This design comes from an exercise in tuning for small area, a short achievable clock period and few clock cycles on the open sky130 flow, not from production work.
Function was checked by simulation only, so behaviour that the tests miss may differ from the original.
Some runs may be left out. An edit can pass the tests and still lose a function that they never use.
Power figures rest on the tool's default switching activity, not on a simulated workload.

--- design/flow/config.mk ---
export PLATFORM = sky130hd
export DESIGN_NAME = CPU
export DESIGN_NICKNAME = CPU
export VERILOG_FILES = /design/flow/design.v
export SDC_FILE = /design/flow/constraint.sdc
export NUM_CORES = 4
export LEC_CHECK = 0
export CAP_MARGIN = 20
export CORE_MARGIN = 2
export CORE_UTILIZATION = 40
export SLEW_MARGIN = 20
--- design/flow/constraint.sdc ---
create_clock -name core_clock -period 22.0 [get_ports {CLK}]
set_input_delay 4.4000 -clock core_clock [delete_from_list [all_inputs] [get_ports {CLK}]]
set_output_delay 4.4000 -clock core_clock [all_outputs]
set_load 0.01 [all_outputs]
--- design/flow/design.v ---
`timescale 1ns / 1ps
module CPU(
    input CLK,
    input RST,
    output [31:0] imem_addr,  
    input [31:0] imem_data,  
    output [31:0] dmem_addr,  
    output [31:0] dmem_wdata,  
    output dmem_we,  
    input [31:0] dmem_rdata,  
    output halted  
    );
    localparam [5:0] ADDU = 6'b000000, SUBU = 6'b000001, ADDIU = 6'b000010, OR = 6'b010000,
                     AND = 6'b010001, ORI = 6'b010010, SLL = 6'b011000, SLTU = 6'b100110,
                     SLTIU = 6'b100111, SW = 6'b110000, LW = 6'b110001, BEQ = 6'b110100,
                     JUMP = 6'b111000, JR = 6'b111001, JAL = 6'b111010, HALT = 6'b111111;
    reg [29:0] pc;
    wire [29:0] pc1 = pc + 30'd1;
    assign imem_addr = {pc, 2'b00};
    wire [5:0] f_op = imem_data[31:26];
    wire f_jmp = f_op == JUMP || f_op == JAL;
    reg [31:0] ir;
    reg [29:0] xpc1;
    reg xv;
    reg halt_r;
    reg [31:0] mres, mst;
    reg mwe, mld;
    reg [4:0] mdst;
    reg [31:0] wdat;
    reg [4:0] wdst;
    reg [31:0] rf [0:31];
    reg [31:0] rv;
    wire [5:0] op = ir[31:26];
    wire [4:0] rs = ir[25:21], rt = ir[20:16], rd = ir[15:11], sh = ir[10:6];
    wire [31:0] sx = {{16{ir[15]}}, ir[15:0]};
    wire [31:0] zx = {16'b0, ir[15:0]};
    wire i_addu = op == ADDU, i_subu = op == SUBU, i_or = op == OR, i_and = op == AND;
    wire i_sltu = op == SLTU, i_sll = op == SLL, i_addiu = op == ADDIU, i_ori = op == ORI;
    wire i_sltiu = op == SLTIU, i_lw = op == LW, i_sw = op == SW, i_beq = op == BEQ;
    wire i_jr = op == JR, i_jal = op == JAL, i_halt = op == HALT;
    wire r_type = i_addu | i_subu | i_or | i_and | i_sltu | i_sll;
    wire i_wrt = i_addiu | i_ori | i_sltiu | i_lw;
    wire use_rs = r_type & ~i_sll | i_wrt | i_sw | i_beq | i_jr;
    wire use_rt = r_type | i_sw | i_beq;
    wire [4:0] dst = r_type ? rd : i_wrt ? rt : i_jal ? 5'd31 : 5'd0;
    wire [31:0] rf_a = rv[rs] ? rf[rs] : 32'b0;
    wire [31:0] rf_b = rv[rt] ? rf[rt] : 32'b0;
    wire a_m = rs == mdst && mdst != 5'd0;
    wire b_m = rt == mdst && mdst != 5'd0;
    wire a_w = rs == wdst && wdst != 5'd0;
    wire b_w = rt == wdst && wdst != 5'd0;
    wire [31:0] A = a_m ? mres : a_w ? wdat : rf_a;
    wire [31:0] B = b_m ? mres : b_w ? wdat : rf_b;
    wire stall = xv & mld & (use_rs & a_m | use_rt & b_m);
    wire imm_op = i_addiu | i_ori | i_sltiu | i_lw | i_sw;
    wire [31:0] Bp = imm_op ? (i_ori ? zx : sx) : B;
    wire sub = i_subu | i_sltu | i_sltiu;
    wire [32:0] sum = {1'b0, A} + {1'b0, Bp ^ {32{sub}}} + {32'b0, sub};
    wire lt = ~sum[32];
    wire [31:0] res =
        (i_or | i_ori) ? (A | Bp) :
        i_and ? (A & B) :
        (i_sltu | i_sltiu) ? {31'b0, lt} :
        i_sll ? (B << sh) :
        i_jal ? {xpc1, 2'b00} :
        sum[31:0];
    wire go = xv & ~stall;
    wire x_halt = xv & i_halt;
    wire taken = i_beq & (A == B);
    wire redirect = go & (taken | i_jr);
    wire [29:0] target = i_jr ? A[31:2] : xpc1 + sx[29:0];
    always @(posedge CLK or posedge RST)
        if (RST) begin
            pc <= 30'b0;
            xv <= 1'b0;
            halt_r <= 1'b0;
            mwe <= 1'b0;
            mld <= 1'b0;
            mdst <= 5'b0;
            wdst <= 5'b0;
        end else begin
            if (x_halt) halt_r <= 1'b1;
            if (!(stall | x_halt | halt_r))
                pc <= redirect ? target : f_jmp ? {pc1[29:26], imem_data[25:0]} : pc1;
            if (!stall) xv <= ~(redirect | x_halt | halt_r);
            mwe <= go & i_sw;
            mld <= go & i_lw;
            mdst <= go ? dst : 5'd0;
            wdst <= mdst;
        end
    always @(posedge CLK) begin
        if (!stall) begin
            ir <= imem_data;
            xpc1 <= pc1;
        end
        mres <= res;
        mst <= B;
        wdat <= mld ? dmem_rdata : mres;
    end
    always @(posedge CLK or posedge RST)
        if (RST) rv <= 32'b0;
        else if (wdst != 5'd0) rv[wdst] <= 1'b1;
    always @(posedge CLK)
        if (wdst != 5'd0) rf[wdst] <= wdat;
    assign dmem_addr = mres;
    assign dmem_wdata = mst;
    assign dmem_we = mwe;
    assign halted = halt_r;
endmodule
--- design/flow/run.sh ---
#!/bin/bash
# synth_recipe.tcl (not shown) runs the flow's synth.tcl, then flattens the netlist and writes it again
# the make line also repeats each setting of config.mk as NAME=value (left out here)
make -C /OpenROAD-flow-scripts/flow DESIGN_CONFIG=/design/flow/config.mk WORK_HOME=/design/flow/orfs CLKGATE_MAP_FILE= SYNTH_SCRIPT=/design/flow/synth_recipe.tcl finish
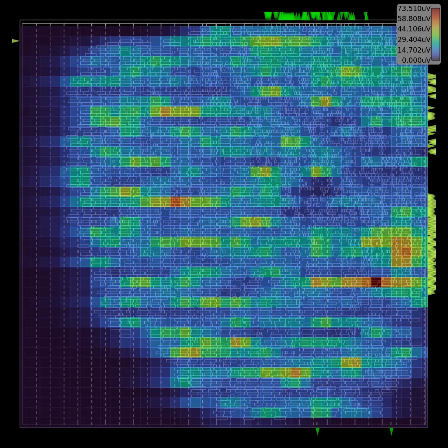
**Above:** run 1 (IR drop map).
cell internal pwr: 4.983 mW
total power: 7.247 mW

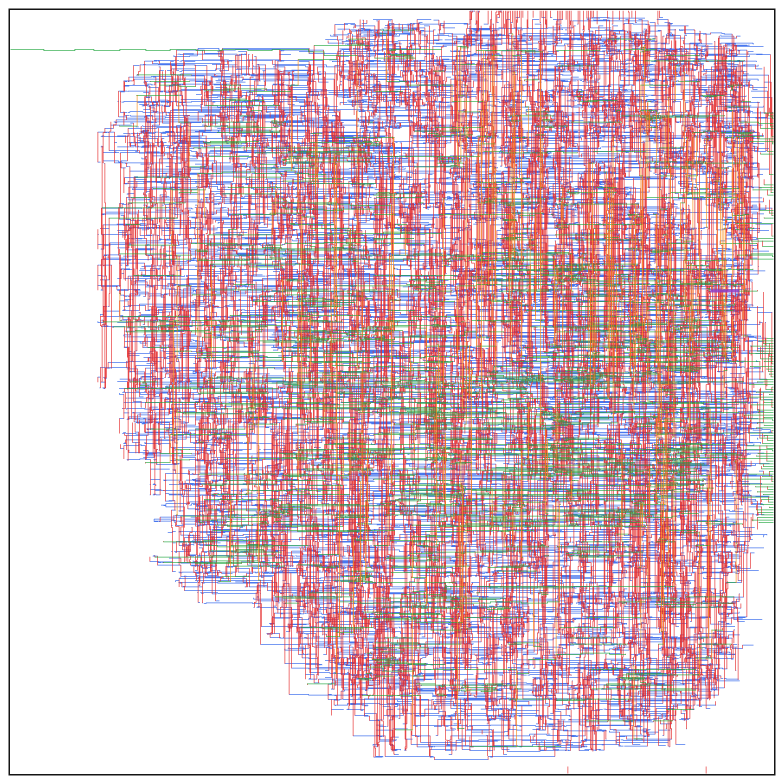
**Above:** run 1 (signal wires by layer).
legend:
  metal 5:
    colour: purple
    wire_length: 13.8 microns
  metal 4:
    colour: orange
    wire_length: 10300 microns
  metal 2:
    colour: red
    wire_length: 106 mm
  metal 1:
    colour: blue
    wire_length: 89.7 mm
  metal 3:
    colour: green
    wire_length: 23.7 mm
vias: 43968
routed len/inst: 34.29 microns
Routed WL: 229.8 mm
Total GRT Usage: 27.63%

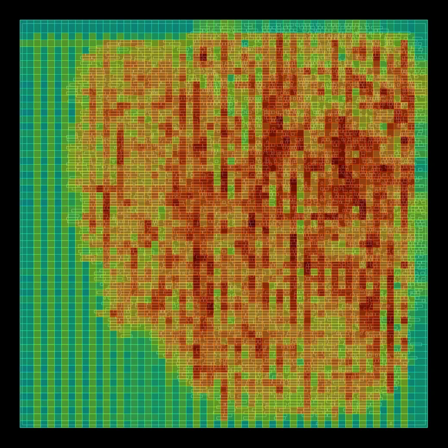
**Above:** run 1 (track usage over the die).
GRT Max-Usage Layer: met2
final core occ: 45.88%

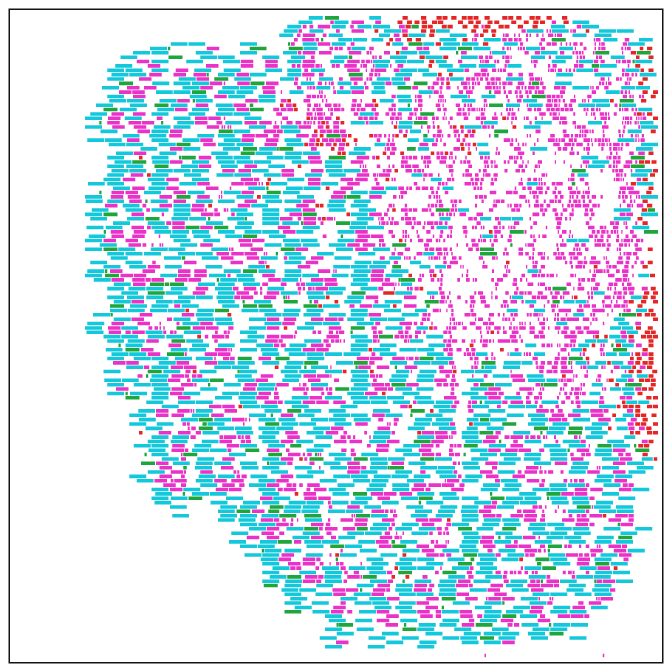
**Above:** run 1 (placed cells, one colour a class).
legend:
  flops:
    colour: cyan
    cells: 1268
  clock drivers and dummy loads:
    colour: green
    cells: 254
  combinational and other logic:
    colour: magenta
    cells: 2719
  other buffers and delay cells:
    colour: red
    cells: 299
Core Footprint: 160600 sq um
# rows: 147
post-route cell area: 73680 sq um

==> run notes, run 1 <==
outcome=timing/DRC/antenna clean; Hold Buf Count CTS=0; Min Hold Slack=0.4779 ns; critical path required time=22.65 ns; Worst Hold Path EP=wdst[4]; Async SR Flop Fraction=5.994%; minimum clock period=8.279 ns; Post-synth EDFFs=approximately 1100; Slew Limit Fails=0; commonest non-fill, non-tap cell in the layout=edfxtp_1; area leader, netlist=edfxtp_1; vias per cell=6.560; Yosys reg bits=1268; worst-margin pin slew=1.250 ns; Nets=between 4000 and 5000; RePlAce Congestion=~1.0; crit end category=register; Worst EP arrival=8.93 ns; Post-Synth Simple-Gate Area=6.013%; adder-cell area share of the yosys netlist=1.958%; Hold Fails Final Rpt=0; Max-Cap Viols=0; Post-CTS Setup Bufs=0; Clock Pin Slew Worst Setup and Hold Paths=around 0.070 ns; initial antenna violation count=8; R2R Path End=pc[14]; Routed Antenna Nets=0; Sequential Area=~37000 sq um; fill count=~14000; largest family of logic cells by synthesized area=multiplexers; clock sink count=1268; post-place setup slack=roughly 14 ns; register area share after synthesis=a little under three fifths; Post-Syn Area=between 60000 and 70000 sq um; area of the multi-input gates=26950 sq um; RSZ-0062 raised after global routing=false; first-pass GRT wire length=323.4 mm; Primary FF master, synth=edfxtp_1; detailed-route DRC error count=0; Num CTS Buffers=138; Final Instance Count excl. Fillers=6702; vias in the first global route=approximately 43000; drt initial violations=6508
Testbench counts for the RTL of run 1, summed over its fixed seeds: cycles 37,513.
## run 1: metrics by stage
stage               area, sq um  util, %  power, mW
floorplan                 64680        -      4.152
global placement          69160    43.07      4.909
detailed placement        69170    43.08      4.919
CTS                       73640    45.86      7.231
global route              73670    45.88      7.476
finish                    73680    45.88      7.247
## run 1: final cells by class
type                            instances  area share (%)
Multi-Input combinational cell       2666           36.59
Tap cell                             2160           3.668
Clock inverter                         70          0.9357
Inverter                               53          0.2717
Sequential cell                      1268           49.79
Clock buffer                          184           5.134
Timing Repair Buffer                  299           3.612
Antenna cell                            2        0.006793
## run 1: cell families (layout without fill, tap and decap cells)
logic type	count (synthesis)	after routing
multiplexers	812	812
buffers and inverters	356	606
other	1	4
AO/OA/AOI/OAI	793	793
AND/OR/NAND/NOR	831	831
XOR/XNOR	128	128
adder cells (fa/ha/maj)	100	100
flip-flops	1268	1268
## run 1: routing by layer
metal | wire length (microns) | part of all wire, %
met5 | 13 | 0.0057
met4 | 10350 | 4.5
met3 | 23720 | 10
met2 | 106000 | 46
met1 | 89720 | 39
## run 1: power by group
| part | switching [mW] | internal, mW | total, mW |
|---|---|---|---|
| clock | 1.00 | 1.32 | 2.33 |
| sequential | 0.343 | 3.04 | 3.39 |
| combinational | 0.918 | 0.615 | 1.53 |
## run 1: worst max-delay path: stages (launching register included)
cell      delay, ns
dfxtp_4        0.88
buf_4          0.80
buf_4          0.72
and2_2         0.31
buf_4          0.60
a221oi_1       0.16
o21ai_0        0.15
nand4_1        0.33
a222oi_1       0.97
inv_2          0.15
ha_1           0.34
nor4_1         0.68
nand4_1        0.24
nor2_1         0.16
a21oi_1        0.18
nor2_1         0.19
buf_4          0.26
or2_2          0.47
o21ai_0        0.18
a31oi_1        0.15
o21ai_0        0.11
## run 1: sequential cells by signal, summed over array words and instances, names as in the netlist, 5 cells and up, named ones only
name	count
rf	1024
rv	32
wdat	32
mdst	5
mres	32
xpc1	30
pc	30
mst	32
ir	32
wdst	5
## run 1: how the worst max path moves through the flow
stage / endpoint / slack [ns] / cells past startpoint
floorplan: halt_r / 15.66 / 1
global placement: mres[29] / 13.89 / 20
detailed placement: mres[29] / 13.88 / 23
CTS: mres[29] / 13.86 / 23
global route: mres[29] / 13.25 / 23
finish: pc[14] / 13.72 / 20
**Run 1: PDN straps and rails**

Pins as bars on the die edge.
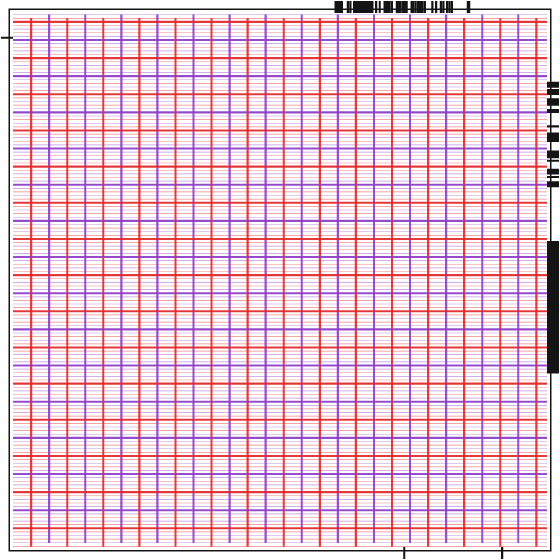

==> run 2: a larger rewrite; changed files in full <==
==> design/flow/design.v <==
`timescale 1ns / 1ps
module CPU(
    input CLK,
    input RST,
    output [31:0] imem_addr,  
    input [31:0] imem_data,  
    output [31:0] dmem_addr,  
    output [31:0] dmem_wdata,  
    output dmem_we,  
    input [31:0] dmem_rdata,  
    output halted  
    );
    localparam [5:0] ADDU = 6'b000000, SUBU = 6'b000001, ADDIU = 6'b000010, OR = 6'b010000,
                     AND = 6'b010001, ORI = 6'b010010, SLL = 6'b011000, SLTU = 6'b100110,
                     SLTIU = 6'b100111, SW = 6'b110000, LW = 6'b110001, BEQ = 6'b110100,
                     JUMP = 6'b111000, JR = 6'b111001, JAL = 6'b111010, HALT = 6'b111111;
    reg [29:0] pc;               
    reg [29:0] ras;              
    reg [31:0] dir;              
    reg [29:0] dpc;              
    reg dv;                      
    reg [31:0] xir;              
    reg [29:0] xpc1;             
    reg [31:0] xa, xb;           
    reg xfa, xfb;                
    reg [4:0] xdst;              
    reg xv;                      
    reg [31:0] mres, mst;        
    reg mwe, mld;                
    reg [4:0] mdst;              
    reg [31:0] wdat;             
    reg [4:0] wdst;              
    reg halt_r;
    reg [31:0] rf [0:31];        
    reg [31:0] rv;               
    assign imem_addr = {pc, 2'b00};
    wire [29:0] pc1 = pc + 30'd1;
    wire [5:0] f_op = imem_data[31:26];
    wire f_j = f_op == JUMP || f_op == JAL;
    wire f_jal = f_op == JAL;
    wire f_jr = f_op == JR;
    wire f_bt = f_op == BEQ && imem_data[25:21] == imem_data[20:16];
    wire [16:0] f_lo = {1'b0, pc1[15:0]} + {1'b0, imem_data[15:0]};
    wire [13:0] f_hi = pc1[29:16];
    wire [13:0] f_hip = f_hi + 14'd1;
    wire [13:0] f_him = f_hi - 14'd1;
    wire [29:0] f_btgt = {imem_data[15] ? (f_lo[16] ? f_hi : f_him) : (f_lo[16] ? f_hip : f_hi), f_lo[15:0]};
    wire [5:0] d_op = dir[31:26];
    wire [4:0] d_rs = dir[25:21], d_rt = dir[20:16], d_rd = dir[15:11];
    wire d_rtype = d_op == ADDU || d_op == SUBU || d_op == OR || d_op == AND || d_op == SLTU || d_op == SLL;
    wire d_iwrt = d_op == ADDIU || d_op == ORI || d_op == SLTIU || d_op == LW;
    wire d_use_rs = d_rtype && d_op != SLL || d_iwrt || d_op == SW || d_op == BEQ || d_op == JR;
    wire d_use_rt = d_rtype || d_op == SW || d_op == BEQ;
    wire [4:0] d_dst = d_rtype ? d_rd : d_iwrt ? d_rt : d_op == JAL ? 5'd31 : 5'd0;
    reg [31:0] rf_a, rf_b;
    integer i;
    always @* begin
        rf_a = 32'b0;
        rf_b = 32'b0;
        for (i = 1; i < 32; i = i + 1) begin
            rf_a = rf_a | (rf[i] & {32{rv[i] && d_rs == i}});
            rf_b = rf_b | (rf[i] & {32{rv[i] && d_rt == i}});
        end
    end
    wire a_x = d_rs == xdst && xdst != 5'd0;
    wire b_x = d_rt == xdst && xdst != 5'd0;
    wire a_m = d_rs == mdst && mdst != 5'd0;
    wire b_m = d_rt == mdst && mdst != 5'd0;
    wire a_w = d_rs == wdst && wdst != 5'd0;
    wire b_w = d_rt == wdst && wdst != 5'd0;
    wire [31:0] a_nm = a_w ? wdat : rf_a;
    wire [31:0] b_nm = b_w ? wdat : rf_b;
    wire [31:0] d_a = a_m & mld ? dmem_rdata : a_m ? mres : a_nm;
    wire [31:0] d_b = b_m & mld ? dmem_rdata : b_m ? mres : b_nm;
    wire d_replay = dv & xv & xir[31:26] == LW & (d_use_rs & a_x | d_use_rt & b_x);
    wire [5:0] op = xir[31:26];
    wire [4:0] sh = xir[10:6];
    wire [31:0] sx = {{16{xir[15]}}, xir[15:0]};
    wire [31:0] zx = {16'b0, xir[15:0]};
    wire i_or = op == OR, i_and = op == AND, i_sltu = op == SLTU, i_sll = op == SLL;
    wire i_subu = op == SUBU, i_addiu = op == ADDIU, i_ori = op == ORI, i_sltiu = op == SLTIU;
    wire i_lw = op == LW, i_sw = op == SW, i_beq = op == BEQ;
    wire i_jr = op == JR, i_jal = op == JAL, i_halt = op == HALT;
    wire [31:0] A = xfa ? mres : xa;
    wire [31:0] B = xfb ? mres : xb;
    wire imm_op = i_addiu | i_ori | i_sltiu | i_lw | i_sw;
    wire [31:0] Bp = imm_op ? (i_ori ? zx : sx) : B;
    wire sub = i_subu | i_sltu | i_sltiu;
    wire [32:0] sum = {1'b0, A} + {1'b0, Bp ^ {32{sub}}} + {32'b0, sub};
    wire lt = ~sum[32];
    wire [31:0] res =
        (i_or | i_ori) ? (A | Bp) :
        i_and ? (A & B) :
        (i_sltu | i_sltiu) ? {31'b0, lt} :
        i_sll ? (B << sh) :
        i_jal ? {xpc1, 2'b00} :
        sum[31:0];
    wire eq = A == B;
    wire [29:0] x_btgt = xpc1 + sx[29:0];
    wire x_mis = xv & (i_beq & (~dv | (eq ? x_btgt != dpc : xpc1 != dpc)) |
                       i_jr & (~dv | A[31:2] != dpc));
    wire [29:0] x_tgt = i_jr ? A[31:2] : eq ? x_btgt : xpc1;
    wire x_halt = xv & i_halt;
    wire kill = x_mis | x_halt | halt_r;
    always @(posedge CLK or posedge RST)
        if (RST) begin
            pc <= 30'b0;
            dv <= 1'b0;
            xv <= 1'b0;
            xdst <= 5'b0;
            mwe <= 1'b0;
            mld <= 1'b0;
            mdst <= 5'b0;
            wdst <= 5'b0;
            halt_r <= 1'b0;
        end else begin
            if (x_halt) halt_r <= 1'b1;
            pc <= x_mis ? x_tgt : d_replay ? dpc : f_j ? {pc1[29:26], imem_data[25:0]} :
                  f_bt ? f_btgt : f_jr ? ras : pc1;
            dv <= ~(kill | d_replay);
            xv <= dv & ~(kill | d_replay);
            xdst <= dv & ~(kill | d_replay) ? d_dst : 5'd0;
            mwe <= xv & i_sw;
            mld <= xv & i_lw;
            mdst <= xv ? xdst : 5'd0;
            wdst <= mdst;
        end
    always @(posedge CLK) begin
        if (f_jal) ras <= pc1;
        dir <= imem_data;
        dpc <= pc;
        xir <= dir;
        xpc1 <= dpc + 30'd1;
        xa <= d_a;
        xb <= d_b;
        xfa <= a_x;
        xfb <= b_x;
        mres <= res;
        mst <= B;
        wdat <= mld ? dmem_rdata : mres;
    end
    always @(posedge CLK or posedge RST)
        if (RST) rv <= 32'b0;
        else if (wdst != 5'd0) rv[wdst] <= 1'b1;
    always @(posedge CLK)
        if (wdst != 5'd0) rf[wdst] <= wdat;
    assign dmem_addr = mres;
    assign dmem_wdata = mst;
    assign dmem_we = mwe;
    assign halted = halt_r;
endmodule
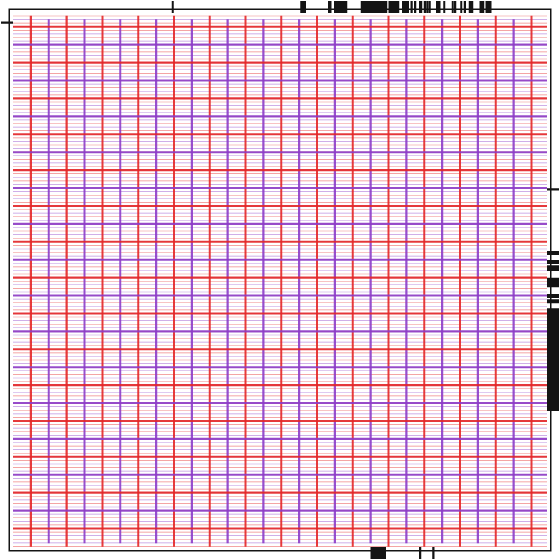
**Above:** run 2 (PDN straps and rails).
Pins as bars on the die edge.
legend:
  VSS:
    colour: red
  VDD:
    colour: purple
met4 straps: 29
met1 rails: 149
signal pins: 164
Worst VDD drop: 0.00005810 V
Die H: 409.8 microns
Die X: 409.8 microns
Core Footprint: 163100 sq um

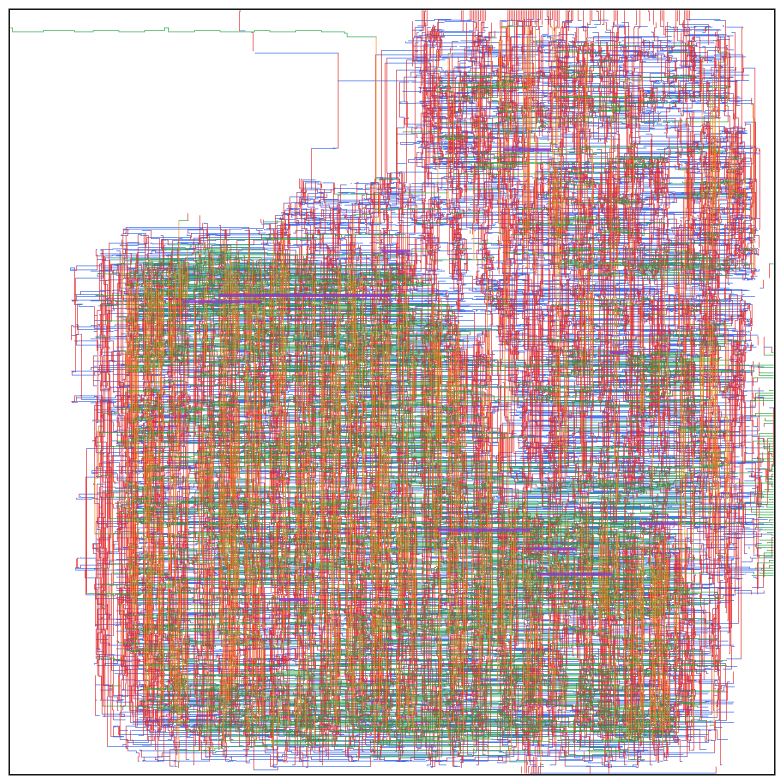
**Above:** run 2 (signal wires by layer).
vias: 58288
routed len/inst: 40.62 microns
Total GRT Usage: 36.87%
Routed WL: 323.1 mm

==> run 2 against run 1 <==
  * Still clean
  * First-iteration DRC count rose by 110%
  * Synthesized cell count up 31%
  * Sequential share of layout area up 1.3 points
  * Routed wire length up 41%
  * Critical endpoint is now pc[25]
  * Highest routed layer unchanged
==> run notes, run 2 <==
Post-synth EDFFs=1022 (was 1086); RePlAce Congestion=1.069 (was 1.004); # rows=148 (was 147); Clock Pin Slew Worst Setup and Hold Paths=0.06 ns (was 0.07 ns); Async SR Flop Fraction=5.874% (was 5.994%); Yosys reg bits=1379 (was 1268); max incr delay on CP=0.66 ns (was 0.97 ns); critical path required time=22.66 ns (was 22.65 ns); Worst EP arrival=9.17 ns (was 8.93 ns); drt initial violations=13520 (was 6508); Slew Limit Fails=0 (unchanged); post-place setup slack=12.79 ns (was 13.88 ns); worst path cell trace=clkdlybuf4s50_1, ha_1, fa_1, a211o_1, a2111oi_0, o311ai_0, a41o_1, nor4_1, nand4_1, o21ai_0, xnor2_1, o221ai_1, o21ai_0, a21boi_0, mux2i_1 (was buf_4, buf_4, and2_2, buf_4, a221oi_1, o21ai_0, nand4_1, a222oi_1, inv_2, ha_1, nor4_1, nand4_1, nor2_1, a21oi_1, nor2_1, buf_4, or2_2, o21ai_0, a31oi_1, o21ai_0); Post-Syn Area=65880 sq um (was 64670 sq um); max reg flops=992 (was 1024); initial antenna violation count=22 (was 8); Nets=5826 (was 4592); Min Hold Slack=0.3267 ns (was 0.4779 ns); CP max stage cell=nor4_1 (was a222oi_1); R2R Path End=pc[5] (was pc[14]); Hold Fails Final Rpt=0 (unchanged); minimum clock period=8.507 ns (was 8.279 ns); clock sink count=1379 (was 1268); area leader, netlist=edfxtp_1 (unchanged); critical path endpoint=pc[25] (was pc[14]); register area share after synthesis=58.05% (was 56.65%); post-route cell area=74850 sq um (was 73680 sq um); Crit path top cell by count=o21ai_0 (was buf_4); Final Instance Count excl. Fillers=7955 (was 6702); Routed Antenna Nets=0 (unchanged); outcome=timing/DRC/antenna clean (unchanged); worst-margin pin slew=1.288 ns (was 1.250 ns); crit end category=register (unchanged); detailed-route DRC error count=0 (unchanged); Hold Buf Count CTS=0 (unchanged); Placement Cell Area=69920 sq um (was 69170 sq um); Primary FF master, synth=edfxtp_1 (unchanged)
Testbench counts for the RTL of run 2, summed over its fixed seeds: cycles 34,702.
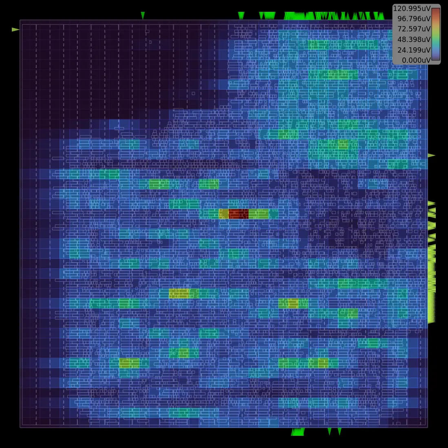
**Above:** run 2 (IR drop map).
total power: 7.873 mW
Net Sw Power: 2.671 mW
cell internal pwr: 5.202 mW
Pwr per Cell Area: 105.2 nW/um^2

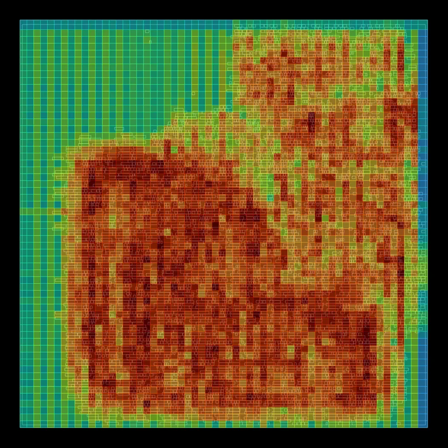
**Above:** run 2 (track usage over the die).
final core occ: 45.88%
grt met3 use: 15.24%
M1 GR Usage: 46.75%
met2 usage: 51.72%

-- run 2: cell count changes after synthesis, sizes merged, moves of 64 or more --
cell and change:
mux4 -529, a22oi +445, clkbuf +195, dfxtp +170
a21oi +144, a22o +135, a221oi +129, nand3 +116
nand4 +111, nor2 +103, inv +72, a222oi +64
edfxtp -64, xnor2 +64
-- run 2: final cells by class --
type	count	area, sq um
Multi-Input combinational cell	3692	25830
Fill cell	14642	88290
Tap cell	2175	2721
Timing Repair Buffer	301	2663
Antenna cell	17	42.54
Sequential cell	1379	38250
Clock buffer	209	4187
Inverter	122	459.2
Clock inverter	60	700.7
-- run 2: power by group --
group	switching, mW	internal [mW]
Sequential	0.504	3.13
Clock	1.12	1.41
Combinational	1.05	0.670
Total	2.67	5.20
-- run 2: cell families (layout without fill, tap and decap cells) --
group                      after synthesis  after routing  share of synthesized area (%)
AOI/OAI and AO/OA                     1761           1761                          19.26
DFF                                   1379           1379                          58.05
and+or+nand+nor                       1330           1330                          10.02
buffers and inverters                  565            692                          3.333
xor gates and xnor gates               254            254                          3.377
muxes                                  225            225                          3.643
adders and majority gates              120            120                          2.313
other                                    1             19                       0.005692
-- run 2: worst min-delay path by stage --
| stage | cells after the start | startpoint | slack [ns] | endpoint |
|---|---|---|---|---|
| floorplan | 0 | dir[0] | 0.31 | xir[0] |
| global placement | 0 | dir[9] | 0.31 | xir[9] |
| finish | 0 | dir[9] | 0.33 | xir[9] |
| detailed placement | 0 | dir[9] | 0.31 | xir[9] |
| CTS | 0 | dir[9] | 0.33 | xir[9] |
| global route | 0 | dir[9] | 0.35 | xir[9] |
-- run 2: per-layer routing --
metal  wire (microns)  part of all wire, %  vias to the layer above  track usage, %
li1                 -                    -                    22254               -
met1           112800                   35                    28029           46.75
met2           130000                   40                     6276           51.72
met3            53950                   17                     1708           15.24
met4            26050                  8.1                       21           23.03
met5              320                0.099                        -           1.523
-- run 2: worst register-to-register path: cells and delay by family, from the launching register on --
| kind | cells | cell delay, ns |
|---|---|---|
| simple gates | 7 | 2.89 |
| flops | 1 | 0.31 |
| compound gates | 4 | 0.69 |
| fa+ha+maj | 1 | 0.32 |
| buf+inv | 4 | 1.56 |
| mux | 2 | 1.27 |
**Run 2: clock distribution**

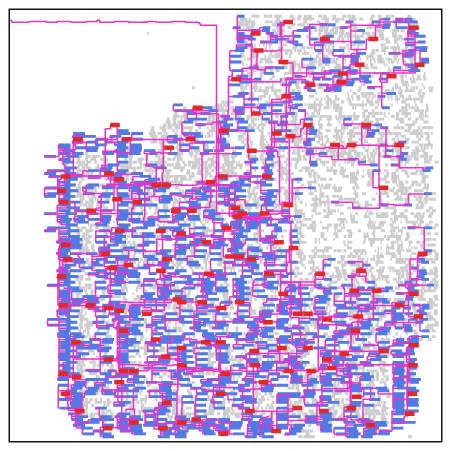

==> run 3, diff against run 2 <==
--- a/design/flow/design.v
+++ b/design/flow/design.v
@@ -27,2 +27,3 @@
     reg xv;                      
+    reg dpred, xpred;            
     reg [31:0] mres, mst;        
@@ -30,4 +31,2 @@
     reg [4:0] mdst;              
-    reg [31:0] wdat;             
-    reg [4:0] wdst;              
     reg halt_r;
@@ -39,12 +38,10 @@
     wire f_j = f_op == JUMP || f_op == JAL;
-    wire f_jal = f_op == JAL;
     wire f_jr = f_op == JR;
-    wire f_bt = f_op == BEQ && imem_data[25:21] == imem_data[20:16];
-    wire [16:0] f_lo = {1'b0, pc1[15:0]} + {1'b0, imem_data[15:0]};
-    wire [13:0] f_hi = pc1[29:16];
-    wire [13:0] f_hip = f_hi + 14'd1;
-    wire [13:0] f_him = f_hi - 14'd1;
-    wire [29:0] f_btgt = {imem_data[15] ? (f_lo[16] ? f_hi : f_him) : (f_lo[16] ? f_hip : f_hi), f_lo[15:0]};
+    wire [6:0] f_lo = {1'b0, pc1[5:0]} + {1'b0, imem_data[5:0]};
+    wire f_bt = f_op == BEQ && imem_data[25:21] == imem_data[20:16] &&
+                imem_data[15:6] == 10'h000 && !f_lo[6];
+    wire [29:0] f_btgt = {pc1[29:6], f_lo[5:0]};
     wire [5:0] d_op = dir[31:26];
     wire [4:0] d_rs = dir[25:21], d_rt = dir[20:16], d_rd = dir[15:11];
+    wire [29:0] d_pc1 = dpc + 30'd1;
     wire d_rtype = d_op == ADDU || d_op == SUBU || d_op == OR || d_op == AND || d_op == SLTU || d_op == SLL;
@@ -68,8 +65,5 @@
     wire b_m = d_rt == mdst && mdst != 5'd0;
-    wire a_w = d_rs == wdst && wdst != 5'd0;
-    wire b_w = d_rt == wdst && wdst != 5'd0;
-    wire [31:0] a_nm = a_w ? wdat : rf_a;
-    wire [31:0] b_nm = b_w ? wdat : rf_b;
-    wire [31:0] d_a = a_m & mld ? dmem_rdata : a_m ? mres : a_nm;
-    wire [31:0] d_b = b_m & mld ? dmem_rdata : b_m ? mres : b_nm;
+    wire [31:0] wdat = mld ? dmem_rdata : mres;
+    wire [31:0] d_a = a_m ? wdat : rf_a;
+    wire [31:0] d_b = b_m ? wdat : rf_b;
     wire d_replay = dv & xv & xir[31:26] == LW & (d_use_rs & a_x | d_use_rt & b_x);
@@ -99,6 +93,13 @@
     wire [29:0] x_btgt = xpc1 + sx[29:0];
-    wire x_mis = xv & (i_beq & (~dv | (eq ? x_btgt != dpc : xpc1 != dpc)) |
-                       i_jr & (~dv | A[31:2] != dpc));
+    wire x_mis = xv & (i_beq & (eq ^ xpred) | i_jr & A[31:2] != dpc);
     wire [29:0] x_tgt = i_jr ? A[31:2] : eq ? x_btgt : xpc1;
     wire x_halt = xv & i_halt;
+    wire ovr = x_mis | d_replay;
+    wire [29:0] pc_ovr = x_mis ? x_tgt : dpc;
+    wire s_j = ~ovr & f_j;
+    wire s_bt = ~ovr & ~f_j & f_bt;
+    wire s_jr = ~ovr & ~f_j & ~f_bt & f_jr;
+    wire s_seq = ~ovr & ~f_j & ~f_bt & ~f_jr;
+    wire [29:0] pc_next = {30{ovr}} & pc_ovr | {30{s_j}} & {pc1[29:26], imem_data[25:0]} |
+                          {30{s_bt}} & f_btgt | {30{s_jr}} & ras | {30{s_seq}} & pc1;
     wire kill = x_mis | x_halt | halt_r;
@@ -113,3 +114,2 @@
             mdst <= 5'b0;
-            wdst <= 5'b0;
             halt_r <= 1'b0;
@@ -117,4 +117,3 @@
             if (x_halt) halt_r <= 1'b1;
-            pc <= x_mis ? x_tgt : d_replay ? dpc : f_j ? {pc1[29:26], imem_data[25:0]} :
-                  f_bt ? f_btgt : f_jr ? ras : pc1;
+            pc <= pc_next;
             dv <= ~(kill | d_replay);
@@ -125,6 +124,5 @@
             mdst <= xv ? xdst : 5'd0;
-            wdst <= mdst;
         end
     always @(posedge CLK) begin
-        if (f_jal) ras <= pc1;
+        if (d_op == JAL) ras <= d_pc1;
         dir <= imem_data;
@@ -132,3 +130,5 @@
         xir <= dir;
-        xpc1 <= dpc + 30'd1;
+        xpc1 <= d_pc1;
+        dpred <= f_j | f_bt | f_jr;
+        xpred <= dpred;
         xa <= d_a;
@@ -139,3 +139,2 @@
         mst <= B;
-        wdat <= mld ? dmem_rdata : mres;
     end
@@ -143,5 +142,5 @@
         if (RST) rv <= 32'b0;
-        else if (wdst != 5'd0) rv[wdst] <= 1'b1;
+        else if (mdst != 5'd0) rv[mdst] <= 1'b1;
     always @(posedge CLK)
-        if (wdst != 5'd0) rf[wdst] <= wdat;
+        if (mdst != 5'd0) rf[mdst] <= wdat;
     assign dmem_addr = mres;
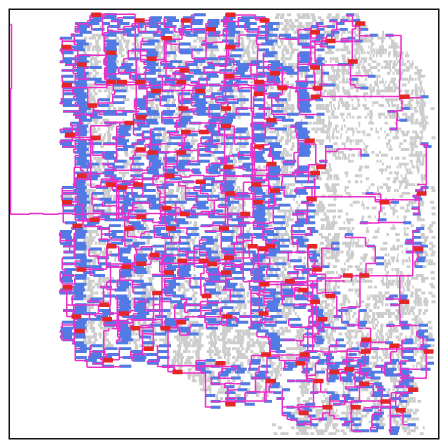
**Above:** run 3 (clock distribution).
legend:
  clock wires:
    colour: magenta
    length: 16500 microns
  flip-flops:
    colour: blue
    count: 1344
  clock drivers:
    colour: red
    count: 138
flops lie: spread over the die
Skew-Pair Late Insertion Delay: 0.83 ns
Clk pwr share: 36.4%

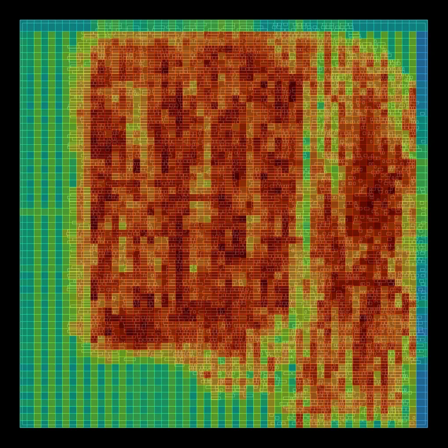
**Above:** run 3 (track usage over the die).
M1 GR Usage: 43.61%
grt met3 use: 15.51%
Total GRT Usage: 37.42%

==> run 3 against run 2 <==
  * Sequential share of layout area grew 1.9 points
  * Power is 14% lower
  * Setup slack improved by 1.9 ns
  * Clock skew is 0.0085 ns lower
  * Sequential cell count shrank 35
  * Routed wire length down 5.6%
  * Clock power shrank 2%
  * Synthesized area down 6.0%
  * Critical path type is now register to output port
==> run notes, run 3 <==
outcome=timing/DRC/antenna clean (unchanged); RSZ-0062 raised after global routing=false (unchanged); critical path required time=17.60 ns (was 22.66 ns); vias=52775 (was 58288); Die X=397.4 microns (was 409.8 microns); Primary FF master, synth=edfxtp_1 (unchanged); Slew Limit Fails=0 (unchanged); detailed-route DRC error count=0 (unchanged); Hold Fails Final Rpt=0 (unchanged); max reg flops=992 (unchanged); Post-Syn Area=61910 sq um (was 65880 sq um); RePlAce Congestion=0.9711 (was 1.069); register area share after synthesis=60.59% (was 58.05%); Yosys reg bits=1344 (was 1379); register name with the most flops=rf (unchanged); worst-margin pin slew=1.260 ns (was 1.288 ns); Placement Cell Area=66060 sq um (was 69920 sq um); Worst EP arrival=2.17 ns (was 9.17 ns); Nets=5048 (was 5826); area of the multi-input gates=22970 sq um (was 25830 sq um); Routed Antenna Nets=0 (unchanged); max incr delay on CP=0.69 ns (was 0.66 ns); Max-Cap Viols=0 (unchanged); minimum clock period=6.573 ns (was 8.507 ns); vias per cell=7.490 (was 7.327); fill count=13739 (was 14642); drt initial violations=11929 (was 13520); first-pass GRT wire length=408.0 mm (was 433.4 mm); area leader, netlist=edfxtp_1 (unchanged); Async SR Flop Fraction=5.655% (was 5.874%); commonest non-fill, non-tap cell in the layout=edfxtp_1 (unchanged)
Testbench counts for the RTL of run 3, summed over its fixed seeds: cycles 34,766.
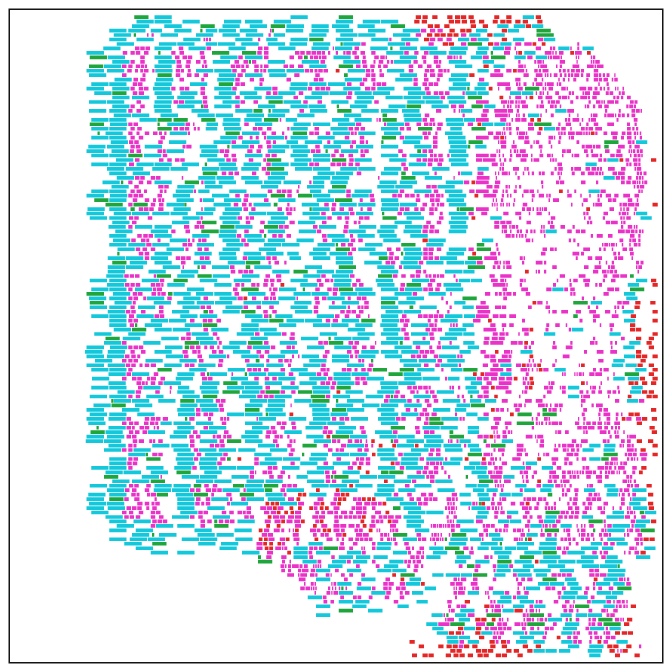
**Above:** run 3 (placed cells, one colour a class).
# rows: 144
sequential share of cell area: 52.97%
Core Footprint: 153900 sq um
post-route cell area: 70850 sq um

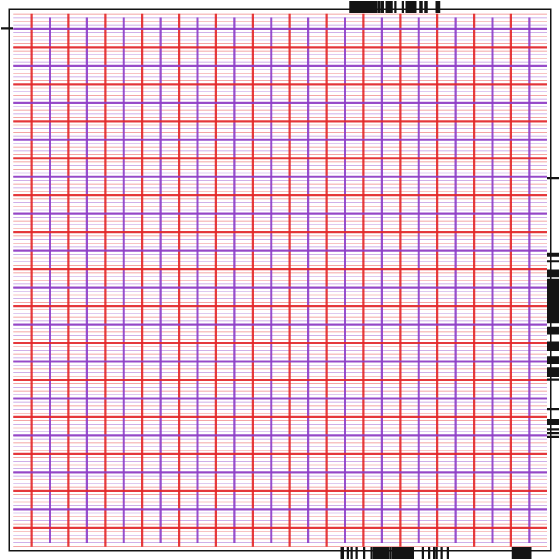
**Above:** run 3 (PDN straps and rails).
Pins as bars on the die edge.
legend:
  VDD:
    colour: purple
  VSS:
    colour: red
met4 straps: 28
signal pins: 164
met5 straps: 28
rows: 144
Die H: 397.4 microns
Worst VDD drop: 0.00006280 V

==> run 3: cell types whose count changed in the layout (fill, tap and decap cells not counted), moves of 69 or more <==
cell      before  now
a21oi_1      297  182
a221oi_1     163  462
a22o_1       147  454
a22oi_1      607   39
mux2i_1      170  101
nand3_1      194   78
nor2_1       318  115
o21ai_0      171   93
==> run 3: path summary, 6_finish.rpt <==
check / to / slack [ns] / cells past startpoint
max: dmem_addr[16] / 15.43 / 1
min: xir[10] / 0.33 / 0
max reg2reg: mres[24] / 16.08 / 16
min reg2reg: xir[10] / 0.33 / 0
max in group asynchronous: mld / 16.96 / 3
min in group asynchronous: pc[25] / 3.84 / 2
==> run 3: report_power, final <==
group / switching (mW) / total [mW] / internal, mW / leakage (nW)
sequential: 0.255 / 3.22 / 2.97 / 12.4
clock: 1.09 / 2.47 / 1.39 / 2.28
combinational: 0.688 / 1.09 / 0.406 / 9.96
==> run 3: metrics by stage <==
step / util, % / power [mW] / cells / hold WS, ns
2_1_floorplan: - / 3.773 / 4816 / 0.3096
3_3_place_gp: 42.93 / 4.322 / 6777 / 0.3131
3_5_place_dp: 42.93 / 4.322 / 6777 / 0.3121
4_1_cts: 46.00 / 6.742 / 7033 / 0.3263
5_1_grt: 46.03 / 6.957 / 7037 / 0.3475
6_report: 46.04 / 6.793 / 7046 / 0.3259
==> run 3: metal layers <==
layer,vias to the layer above,track usage [%],share of wire (%)
met5,-,1.120,0.13
met4,18,27.28,9.9
met3,1724,15.51,16
met2,5575,55.25,42
met1,25600,43.61,33
li1,19858,-,-
==> run 3: logic make-up (layout without fill, tap and decap cells) <==
kind of cell / count (synthesis) / after routing / share of synthesized area, %
XOR/XNOR: 189 / 189 / 2.674
buffers and inverters: 485 / 659 / 3.029
flip-flops: 1344 / 1344 / 60.59
adder cells (fa/ha/maj): 108 / 108 / 2.219
AO/OA/AOI/OAI: 1579 / 1579 / 20.28
other: 1 / 14 / 0.006057
multiplexers: 180 / 180 / 3.557
AND/OR/NAND/NOR: 929 / 929 / 7.641
==> run 3: cell type report <==
type	instances	share of cell area [%]
diodes	12	0.04239
clock buffers	175	5.249
clock inverters	81	1.413
inverters	105	0.5581
multi-input cells	2987	32.43
flip-flops and latches	1344	52.97
well taps	2044	3.610
repair buffers	298	3.737
**Run 3: signal wires by layer**

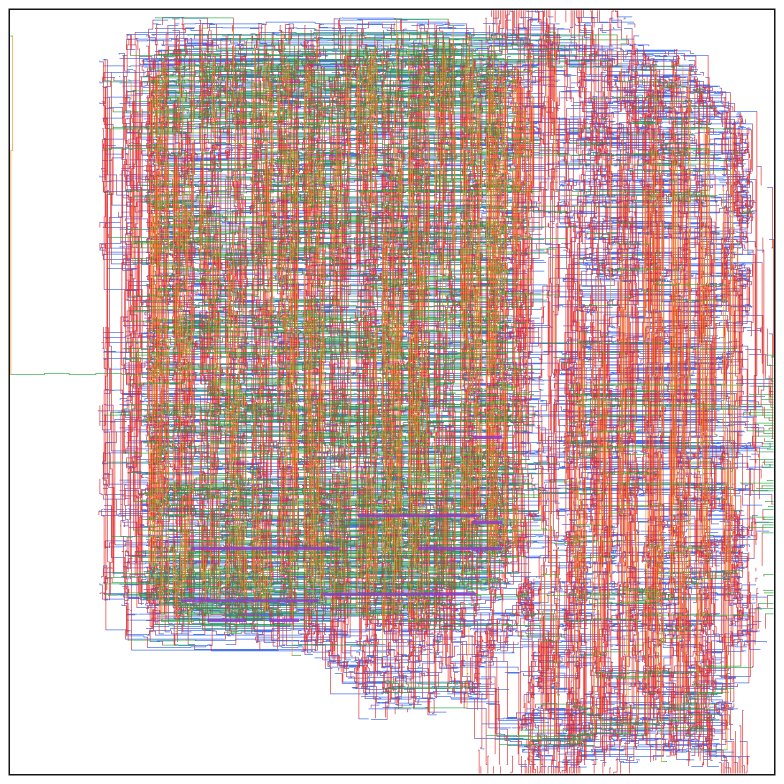

==> run 4, diff against run 3 <==
==> design/flow/flow/run.sh (new file) <==
#!/bin/bash
set -euo pipefail
export SETUP_SLACK_MARGIN=16
bash standard.sh finish > flow_make.log 2>&1
==> design/flow/standard.sh (new file) <==
#!/bin/bash
# synth_recipe.tcl (not shown) runs the flow's synth.tcl, then flattens the netlist and writes it again
# the make line also repeats each setting of config.mk as NAME=value (left out here)
make -C /OpenROAD-flow-scripts/flow DESIGN_CONFIG=/design/flow/config.mk WORK_HOME=/design/flow/orfs CLKGATE_MAP_FILE= SYNTH_SCRIPT=/design/flow/synth_recipe.tcl "${@:-finish}"
removed: design/flow/run.sh
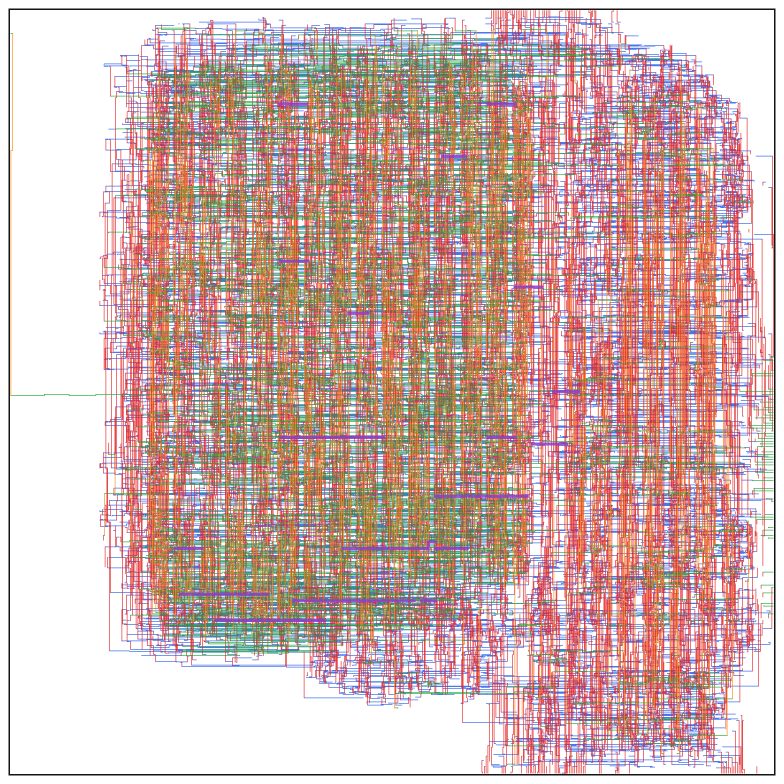
**Above:** run 4 (signal wires by layer).
vias: 53082
Total GRT Usage: 37.95%
routed len/inst: 43.79 microns
Routed WL: 310.5 mm

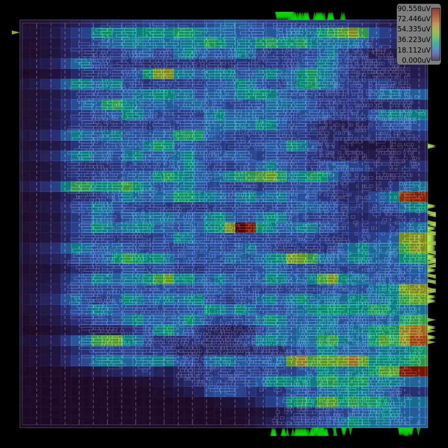
**Above:** run 4 (IR drop map).
Net Sw Power: 2.070 mW
cell internal pwr: 4.778 mW

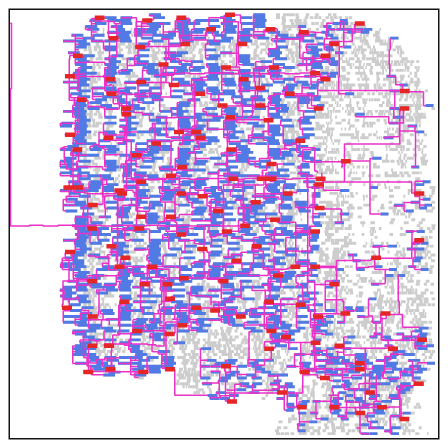
**Above:** run 4 (clock distribution).
legend:
  clock drivers:
    colour: red
    count: 141
  clock wires:
    colour: magenta
    length: 16900 microns
  flip-flops:
    colour: blue
    count: 1344
routed clock nets: 142
flops lie: spread over the die
P_clk: 2.49 mW
post-route clock skew: 0.04501 ns

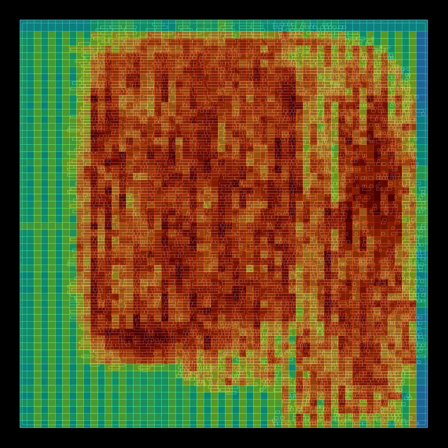
**Above:** run 4 (track usage over the die).
grt met3 use: 15.23%
final core occ: 46.36%
M1 GR Usage: 43.82%

==> run 4 against run 3 <==
  * Sequential share of layout area fell by 0.20 points
  * Fmax rose by 9.7%
  * Synthesized cell count did not move
  * Combinational power rose by 5%
  * Final cell count rose by 0.65%
  * Power rose by 0.82%
  * Count of clock-buffer cells in the layout did not move
  * Setup slack improved by 0.58 ns
  * Clock power barely moved
  * Routed wire length rose by 1.8%
  * Sequential cell count did not move
  * Largest cell class unchanged
  * Highest routed layer unchanged
==> run notes, run 4 <==
outcome=timing/DRC/antenna clean (unchanged); commonest non-fill, non-tap cell in the layout=edfxtp_1 (unchanged); Pwr per Cell Area=96.00 nW/um^2 (was 95.88 nW/um^2); Primary FF master, synth=edfxtp_1 (unchanged); minimum clock period=5.992 ns (was 6.573 ns); RSZ-0062 raised after global routing=false (unchanged); Yosys reg bits=1344 (unchanged); adder-cell area share of the yosys netlist=2.219% (unchanged); reg2reg setup slack=16.10 ns (was 16.08 ns); # rows=144 (unchanged); register name with the most flops=rf (unchanged); Routed Antenna Nets=0 (unchanged); Die H=397.4 microns (unchanged); crit end category=register (was output port); max incr delay on CP=0.75 ns (was 0.69 ns); vias per cell=7.485 (was 7.490); first-pass GRT wire length=413.6 mm (was 408.0 mm); post-synthesis xor/xnor area fraction=2.674% (unchanged); Skew-Pair Late Insertion Delay=0.83 ns (about the same); share of cells above drive strength 1=13.34% (was 11.26%); Worst Hold Path EP=xir[10] (unchanged); Async SR Flop Fraction=5.655% (unchanged); Hold Buf Count CTS=0 (unchanged); Unique masters post-synth=88 (unchanged); worst min-delay path startpoint=dir[10] (unchanged); Pleak=25.31 nW (was 24.64 nW); Post-Syn Area=61910 sq um (unchanged); area fraction of the dominant cell type after synthesis=49.57% (unchanged); Worst VDD drop=0.00006243 V (was 0.00006280 V); critical path required time=22.38 ns (was 17.60 ns); Max-Cap Viols=0 (unchanged); max reg flops=992 (unchanged); initial antenna violation count=23 (was 14); vias in the first global route=49771 (was 49351); post-synthesis mux area share=3.557% (unchanged); Clock Pin Slew Worst Setup and Hold Paths=0.06 ns (about the same); worst-margin pin slew=1.370 ns (was 1.260 ns); Nets=5100 (was 5048); post-synthesis compound-gate area fraction=20.28% (unchanged); WS Path Type=input port to register (was register to output port); clock sink count=1344 (unchanged); Worst EP arrival=6.37 ns (was 2.17 ns); largest family of logic cells by synthesized area=compound AO/OA/AOI/OAI gates (unchanged); worst path cell trace=clkdlybuf4s50_1, mux2i_1, inv_1 (was clkdlybuf4s50_1); area leader, netlist=edfxtp_1 (unchanged); drt initial violations=11719 (was 11929); register area share after synthesis=60.59% (unchanged); Num CTS Buffers=141 (was 138); Hold Path Stages=0 (unchanged); r2r worst-path depth=16 (unchanged); H-tree levels=4 (unchanged)
-- run 4: cell counts after synthesis --
Identical to the previous run, type by type.
-- run 4: cells by family (layout without fill, tap and decap cells) --
family	Yosys count	count (layout)
xor gates and xnor gates	189	189
adders and majority gates	108	108
AOI/OAI and AO/OA	1579	1579
and+or+nand+nor	929	931
DFF	1344	1344
other	1	12
buffers and inverters	485	705
muxes	180	180
-- run 4: how the worst max path moves through the flow --
stage                   startpoint       endpoint  slack (ns)  cells after the start
floorplan             imem_data[0]          pc[3]       16.00                     13
global placement     imem_data[30]         pc[24]       14.78                      7
detailed placement   imem_data[28]         pc[24]       14.72                      7
CTS                       mres[16]  dmem_addr[16]       15.80                      1
global route               mres[7]   dmem_addr[7]       16.01                      1
finish              dmem_rdata[17]     rf[20][17]       16.01                      3
-- run 4: what timing repair did --
action / in CTS / in global routing
setup endpoints to repair: 135 / 124
pin swaps: 0 / 1
endpoints found under the hold margin: 0 / 0
cloned: 1 / 1
resized for setup: 176 / 15
setup buffers: 35 / 2
-- run 4: power breakdown --
group,leakage (nW),switching (mW),internal (mW)
sequential,12.4,0.237,2.98
combinational,10.6,0.732,0.406
clock,2.31,1.10,1.39
total,25.3,2.07,4.78
-- run 4: per-layer routing --
metal  GRT usage (%)  vias up  wire length (microns)
met5           1.211        -                    476
li1                -    19941                      -
met4           28.99       38                  30330
met1           43.82    25852                 100600
met3           15.23     1702                  47990
met2           56.27     5549                 131100
-- run 4: cell type report --
type	count	area (sq um)
diodes	10	25.02
clock buffers	175	3780
inverters	105	400.4
flip-flops and latches	1344	37640
fillers	13719	82530
multi-input cells	2989	23060
clock inverters	80	965.9
well taps	2044	2557
repair buffers	345	2909
-- run 4: worst max-delay path: cells and delay by family --
family                 cells  cell delay, ns
buffers and inverters      2            1.20
muxes                      1            0.75
-- run 4: stage by stage --
stage / power, mW / hold slack (ns) / worst slack [ns] / std cells / cell area [sq um]
5_1_grt: 6.990 / 0.3281 / 16.01 / 7083 / 71310
3_5_place_dp: 4.322 / 0.3128 / 14.72 / 6787 / 66150
4_1_cts: 6.784 / 0.3273 / 15.80 / 7078 / 71200
3_3_place_gp: 4.322 / 0.3117 / 14.78 / 6787 / 66150
6_report: 6.848 / 0.3271 / 16.01 / 7092 / 71330
2_1_floorplan: 3.774 / 0.3096 / 16.00 / 4816 / 61950
**Run 4: PDN straps and rails**

Pins as bars on the die edge.
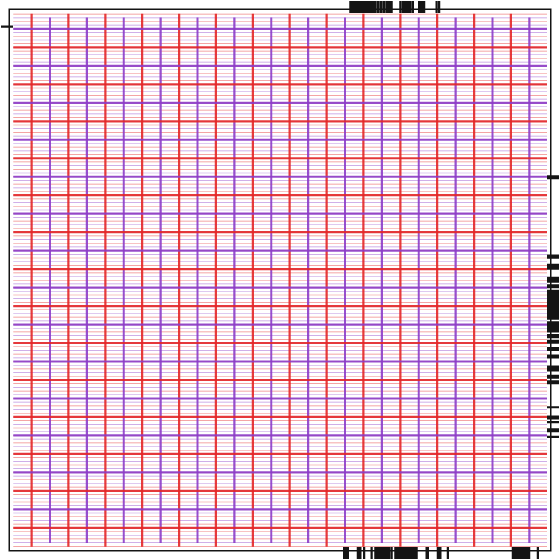

==> run 5, diff against run 4 <==
==> design/flow/flow/run.sh (replaced) <==
#!/bin/bash
set -euo pipefail
export SETUP_SLACK_MARGIN=16.4
export BUFFER_PORTS_ARGS="-buffer_cell sky130_fd_sc_hd__buf_2"
bash standard.sh finish > flow_make.log 2>&1
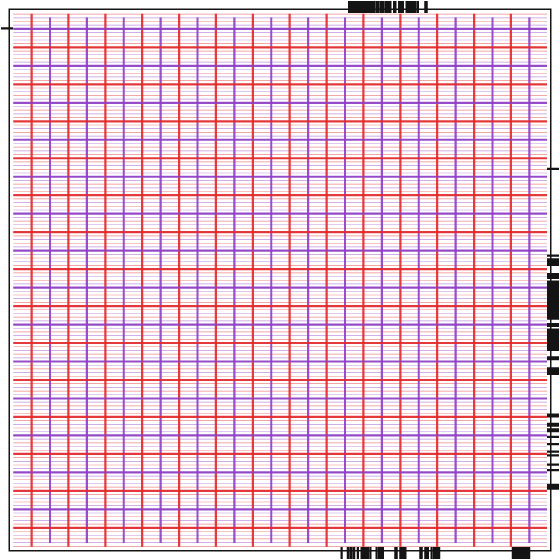
**Above:** run 5 (PDN straps and rails).
Pins as bars on the die edge.
legend:
  VDD:
    colour: purple
  VSS:
    colour: red
met5 straps: 28
met1 rails: 145
rows: 144
signal pins: 164
met4 straps: 28
Worst VDD drop: 0.00008905 V
Die X: 397.4 microns

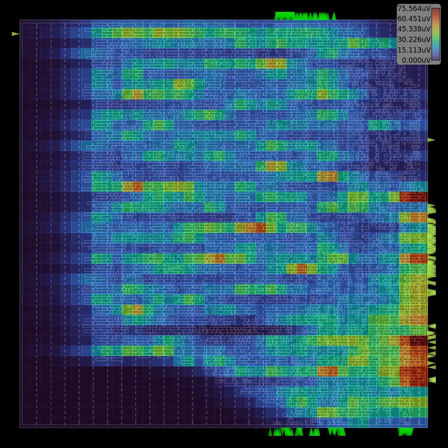
**Above:** run 5 (IR drop map).
cell internal pwr: 4.762 mW
total power: 6.832 mW

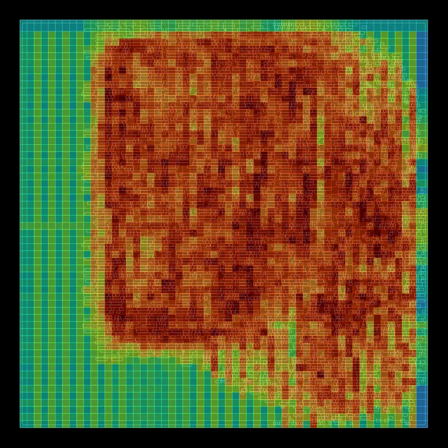
**Above:** run 5 (track usage over the die).
routed len/inst: 42.97 microns
final core occ: 46.34%

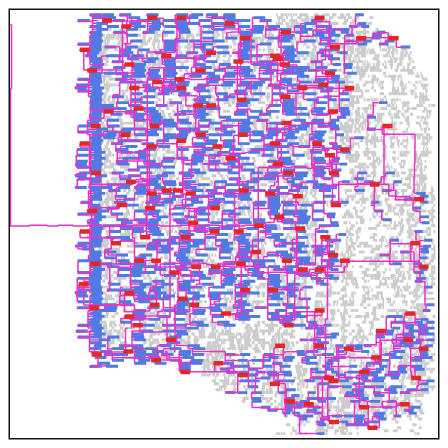
**Above:** run 5 (clock distribution).
post-route clock skew: 0.05601 ns
Clk pwr share: 35.0%
P_clk: 2.39 mW

==> run 5 against run 4 <==
  * Sequential cell count stayed put
  * Power is 0.23% lower
  * Clock skew is 0.011 ns higher
  * Final cell count is 0.21% higher
  * Hold slack worse by 0.0022 ns
  * Highest routed layer unchanged
  * First-iteration DRC count is 5.3% higher
  * Critical endpoint is now imem_addr[28]
  * Cell area hardly changed
  * Still clean
  * Sequential power hardly changed
  * Clock power is 4% lower
  * Synthesized cell count stayed put
  * Register-to-register slack better by 0.45 ns
  * Count of clock-buffer cells in the layout is 1 higher
==> run notes, run 5 <==
outcome=timing/DRC/antenna clean (unchanged); Max-Cap Viols=0 (unchanged); initial antenna violation count=10 (was 23); vias=53047 (was 53082); commonest non-fill, non-tap cell in the layout=edfxtp_1 (unchanged); Hold Path Stages=0 (unchanged); H-tree levels=4 (unchanged); area leader, netlist=edfxtp_1 (unchanged); Core Footprint=153900 sq um (unchanged); Slew Limit Fails=0 (unchanged); minimum clock period=5.815 ns (was 5.992 ns); Inst Count DP=6770 (was 6787); Final Instance Count excl. Fillers=7107 (was 7092); share of cells above drive strength 1=17.71% (was 13.34%); # rows=144 (unchanged); post-synthesis compound-gate area fraction=20.28% (unchanged); Skew-Pair Late Insertion Delay=0.83 ns (about the same); first-pass GRT wire length=409.9 mm (was 413.6 mm); WS Path Type=register to output port (was input port to register); Routed WL=305.4 mm (was 310.5 mm); drt initial violations=12345 (was 11719); CP max stage cell=dfrtp_2 (was mux2i_1); Min Hold Slack=0.3249 ns (was 0.3271 ns); post-synthesis xor/xnor area fraction=2.674% (unchanged); Hold Buf Count CTS=0 (unchanged); RePlAce Congestion=1.011 (was 0.9839); Nets=5119 (was 5100); Yosys reg bits=1344 (unchanged); Unique masters post-synth=88 (unchanged); vias per cell=7.464 (was 7.485); Placement Cell Area=65330 sq um (was 66150 sq um); Post-synth EDFFs=1022 (unchanged); largest family of logic cells by synthesized area=compound AO/OA/AOI/OAI gates (unchanged); worst min-delay path startpoint=dir[8] (was dir[10]); Pleak=25.21 nW (was 25.31 nW); worst path cell trace=buf_6 (was clkdlybuf4s50_1, mux2i_1, inv_1)
-- run 5: cell counts after synthesis --
Identical to the previous run, type by type.
-- run 5: worst max path at each step --
stage,startpoint,endpoint,slack (ns),cells past startpoint
after global placement,imem_data[6],pc[3],15.32,9
after CTS,pc[26],imem_addr[28],16.17,1
after floorplan,imem_data[0],pc[3],16.07,13
after detailed placement,imem_data[6],pc[3],15.23,9
final,pc[26],imem_addr[28],16.19,1
after global routing,pc[12],imem_addr[14],16.19,1
-- run 5: final cells by class --
| cell class | instances | area, sq um |
|---|---|---|
| Clock buffer | 176 | 3657 |
| Antenna cell | 8 | 20.02 |
| Clock inverter | 72 | 853.3 |
| Timing Repair Buffer | 369 | 2904 |
| Inverter | 105 | 397.9 |
| Fill cell | 13638 | 82560 |
| Sequential cell | 1344 | 37710 |
| Tap cell | 2044 | 2557 |
| Multi-Input combinational cell | 2989 | 23210 |
-- run 5: cell families (layout without fill, tap and decap cells) --
logic type,Yosys count,count (layout)
AO/OA/AOI/OAI,1579,1579
flip-flops,1344,1344
AND/OR/NAND/NOR,929,931
buffers and inverters,485,722
XOR/XNOR,189,189
multiplexers,180,180
adder cells (fa/ha/maj),108,108
other,1,10
-- run 5: worst reg2reg max path, cell delays in order, from the launching register on --
cell      delay, ns
dfxtp_2        0.32
buf_6          0.41
mux2i_2        0.67
inv_1          0.20
ha_1           0.32
nor4_1         0.41
nand4_1        0.36
or2_4          0.53
xnor2_1        0.23
nand3_1        0.13
a21boi_4       0.14
buf_4          0.43
or2_2          0.48
nor2_4         0.13
buf_4          0.20
a221oi_1       0.28
o21ai_1        0.13
-- run 5: power by group --
part | internal (mW) | switching [mW]
Combinational | 0.457 | 0.759
Sequential | 2.98 | 0.242
Clock | 1.32 | 1.07
-- run 5: what timing repair did --
| item | in CTS | in global routing |
|---|---|---|
| gates resized for setup | 216 | 21 |
| setup buffers | 70 | 9 |
| gates cloned | 2 | 0 |
| endpoints found under the setup margin | 150 | 293 |
| pin swaps | 4 | 6 |
-- run 5: per-layer routing --
layer / vias to the layer above / share of wire (%) / track usage, %
met5: - / 0.077 / 0.3935
met4: 12 / 9.7 / 27.81
met3: 1724 / 16 / 15.74
met2: 5602 / 42 / 55.34
met1: 25713 / 33 / 43.34
li1: 19996 / - / -
**Run 5: placed cells, one colour a class**

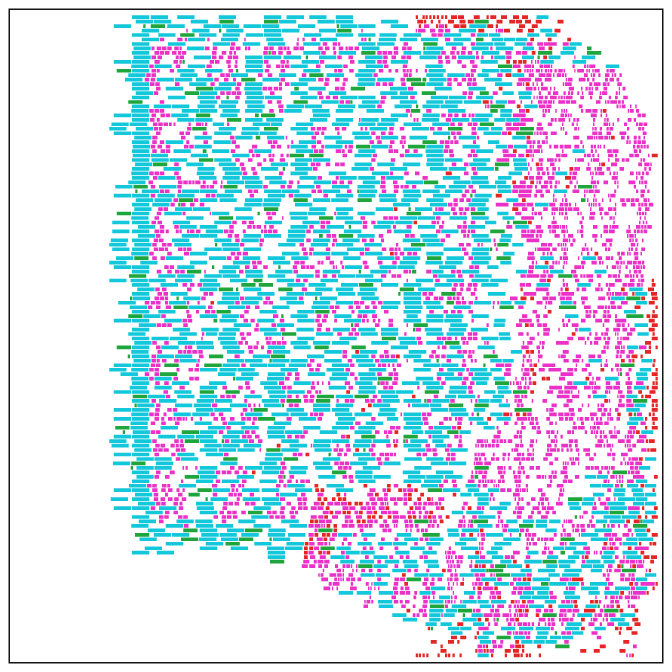

==> run 6, diff against run 5 <==
==> design/flow/flow/run.sh (replaced) <==
#!/bin/bash
set -euo pipefail
export SETUP_SLACK_MARGIN=16.4
export BUFFER_PORTS_ARGS="-buffer_cell sky130_fd_sc_hd__buf_2"
export CTS_ARGS="-sink_clustering_enable -repair_clock_nets -dont_use_dummy_load"
bash standard.sh finish > flow_make.log 2>&1
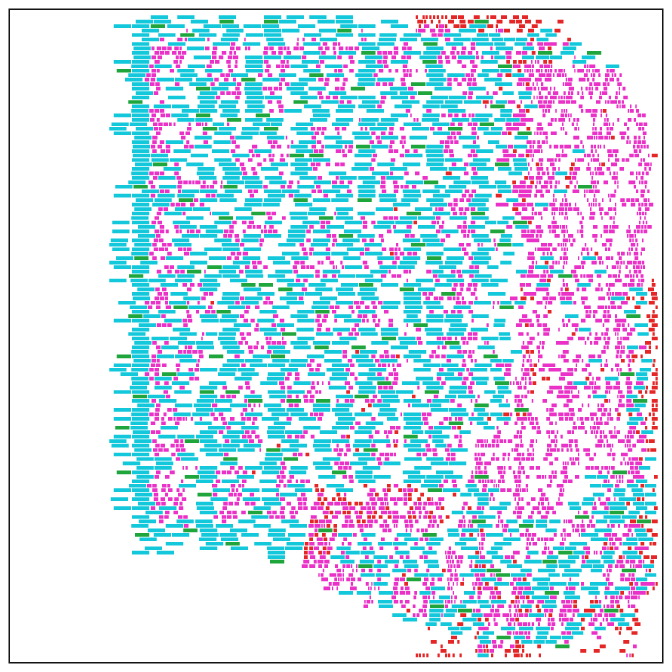
**Above:** run 6 (placed cells, one colour a class).
sequential share of cell area: 53.70%
final core occ: 45.64%
post-route cell area: 70220 sq um

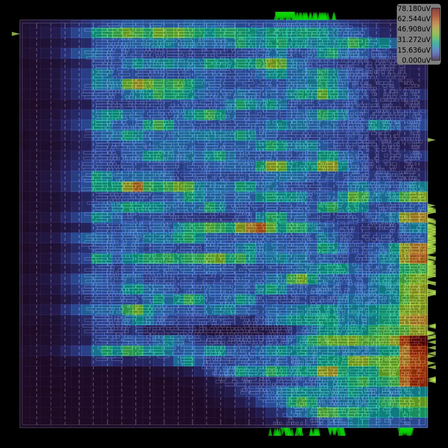
**Above:** run 6 (IR drop map).
Net Sw Power: 1.935 mW
Pwr per Cell Area: 91.96 nW/um^2
total power: 6.457 mW

==> run 6 against run 5 <==
  * First-iteration DRC count down 6.5%
  * Combinational power about the same
  * Non-clock buffer count up 1
==> run notes, run 6 <==
Inst Count DP=6770 (unchanged); CP max stage cell=dfrtp_2 (unchanged); Nets=5122 (was 5119); minimum clock period=5.766 ns (was 5.815 ns); CP delay by family, top=flip-flops (unchanged); Core Footprint=153900 sq um (unchanged); RePlAce Congestion=1.011 (unchanged); Die H=397.4 microns (unchanged); Async SR Flop Fraction=5.655% (unchanged); H-tree levels=4 (unchanged); met2 WL=128.7 mm (was 128.1 mm); WS Path Type=register to output port (unchanged); post-route clock skew=0.1005 ns (was 0.05601 ns); fill count=13716 (was 13638); share of cells above drive strength 1=16.82% (was 17.71%); initial antenna violation count=9 (was 10); Clock Pin Slew Worst Setup and Hold Paths=0.06 ns (about the same); Slew Limit Fails=0 (unchanged); DR WL met3=48.85 mm (was 47.95 mm); Placement Cell Area=65330 sq um (unchanged); Post-synth EDFFs=1022 (unchanged); max reg flops=992 (unchanged); Pleak=24.69 nW (was 25.21 nW); detailed-route DRC error count=0 (unchanged); Worst VDD drop=0.00008813 V (was 0.00008905 V); uppermost layer routed=met5 (unchanged); Hold Buf Count CTS=0 (unchanged); area fraction of the dominant cell type after synthesis=49.57% (unchanged); area leader, netlist=edfxtp_1 (unchanged); Unique masters post-synth=88 (unchanged); Hold Fails Final Rpt=0 (unchanged); Yosys reg bits=1344 (unchanged); Post-Syn Area=61910 sq um (unchanged); register area share after synthesis=60.59% (unchanged); max incr delay on CP=0.45 ns (was 0.46 ns); clock sink count=1344 (unchanged); Final Instance Count excl. Fillers=7000 (was 7107); Max-Cap Viols=0 (unchanged); Routed Antenna Nets=0 (unchanged); first-pass GRT wire length=409.3 mm (was 409.9 mm); worst path cell trace=buf_6 (unchanged); critical path required time=17.60 ns (about the same); outcome=timing/DRC/antenna clean (unchanged); Die X=397.4 microns (unchanged)
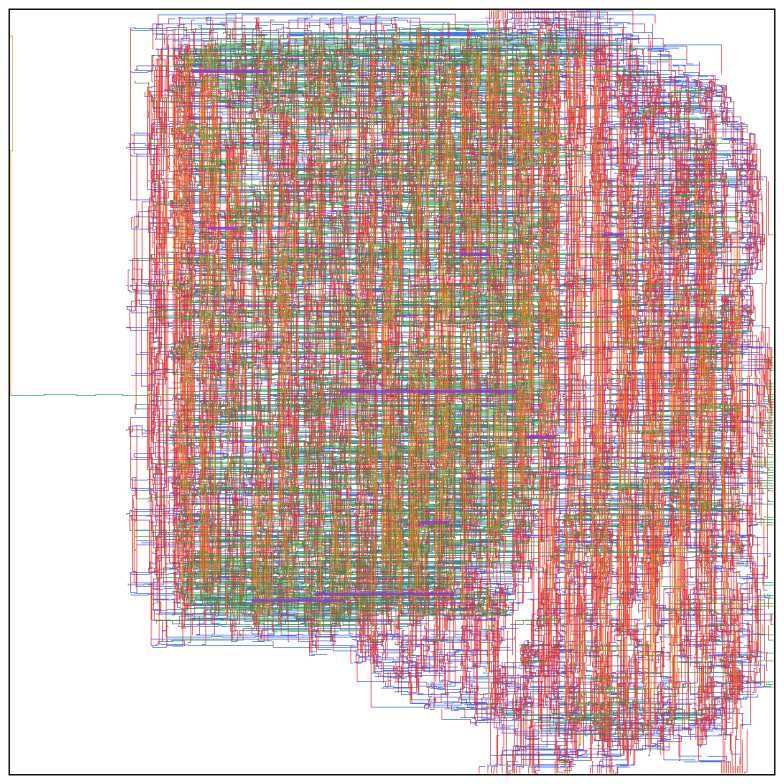
**Above:** run 6 (signal wires by layer).
legend:
  metal 5:
    colour: purple
    wire_length: 310 microns
  metal 3:
    colour: green
    wire_length: 48.8 mm
  metal 2:
    colour: red
    wire_length: 129 mm
  metal 1:
    colour: blue
    wire_length: 98.2 mm
  metal 4:
    colour: orange
    wire_length: 28.8 mm
Routed WL: 304.9 mm
Total GRT Usage: 37.43%
vias: 52806
routed len/inst: 43.56 microns

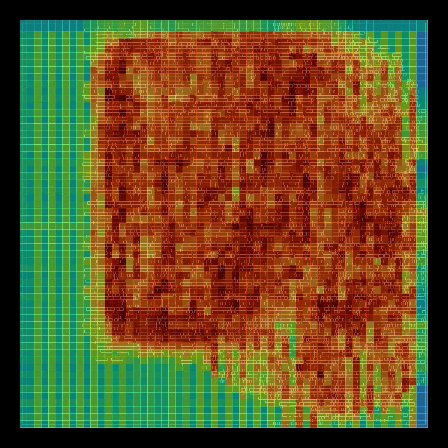
**Above:** run 6 (track usage over the die).
M1 GR Usage: 43.25%
met2 usage: 55.68%
grt met3 use: 15.59%

## run 6: cell counts after synthesis
Identical to the previous run, type by type.
## run 6: worst paths after layout
path,from,end,depth (start not counted)
min in group asynchronous,RST,pc[4],2
max reg2reg,xfa,pc[22],16
max,pc[12],imem_addr[14],1
max in group asynchronous,RST,mld,3
min reg2reg,dir[8],xir[8],0
min,dir[8],xir[8],0
## run 6: repair_timing
item | CTS | global route
setup endpoints to repair | 181 | 223
pin swaps | 4 | 7
cloned | 2 | 2
setup buffers | 68 | 12
gates resized for setup | 218 | 21
## run 6: final cells by class
class / instances / area, sq um / share of cell area, %
inverter: 105 / 405.4 / 0.5773
sequential: 1344 / 37710 / 53.70
timing repair buffer: 370 / 2897 / 4.125
multi-input combinational: 2989 / 23210 / 33.05
timing repair inverter: 2 / 15.01 / 0.02138
clock buffer: 136 / 3403 / 4.847
antenna: 10 / 25.02 / 0.03564
tap: 2044 / 2557 / 3.642
## run 6: metrics by stage
| stage | utilization, % | worst slack (ns) | hold WS [ns] |
|---|---|---|---|
| detailed placement | 42.46 | 15.23 | 0.3179 |
| global placement | 42.46 | 15.32 | 0.3113 |
| CTS | 45.51 | 16.20 | 0.3292 |
| global route | 45.62 | 16.21 | 0.3351 |
| floorplan | - | 16.07 | 0.3096 |
| finish | 45.64 | 16.23 | 0.3330 |
## run 6: per-layer routing
metal,vias up,GRT usage [%]
li1,19868,-
met1,25549,43.25
met2,5706,55.68
met3,1665,15.59
met4,18,27.29
met5,-,0.6659
## run 6: cells by family after synthesis
group / Yosys count / synth area share, %
other: 1 / 0.006057
muxes: 180 / 3.557
buffers and inverters: 485 / 3.029
AOI/OAI and AO/OA: 1579 / 20.28
DFF: 1344 / 60.59
xor gates and xnor gates: 189 / 2.674
adders and majority gates: 108 / 2.219
and+or+nand+nor: 929 / 7.641
## run 6: report_power, final
| part | switching [mW] | internal, mW |
|---|---|---|
| sequential | 0.242 | 2.98 |
| combinational | 0.762 | 0.459 |
| clock | 0.932 | 1.08 |
| total | 1.94 | 4.52 |
**Run 6: clock distribution**

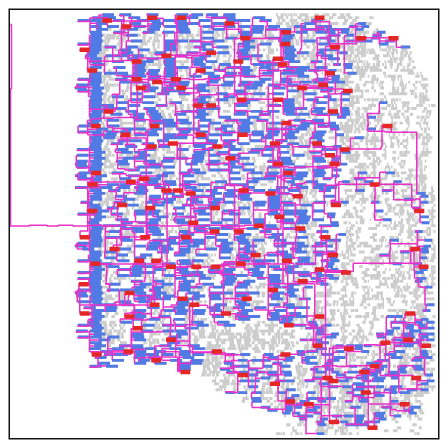

==> run 7, diff against run 6 <==
==> design/flow/flow/run.sh (replaced) <==
#!/bin/bash
set -euo pipefail
export SETUP_SLACK_MARGIN=16.4
export BUFFER_PORTS_ARGS="-buffer_cell sky130_fd_sc_hd__buf_2"
export CTS_ARGS="-sink_clustering_enable -repair_clock_nets -dont_use_dummy_load -sink_clustering_size 24 -sink_clustering_max_diameter 100"
bash standard.sh finish > flow_make.log 2>&1
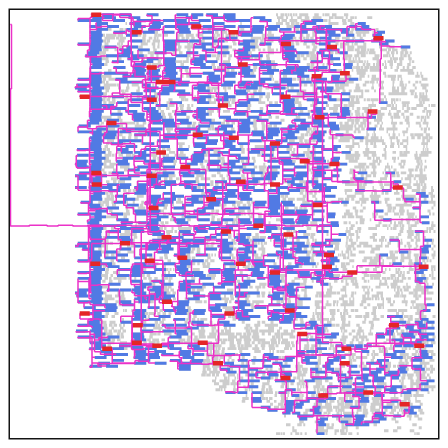
**Above:** run 7 (clock distribution).
legend:
  clock drivers:
    colour: red
    count: 69
  flip-flops:
    colour: blue
    count: 1344
  clock wires:
    colour: magenta
    length: 14700 microns
flops lie: spread over the die
routed clock nets: 70
post-route clock skew: 0.07608 ns
Skew-Pair Late Insertion Delay: 0.72 ns
P_clk: 1.38 mW
Clk pwr share: 23.8%

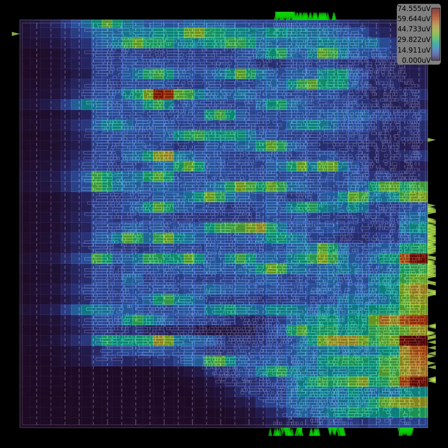
**Above:** run 7 (IR drop map).
total power: 5.805 mW
Net Sw Power: 1.817 mW
cell internal pwr: 3.988 mW
Pwr per Cell Area: 84.84 nW/um^2

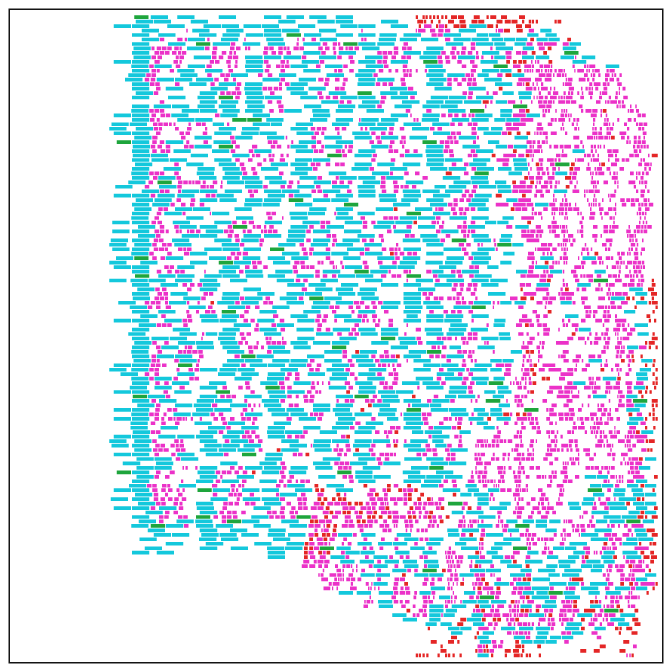
**Above:** run 7 (placed cells, one colour a class).
legend:
  combinational and other logic:
    colour: magenta
    cells: 3096
  flops:
    colour: cyan
    cells: 1344
  clock drivers:
    colour: green
    cells: 69
  other buffers and delay cells:
    colour: red
    cells: 371
final core occ: 44.47%
post-route cell area: 68430 sq um
sequential share of cell area: 55.08%

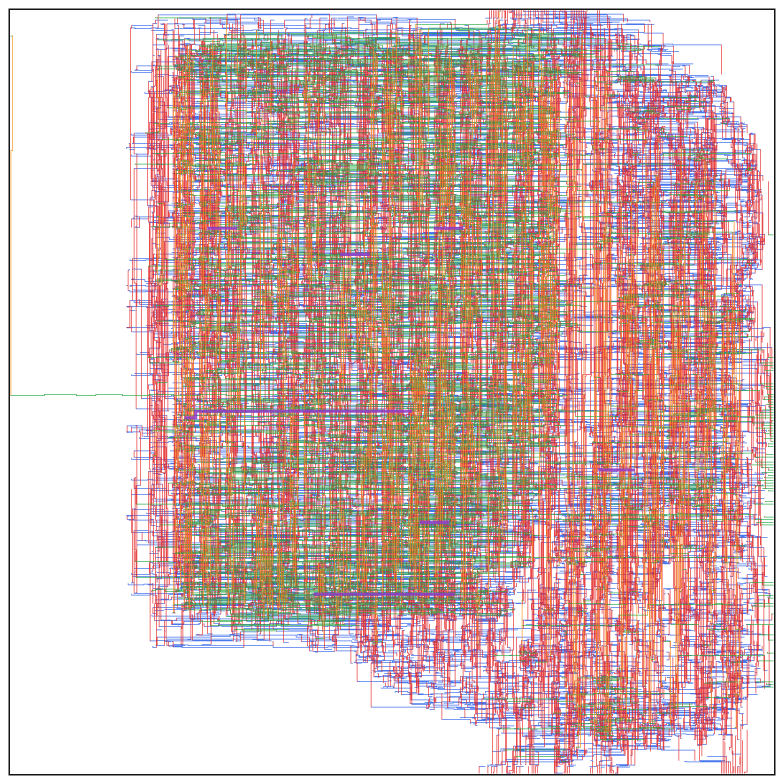
**Above:** run 7 (signal wires by layer).
legend:
  metal 5:
    colour: purple
    wire_length: 265 microns
  metal 4:
    colour: orange
    wire_length: 28.8 mm
  metal 2:
    colour: red
    wire_length: 127 mm
  metal 3:
    colour: green
    wire_length: 48.5 mm
  metal 1:
    colour: blue
    wire_length: 98.4 mm
Total GRT Usage: 37.13%
routed len/inst: 43.75 microns
vias: 52242

==> run 7 against run 6 <==
  * First-iteration DRC count increased by 6.7%
  * Non-clock buffer count increased by 1
  * Global-route usage decreased by 0.29 points
  * Via count decreased by 1.1%
  * Clock power decreased by 31%
  * Die area unchanged
  * Combinational power about the same
  * Synthesized cell count unchanged
  * Final cell count decreased by 0.99%
  * Power decreased by 10%
  * Critical path type unchanged
  * Largest cell class unchanged
==> run notes, run 7 <==
outcome=timing/DRC/antenna clean (unchanged); Async SR Flop Fraction=5.655% (unchanged); Post-Syn Area=61910 sq um (unchanged); reg2reg setup slack=16.60 ns (was 16.52 ns); critical path required time=17.60 ns (about the same); RePlAce Congestion=1.011 (unchanged); post-synthesis xor/xnor area fraction=2.674% (unchanged); adder-cell area share of the yosys netlist=2.219% (unchanged); largest family of logic cells by synthesized area=compound AO/OA/AOI/OAI gates (unchanged); Hold Fails Final Rpt=0 (unchanged); drt initial violations=12313 (was 11540); RSZ-0062 raised after global routing=true (unchanged); Worst EP arrival=1.32 ns (was 1.37 ns); minimum clock period=5.718 ns (was 5.766 ns); first-pass GRT wire length=406.4 mm (was 409.3 mm); Yosys reg bits=1344 (unchanged); WL met1=98.37 mm (was 98.24 mm); area leader, netlist=edfxtp_1 (unchanged); crit end category=output port (unchanged); Pleak=23.85 nW (was 24.69 nW); R2R Path End=pc[22] (unchanged); Max-Cap Viols=0 (unchanged); met2 WL=127.3 mm (was 128.7 mm); max incr delay on CP=0.47 ns (was 0.45 ns); area fraction of the dominant cell type after synthesis=49.57% (unchanged); register name with the most flops=rf (unchanged); worst-margin pin slew=1.174 ns (was 1.205 ns); initial antenna violation count=11 (was 9); post-synthesis mux area share=3.557% (unchanged); max reg flops=992 (unchanged)
==> run 7: cell types whose count changed in the layout (fill, tap and decap cells not counted), sizes merged <==
cell | before | now
diode | 10 | 7
buf | 370 | 371
clkbuf | 136 | 69
==> run 7: metal layers <==
metal | up-vias | track usage [%]
met3 | 1642 | 15.06
li1 | 19725 | -
met2 | 5549 | 55.25
met1 | 25312 | 43.24
met5 | - | 0.9080
met4 | 14 | 26.84
==> run 7: cell families (layout without fill, tap and decap cells) <==
kind of cell             after synthesis  in the layout
XOR/XNOR                             189            189
AO/OA/AOI/OAI                       1579           1579
AND/OR/NAND/NOR                      929            931
buffers and inverters                485            547
other                                  1              9
adder cells (fa/ha/maj)              108            108
multiplexers                         180            180
flip-flops                          1344           1344
==> run 7: what timing repair did <==
action,in CTS,in global routing
cloned,2,2
gates resized for setup,182,25
hold buffers,0,0
pin swaps,4,7
setup buffers,68,13
endpoints found under the setup margin,209,251
==> run 7: report_power, final <==
group | total, mW | switching [mW] | internal [mW]
sequential | 3.22 | 0.240 | 2.98
clock | 1.38 | 0.819 | 0.563
combinational | 1.21 | 0.758 | 0.450
total | 5.80 | 1.82 | 3.99
==> run 7: through the flow <==
| step | utilization, % | instance area (sq um) | setup WS, ns |
|---|---|---|---|
| finish | 44.47 | 68430 | 16.28 |
| global route | 44.46 | 68410 | 16.26 |
| CTS | 44.33 | 68210 | 16.26 |
| detailed placement | 42.46 | 65330 | 15.23 |
| global placement | 42.46 | 65330 | 15.32 |
| floorplan | - | 62070 | 16.07 |
==> run 7: layout make-up <==
cell class              instances  area (sq um)  share of cell area [%]
clock buffers                  69          1727                   2.523
diodes                          7         17.52                 0.02560
inverters                     105         407.9                  0.5961
flip-flops and latches       1344         37690                   55.08
multi-input cells            2989         23220                   33.94
repair inverters                2         12.51                 0.01829
repair buffers                371          2788                   4.074
well taps                    2044          2557                   3.738
==> run 7: worst max-delay path by stage <==
| stage | start | cells after the start | to |
|---|---|---|---|
| floorplan | imem_data[0] | 13 | pc[3] |
| global placement | imem_data[6] | 9 | pc[3] |
| detailed placement | imem_data[6] | 9 | pc[3] |
| CTS | pc[26] | 1 | imem_addr[28] |
| global route | pc[26] | 1 | imem_addr[28] |
| finish | pc[26] | 1 | imem_addr[28] |
**Run 7: track usage over the die**

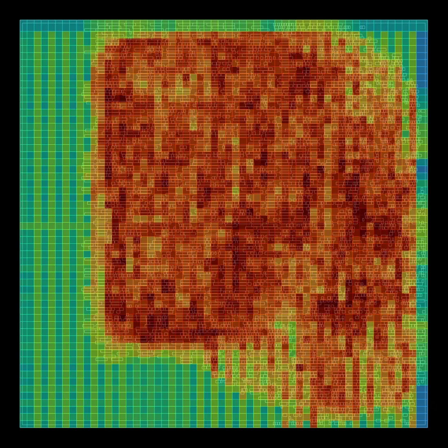

==> run 8, diff against run 7 <==
--- a/design/flow/config.mk
+++ b/design/flow/config.mk
@@ -9,3 +9,3 @@
 export CORE_MARGIN = 2
-export CORE_UTILIZATION = 40
+export CORE_UTILIZATION = 55
 export SLEW_MARGIN = 20
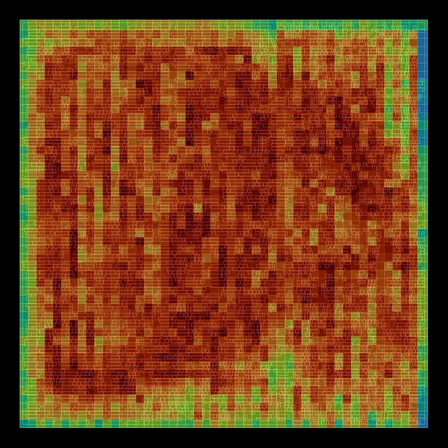
**Above:** run 8 (track usage over the die).
Total GRT Usage: 50.08%
met2 usage: 72.85%
routed len/inst: 46.47 microns
final core occ: 60.42%
M1 GR Usage: 59.44%

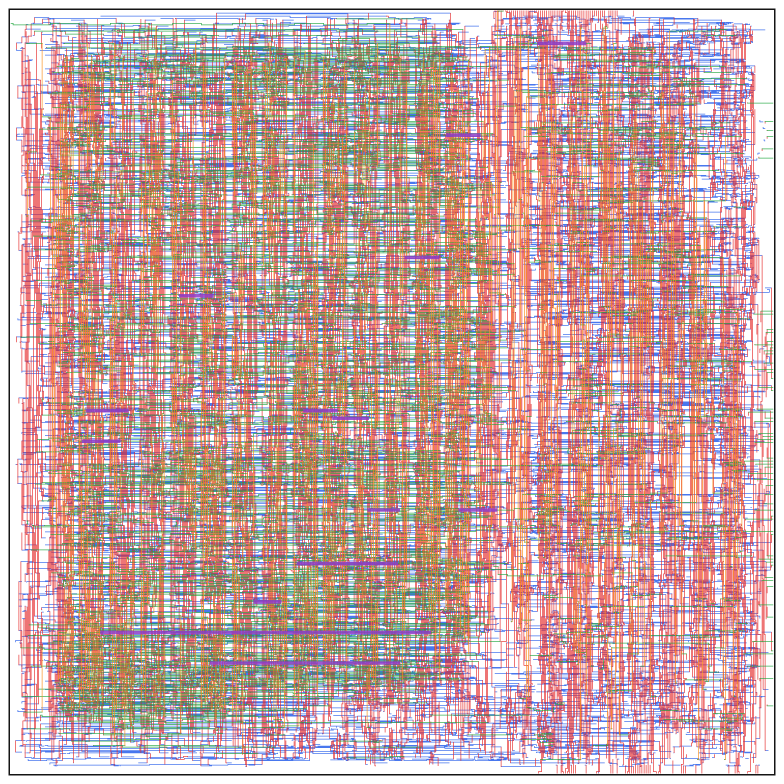
**Above:** run 8 (signal wires by layer).
legend:
  metal 3:
    colour: green
    wire_length: 46.3 mm
  metal 5:
    colour: purple
    wire_length: 434 microns
  metal 4:
    colour: orange
    wire_length: 31.8 mm
  metal 2:
    colour: red
    wire_length: 123 mm
  metal 1:
    colour: blue
    wire_length: 96.4 mm
vias: 52799
Routed WL: 297.9 mm

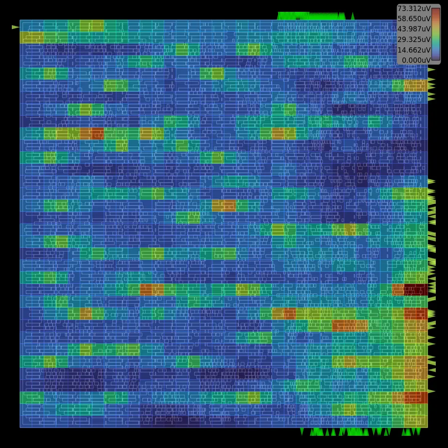
**Above:** run 8 (IR drop map).
Pwr per Cell Area: 85.38 nW/um^2
total power: 5.780 mW

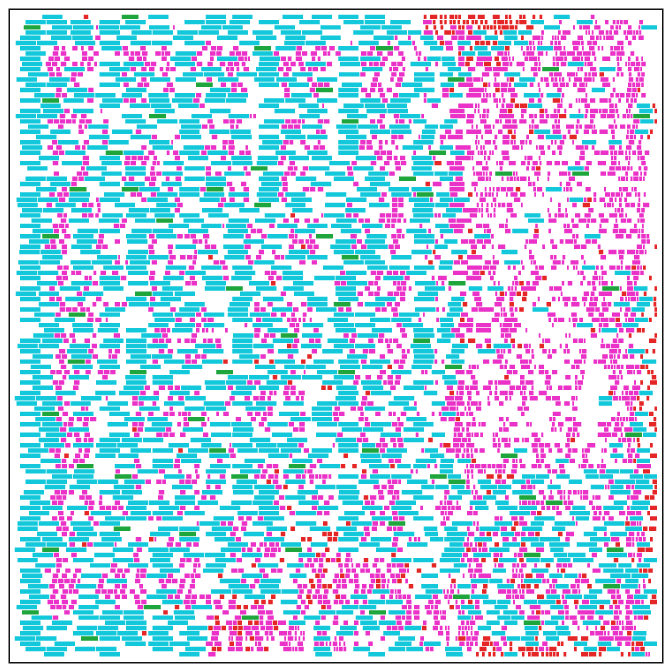
**Above:** run 8 (placed cells, one colour a class).
Core Footprint: 112000 sq um
sequential share of cell area: 55.66%

==> run 8 against run 7 <==
  * Clock skew grew 0.022 ns
  * Via count grew 1.1%
  * Hold slack worse by 0.0099 ns
  * Register-to-register slack got worse by 0.05 ns
  * Routed wire length fell by 1.8%
  * First-iteration DRC count is 6.0% lower
  * Global-route usage is 13 points higher
  * Cell area fell by 1.1%
  * Combinational power barely moved
==> run notes, run 8 <==
H-tree levels=3 (unchanged); RePlAce Congestion=1.016 (was 1.011); fill count=9028 (was 13884); grt met3 use=19.66% (was 15.06%); register name with the most flops=rf (unchanged); initial antenna violation count=17 (was 11); post-route cell area=67700 sq um (was 68430 sq um); cell depth of the worst setup path=3 (was 1); Buf/Inv on CP=2 (was 1); Final Instance Count excl. Fillers=6410 (was 6931); Die X=339.5 microns (was 397.4 microns); Async SR Flop Fraction=5.655% (unchanged); adder-cell area share of the yosys netlist=2.219% (unchanged); Max-Cap Viols=0 (unchanged); Num CTS Buffers=69 (unchanged); Post-Synth Simple-Gate Area=7.641% (unchanged); post-place setup slack=15.34 ns (was 15.23 ns); Primary FF master, synth=edfxtp_1 (unchanged); post-route clock skew=0.09854 ns (was 0.07608 ns); vias per cell=8.237 (was 7.537); WS Path Type=input port to register (was register to output port); largest family of logic cells by synthesized area=compound AO/OA/AOI/OAI gates (unchanged); Pleak=23.95 nW (was 23.85 nW); Yosys reg bits=1344 (unchanged); max reg flops=992 (unchanged); Reg-to-Reg Start=xfa (unchanged); critical path endpoint=rf[13][10] (was imem_addr[28]); Placement Cell Area=64730 sq um (was 65330 sq um); # rows=123 (was 144); setup ws final=16.29 ns (was 16.28 ns); commonest non-fill, non-tap cell in the layout=edfxtp_1 (unchanged); register area share after synthesis=60.59% (unchanged); Sequential Area=37680 sq um (was 37690 sq um); worst path cell trace=buf_2, mux2i_1, inv_1 (was buf_6); Worst EP arrival=5.94 ns (was 1.32 ns); Inst Count DP=6247 (was 6770); CP delay by family, top=buffers and inverters (was flip-flops); clock sink count=1344 (unchanged); worst-margin pin slew=1.302 ns (was 1.174 ns); post-synthesis mux area share=3.557% (unchanged); RSZ-0062 raised after global routing=true (unchanged); R2R Path End=pc[24] (was pc[22]); drt initial violations=11577 (was 12313); max incr delay on CP=0.74 ns (was 0.47 ns); area fraction of the dominant cell type after synthesis=49.57% (unchanged); Nets=5071 (was 5056); Worst VDD drop=0.00007929 V (was 0.00006186 V); Unique masters post-synth=88 (unchanged); Min Hold Slack=0.3291 ns (was 0.3390 ns); first-pass GRT wire length=398.4 mm (was 406.4 mm); Hold Fails Final Rpt=0 (unchanged); Die H=339.5 microns (was 397.4 microns); post-synthesis compound-gate area fraction=20.28% (unchanged); Skew-Pair Late Insertion Delay=0.72 ns (about the same); minimum clock period=5.707 ns (was 5.718 ns); outcome=timing/DRC/antenna clean (unchanged); vias in the first global route=48784 (was 49252); r2r worst-path depth=15 (was 16); crit end category=register (was output port); CP max stage cell=mux2i_1 (was dfrtp_2)
[run 8: cell types whose count changed in the layout (fill, tap and decap cells not counted), moves of 6 or more]
cell,previous run,this run
buf_2,102,120
and3_2,35,59
buf_6,60,47
diode_2,7,15
and3_4,26,2
buf_4,206,218
nor3_1,104,98
[run 8: layout make-up]
cell class | count | share of cell area, %
Sequential cell | 1344 | 55.66
Timing Repair Buffer | 387 | 4.120
Multi-Input combinational cell | 2988 | 34.22
Timing Repair inverter | 2 | 0.02218
Tap cell | 1500 | 2.772
Antenna cell | 15 | 0.05545
Inverter | 105 | 0.6025
Clock buffer | 69 | 2.551
[run 8: per-layer routing]
| metal | up-vias | share of wire (%) |
|---|---|---|
| met2 | 5768 | 41 |
| met5 | - | 0.15 |
| met4 | 28 | 11 |
| li1 | 19763 | - |
| met3 | 1802 | 16 |
| met1 | 25438 | 32 |
[run 8: worst min-delay path by stage]
stage	start	to	slack, ns	cells after the start
after floorplan	dir[0]	xir[0]	0.31	0
after global placement	dir[1]	xir[1]	0.31	0
after detailed placement	dir[0]	xir[0]	0.31	0
after CTS	dir[0]	xir[0]	0.33	0
after global routing	dir[0]	xir[0]	0.33	0
final	dir[0]	xir[0]	0.33	0
[run 8: repair_timing]
action                                  4_1_cts  5_1_grt
pin swaps                                     1       10
buffers inserted                             57       18
gates cloned                                  0        3
hold buffers                                  0        0
gates resized for setup                     151       31
endpoints found under the setup margin      171      231
[run 8: power breakdown]
group          internal (mW)  switching (mW)
sequential              2.97           0.213
clock                  0.563           0.817
combinational          0.451           0.761
total                   3.99            1.79
[run 8: kinds of logic (layout without fill, tap and decap cells)]
logic type,after synthesis,in the layout
compound gates,1579,1579
simple gates,929,930
xor+xnor,189,189
fa+ha+maj,108,108
buf+inv,485,563
flops,1344,1344
other cells,1,17
mux,180,180
[run 8: worst register-to-register path, delay by kind of cell, from the launching register on]
| kind | cells | cell delay (ns) |
|---|---|---|
| AND/OR/NAND/NOR | 6 | 1.57 |
| multiplexers | 1 | 0.88 |
| adder cells (fa/ha/maj) | 1 | 0.40 |
| XOR/XNOR | 1 | 0.22 |
| flip-flops | 1 | 0.33 |
| AO/OA/AOI/OAI | 3 | 0.81 |
| buffers and inverters | 3 | 1.12 |
**Run 8: clock distribution**

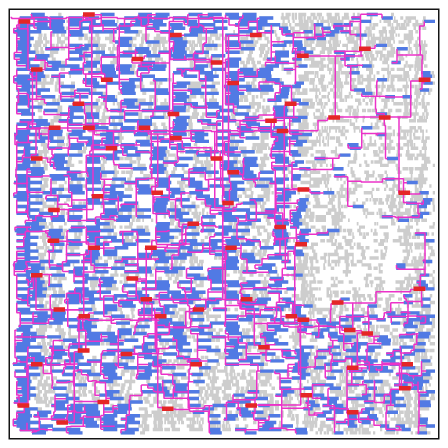

==> run 9, diff against run 8 <==
--- a/design/flow/config.mk
+++ b/design/flow/config.mk
@@ -9,3 +9,3 @@
 export CORE_MARGIN = 2
-export CORE_UTILIZATION = 55
+export CORE_UTILIZATION = 60
 export SLEW_MARGIN = 20
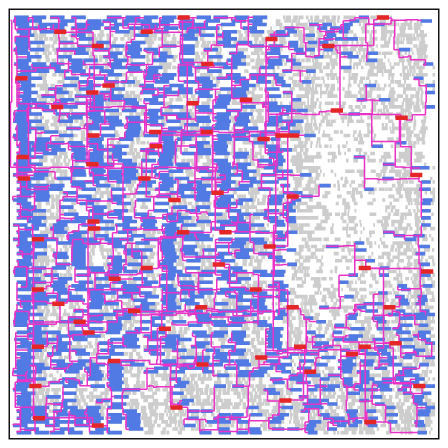
**Above:** run 9 (clock distribution).
legend:
  clock drivers:
    colour: red
    count: 68
  clock wires:
    colour: magenta
    length: 13900 microns
  flip-flops:
    colour: blue
    count: 1344
routed clock nets: 69
flops lie: spread over the die
P_clk: 1.36 mW
post-route clock skew: 0.1124 ns

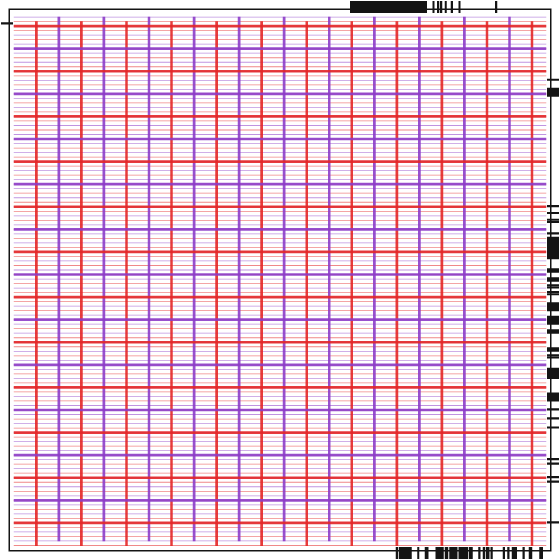
**Above:** run 9 (PDN straps and rails).
Pins as bars on the die edge.
legend:
  VSS:
    colour: red
  VDD:
    colour: purple
signal pins: 164
met5 straps: 23
Worst VDD drop: 0.00008621 V
Die X: 325.2 microns
Core Footprint: 102000 sq um

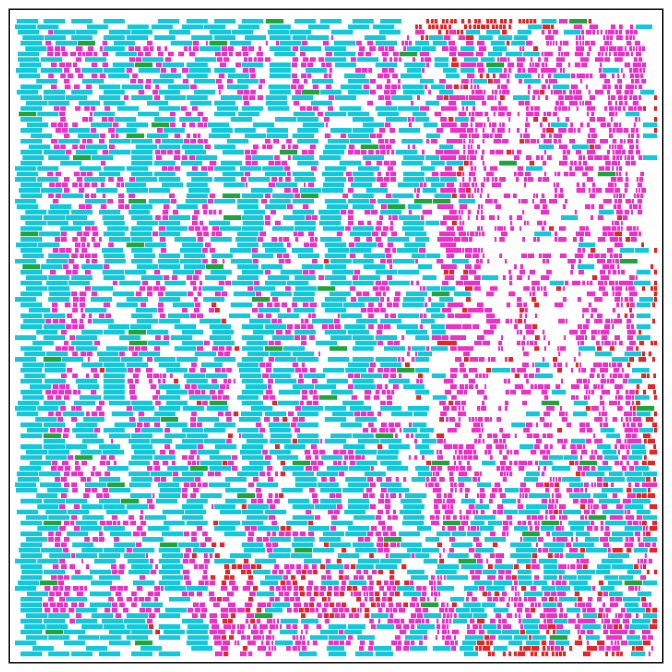
**Above:** run 9 (placed cells, one colour a class).
post-route cell area: 67320 sq um
final core occ: 65.98%
sequential share of cell area: 55.95%
# rows: 117

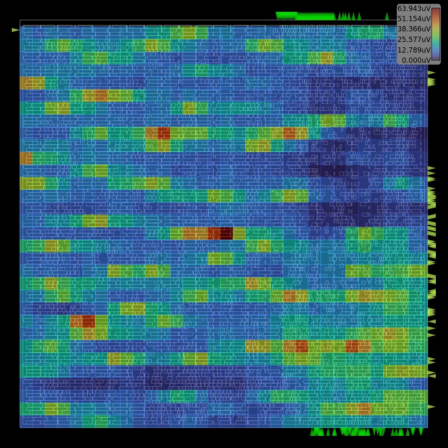
**Above:** run 9 (IR drop map).
total power: 5.741 mW
Pwr per Cell Area: 85.28 nW/um^2
cell internal pwr: 3.967 mW
Net Sw Power: 1.774 mW

==> run 9 against run 8 <==
  * Sequential cell count did not move
  * Fmax increased by 0.48%
  * Non-clock buffer count down 9
  * First-iteration DRC count up 14%
  * Die area down 8.2%
  * Critical path type unchanged
  * Combinational power about the same
  * Cell area down 0.56%
  * Clock skew grew 0.014 ns
  * Still clean on timing, DRC and antenna
  * Utilization up 5.6 points
  * Register-to-register slack improved by 0.06 ns
  * Global-route usage up 2.5 points
  * Via count grew 0.77%
==> run notes, run 9 <==
outcome=timing/DRC/antenna clean (unchanged); Inst Count DP=6115 (was 6247); Nets=5065 (was 5071); Primary FF master, synth=edfxtp_1 (unchanged); Async SR Flop Fraction=5.655% (unchanged); Gate power share=20.9% (was 21.0%); Hold Path Stages=0 (unchanged); vias per cell=8.495 (was 8.237); M1 GR Usage=62.64% (was 59.44%); area leader, netlist=edfxtp_1 (unchanged); Slew Limit Fails=0 (unchanged); routed len/inst=45.88 microns (was 46.47 microns); switching part of the total power=30.90% (was 30.99%); met2 usage=73.77% (was 72.85%); Pleak=23.84 nW (was 23.95 nW); reg2reg setup slack=16.61 ns (was 16.55 ns); drt initial violations=13247 (was 11577); r2r worst-path depth=16 (was 15); Routed Antenna Nets=0 (unchanged); Hold Fails Final Rpt=0 (unchanged); commonest non-fill, non-tap cell in the layout=edfxtp_1 (unchanged); Total GRT Usage=52.63% (was 50.08%); initial antenna violation count=16 (was 17); max incr delay on CP=0.76 ns (was 0.74 ns); Skew-Pair Late Insertion Delay=0.72 ns (about the same); WS Path Type=input port to register (unchanged); Final Instance Count excl. Fillers=6263 (was 6410); Worst EP arrival=5.97 ns (was 5.94 ns); Clock Pin Slew Worst Setup and Hold Paths=0.09 ns (about the same); area fraction of the dominant cell type after synthesis=49.57% (unchanged); grt met3 use=23.50% (was 19.66%); worst path cell trace=buf_2, mux2i_1, inv_1 (unchanged); Buf/Inv on CP=2 (unchanged); worst min-delay path startpoint=dir[5] (was dir[0]); CP max stage cell=mux2i_1 (unchanged); Placement Cell Area=64540 sq um (was 64730 sq um)
-- run 9: changes by cell type in the layout (fill, tap and decap cells not counted), sizes merged --
cell / delta
diode: -9
buf: -8
clkinvlp: +6
inv: -4
clkbuf: -2
clkinv: +1
nor3: +1
-- run 9: timing repair --
item                       in CTS  in global routing
gates resized for setup       120                 42
setup endpoints to repair     108                297
gates cloned                    1                  6
hold buffers                    0                  0
setup buffers                  56                 11
pin swaps                       3                  9
-- run 9: cell families (layout without fill, tap and decap cells) --
family,Yosys count,in the layout,share of synthesized area [%]
buffers and inverters,485,556,3.029
other,1,8,0.006057
muxes,180,180,3.557
xor gates and xnor gates,189,189,2.674
AOI/OAI and AO/OA,1579,1579,20.28
DFF,1344,1344,60.59
adders and majority gates,108,108,2.219
and+or+nand+nor,929,931,7.641
-- run 9: power groups by stage --
stage	Combinational [mW]	Sequential, mW	Clock, mW
finish	1.20	3.18	1.36
global route	1.26	3.18	1.42
CTS	1.13	3.17	1.34
detailed placement	1.00	3.25	0
global placement	0.995	3.25	0
floorplan	0.646	3.13	0
-- run 9: final cells by class --
type                       count  area [sq um]  share of cell area (%)
sequential                  1344         37660                   55.95
inverter                     105         417.9                  0.6208
timing repair inverter         5         37.54                 0.05576
timing repair buffer         378          2661                   3.953
multi-input combinational   2989         23110                   34.33
clock buffer                  68          1702                   2.528
tap                         1368          1712                   2.543
antenna                        6         15.01                 0.02230
-- run 9: worst reg2reg max path, cell delays in order (launching register included) --
cell	delay [ns]
dfxtp_2	0.34
buf_6	0.41
mux2i_2	0.57
inv_1	0.37
ha_1	0.38
nor4_1	0.31
nand4_1	0.38
or2_4	0.56
xnor2_1	0.23
nand3_1	0.11
a21boi_2	0.16
buf_4	0.43
nor3b_4	0.13
buf_8	0.21
a22o_1	0.23
a221o_1	0.26
a31o_2	0.21
-- run 9: how the worst max path moves through the flow --
stage,end,slack (ns)
2_1_floorplan,pc[3],16.07
3_3_place_gp,pc[24],15.44
3_5_place_dp,pc[3],15.35
4_1_cts,imem_addr[29],16.33
5_1_grt,imem_addr[29],16.32
6_report,rf[13][4],16.32
-- run 9: layer usage --
| metal | routed length, microns | share of wire (%) | vias up |
|---|---|---|---|
| met1 | 89910 | 31 | 25171 |
| met2 | 115000 | 40 | 6185 |
| li1 | - | - | 19732 |
| met4 | 32100 | 11 | 34 |
| met3 | 49940 | 17 | 2084 |
| met5 | 422 | 0.15 | - |

[re-timing with driven ports]
How much do the figures lean on ideal ports? The routed layouts below were timed once more, with nothing changed but the port constraints.
Step 1 assumes that a clkbuf_16 drives the clock port and a buf_2 every other input.
Step 2 also shifts input and output timing later by t, the mid clock arrival at the registers, as if the neighbouring blocks saw the same clock.
Three values: no drivers, after step 1, after step 2; two values: the first two.
| run | shift t [ns] | setup WS [ns] | worst setup path at the end | slew at the worst register clock pin (ns) | cell pins on the clock port's net |
|---|---|---|---|---|---|
| run 1 | 0.879 | 13.721 / 13.721 / 13.721 | register to register | 0.07 / 0.07 | 1 |
| run 2 | 0.885 | 13.493 / 13.553 / 12.668 | input to register | 0.07 / 0.07 | 1 |
| run 3 | 0.872 | 15.427 / 15.347 / 14.805 | input to register | 0.07 / 0.07 | 1 |
| run 4 | 0.887 | 16.008 / 15.944 / 15.180 | input to register | 0.08 / 0.08 | 1 |
| run 5 | 0.881 | 16.185 / 16.104 / 15.590 | input to register | 0.07 / 0.07 | 1 |
| run 6 | 0.852 | 16.234 / 16.154 / 15.562 | input to register | 0.07 / 0.07 | 1 |
| run 7 | 0.775 | 16.282 / 16.202 / 15.595 | input to register | 0.10 / 0.10 | 1 |
| run 8 | 0.743 | 16.293 / 16.237 / 15.607 | input to register | 0.11 / 0.11 | 1 |
| run 9 | 0.747 | 16.321 / 16.251 / 15.627 | input to register | 0.10 / 0.10 | 1 |
After both steps every run listed still meets setup and hold. The setup slack of run 4, which loses most, moves by -0.064 ns with the drivers and by -0.828 ns with both steps.
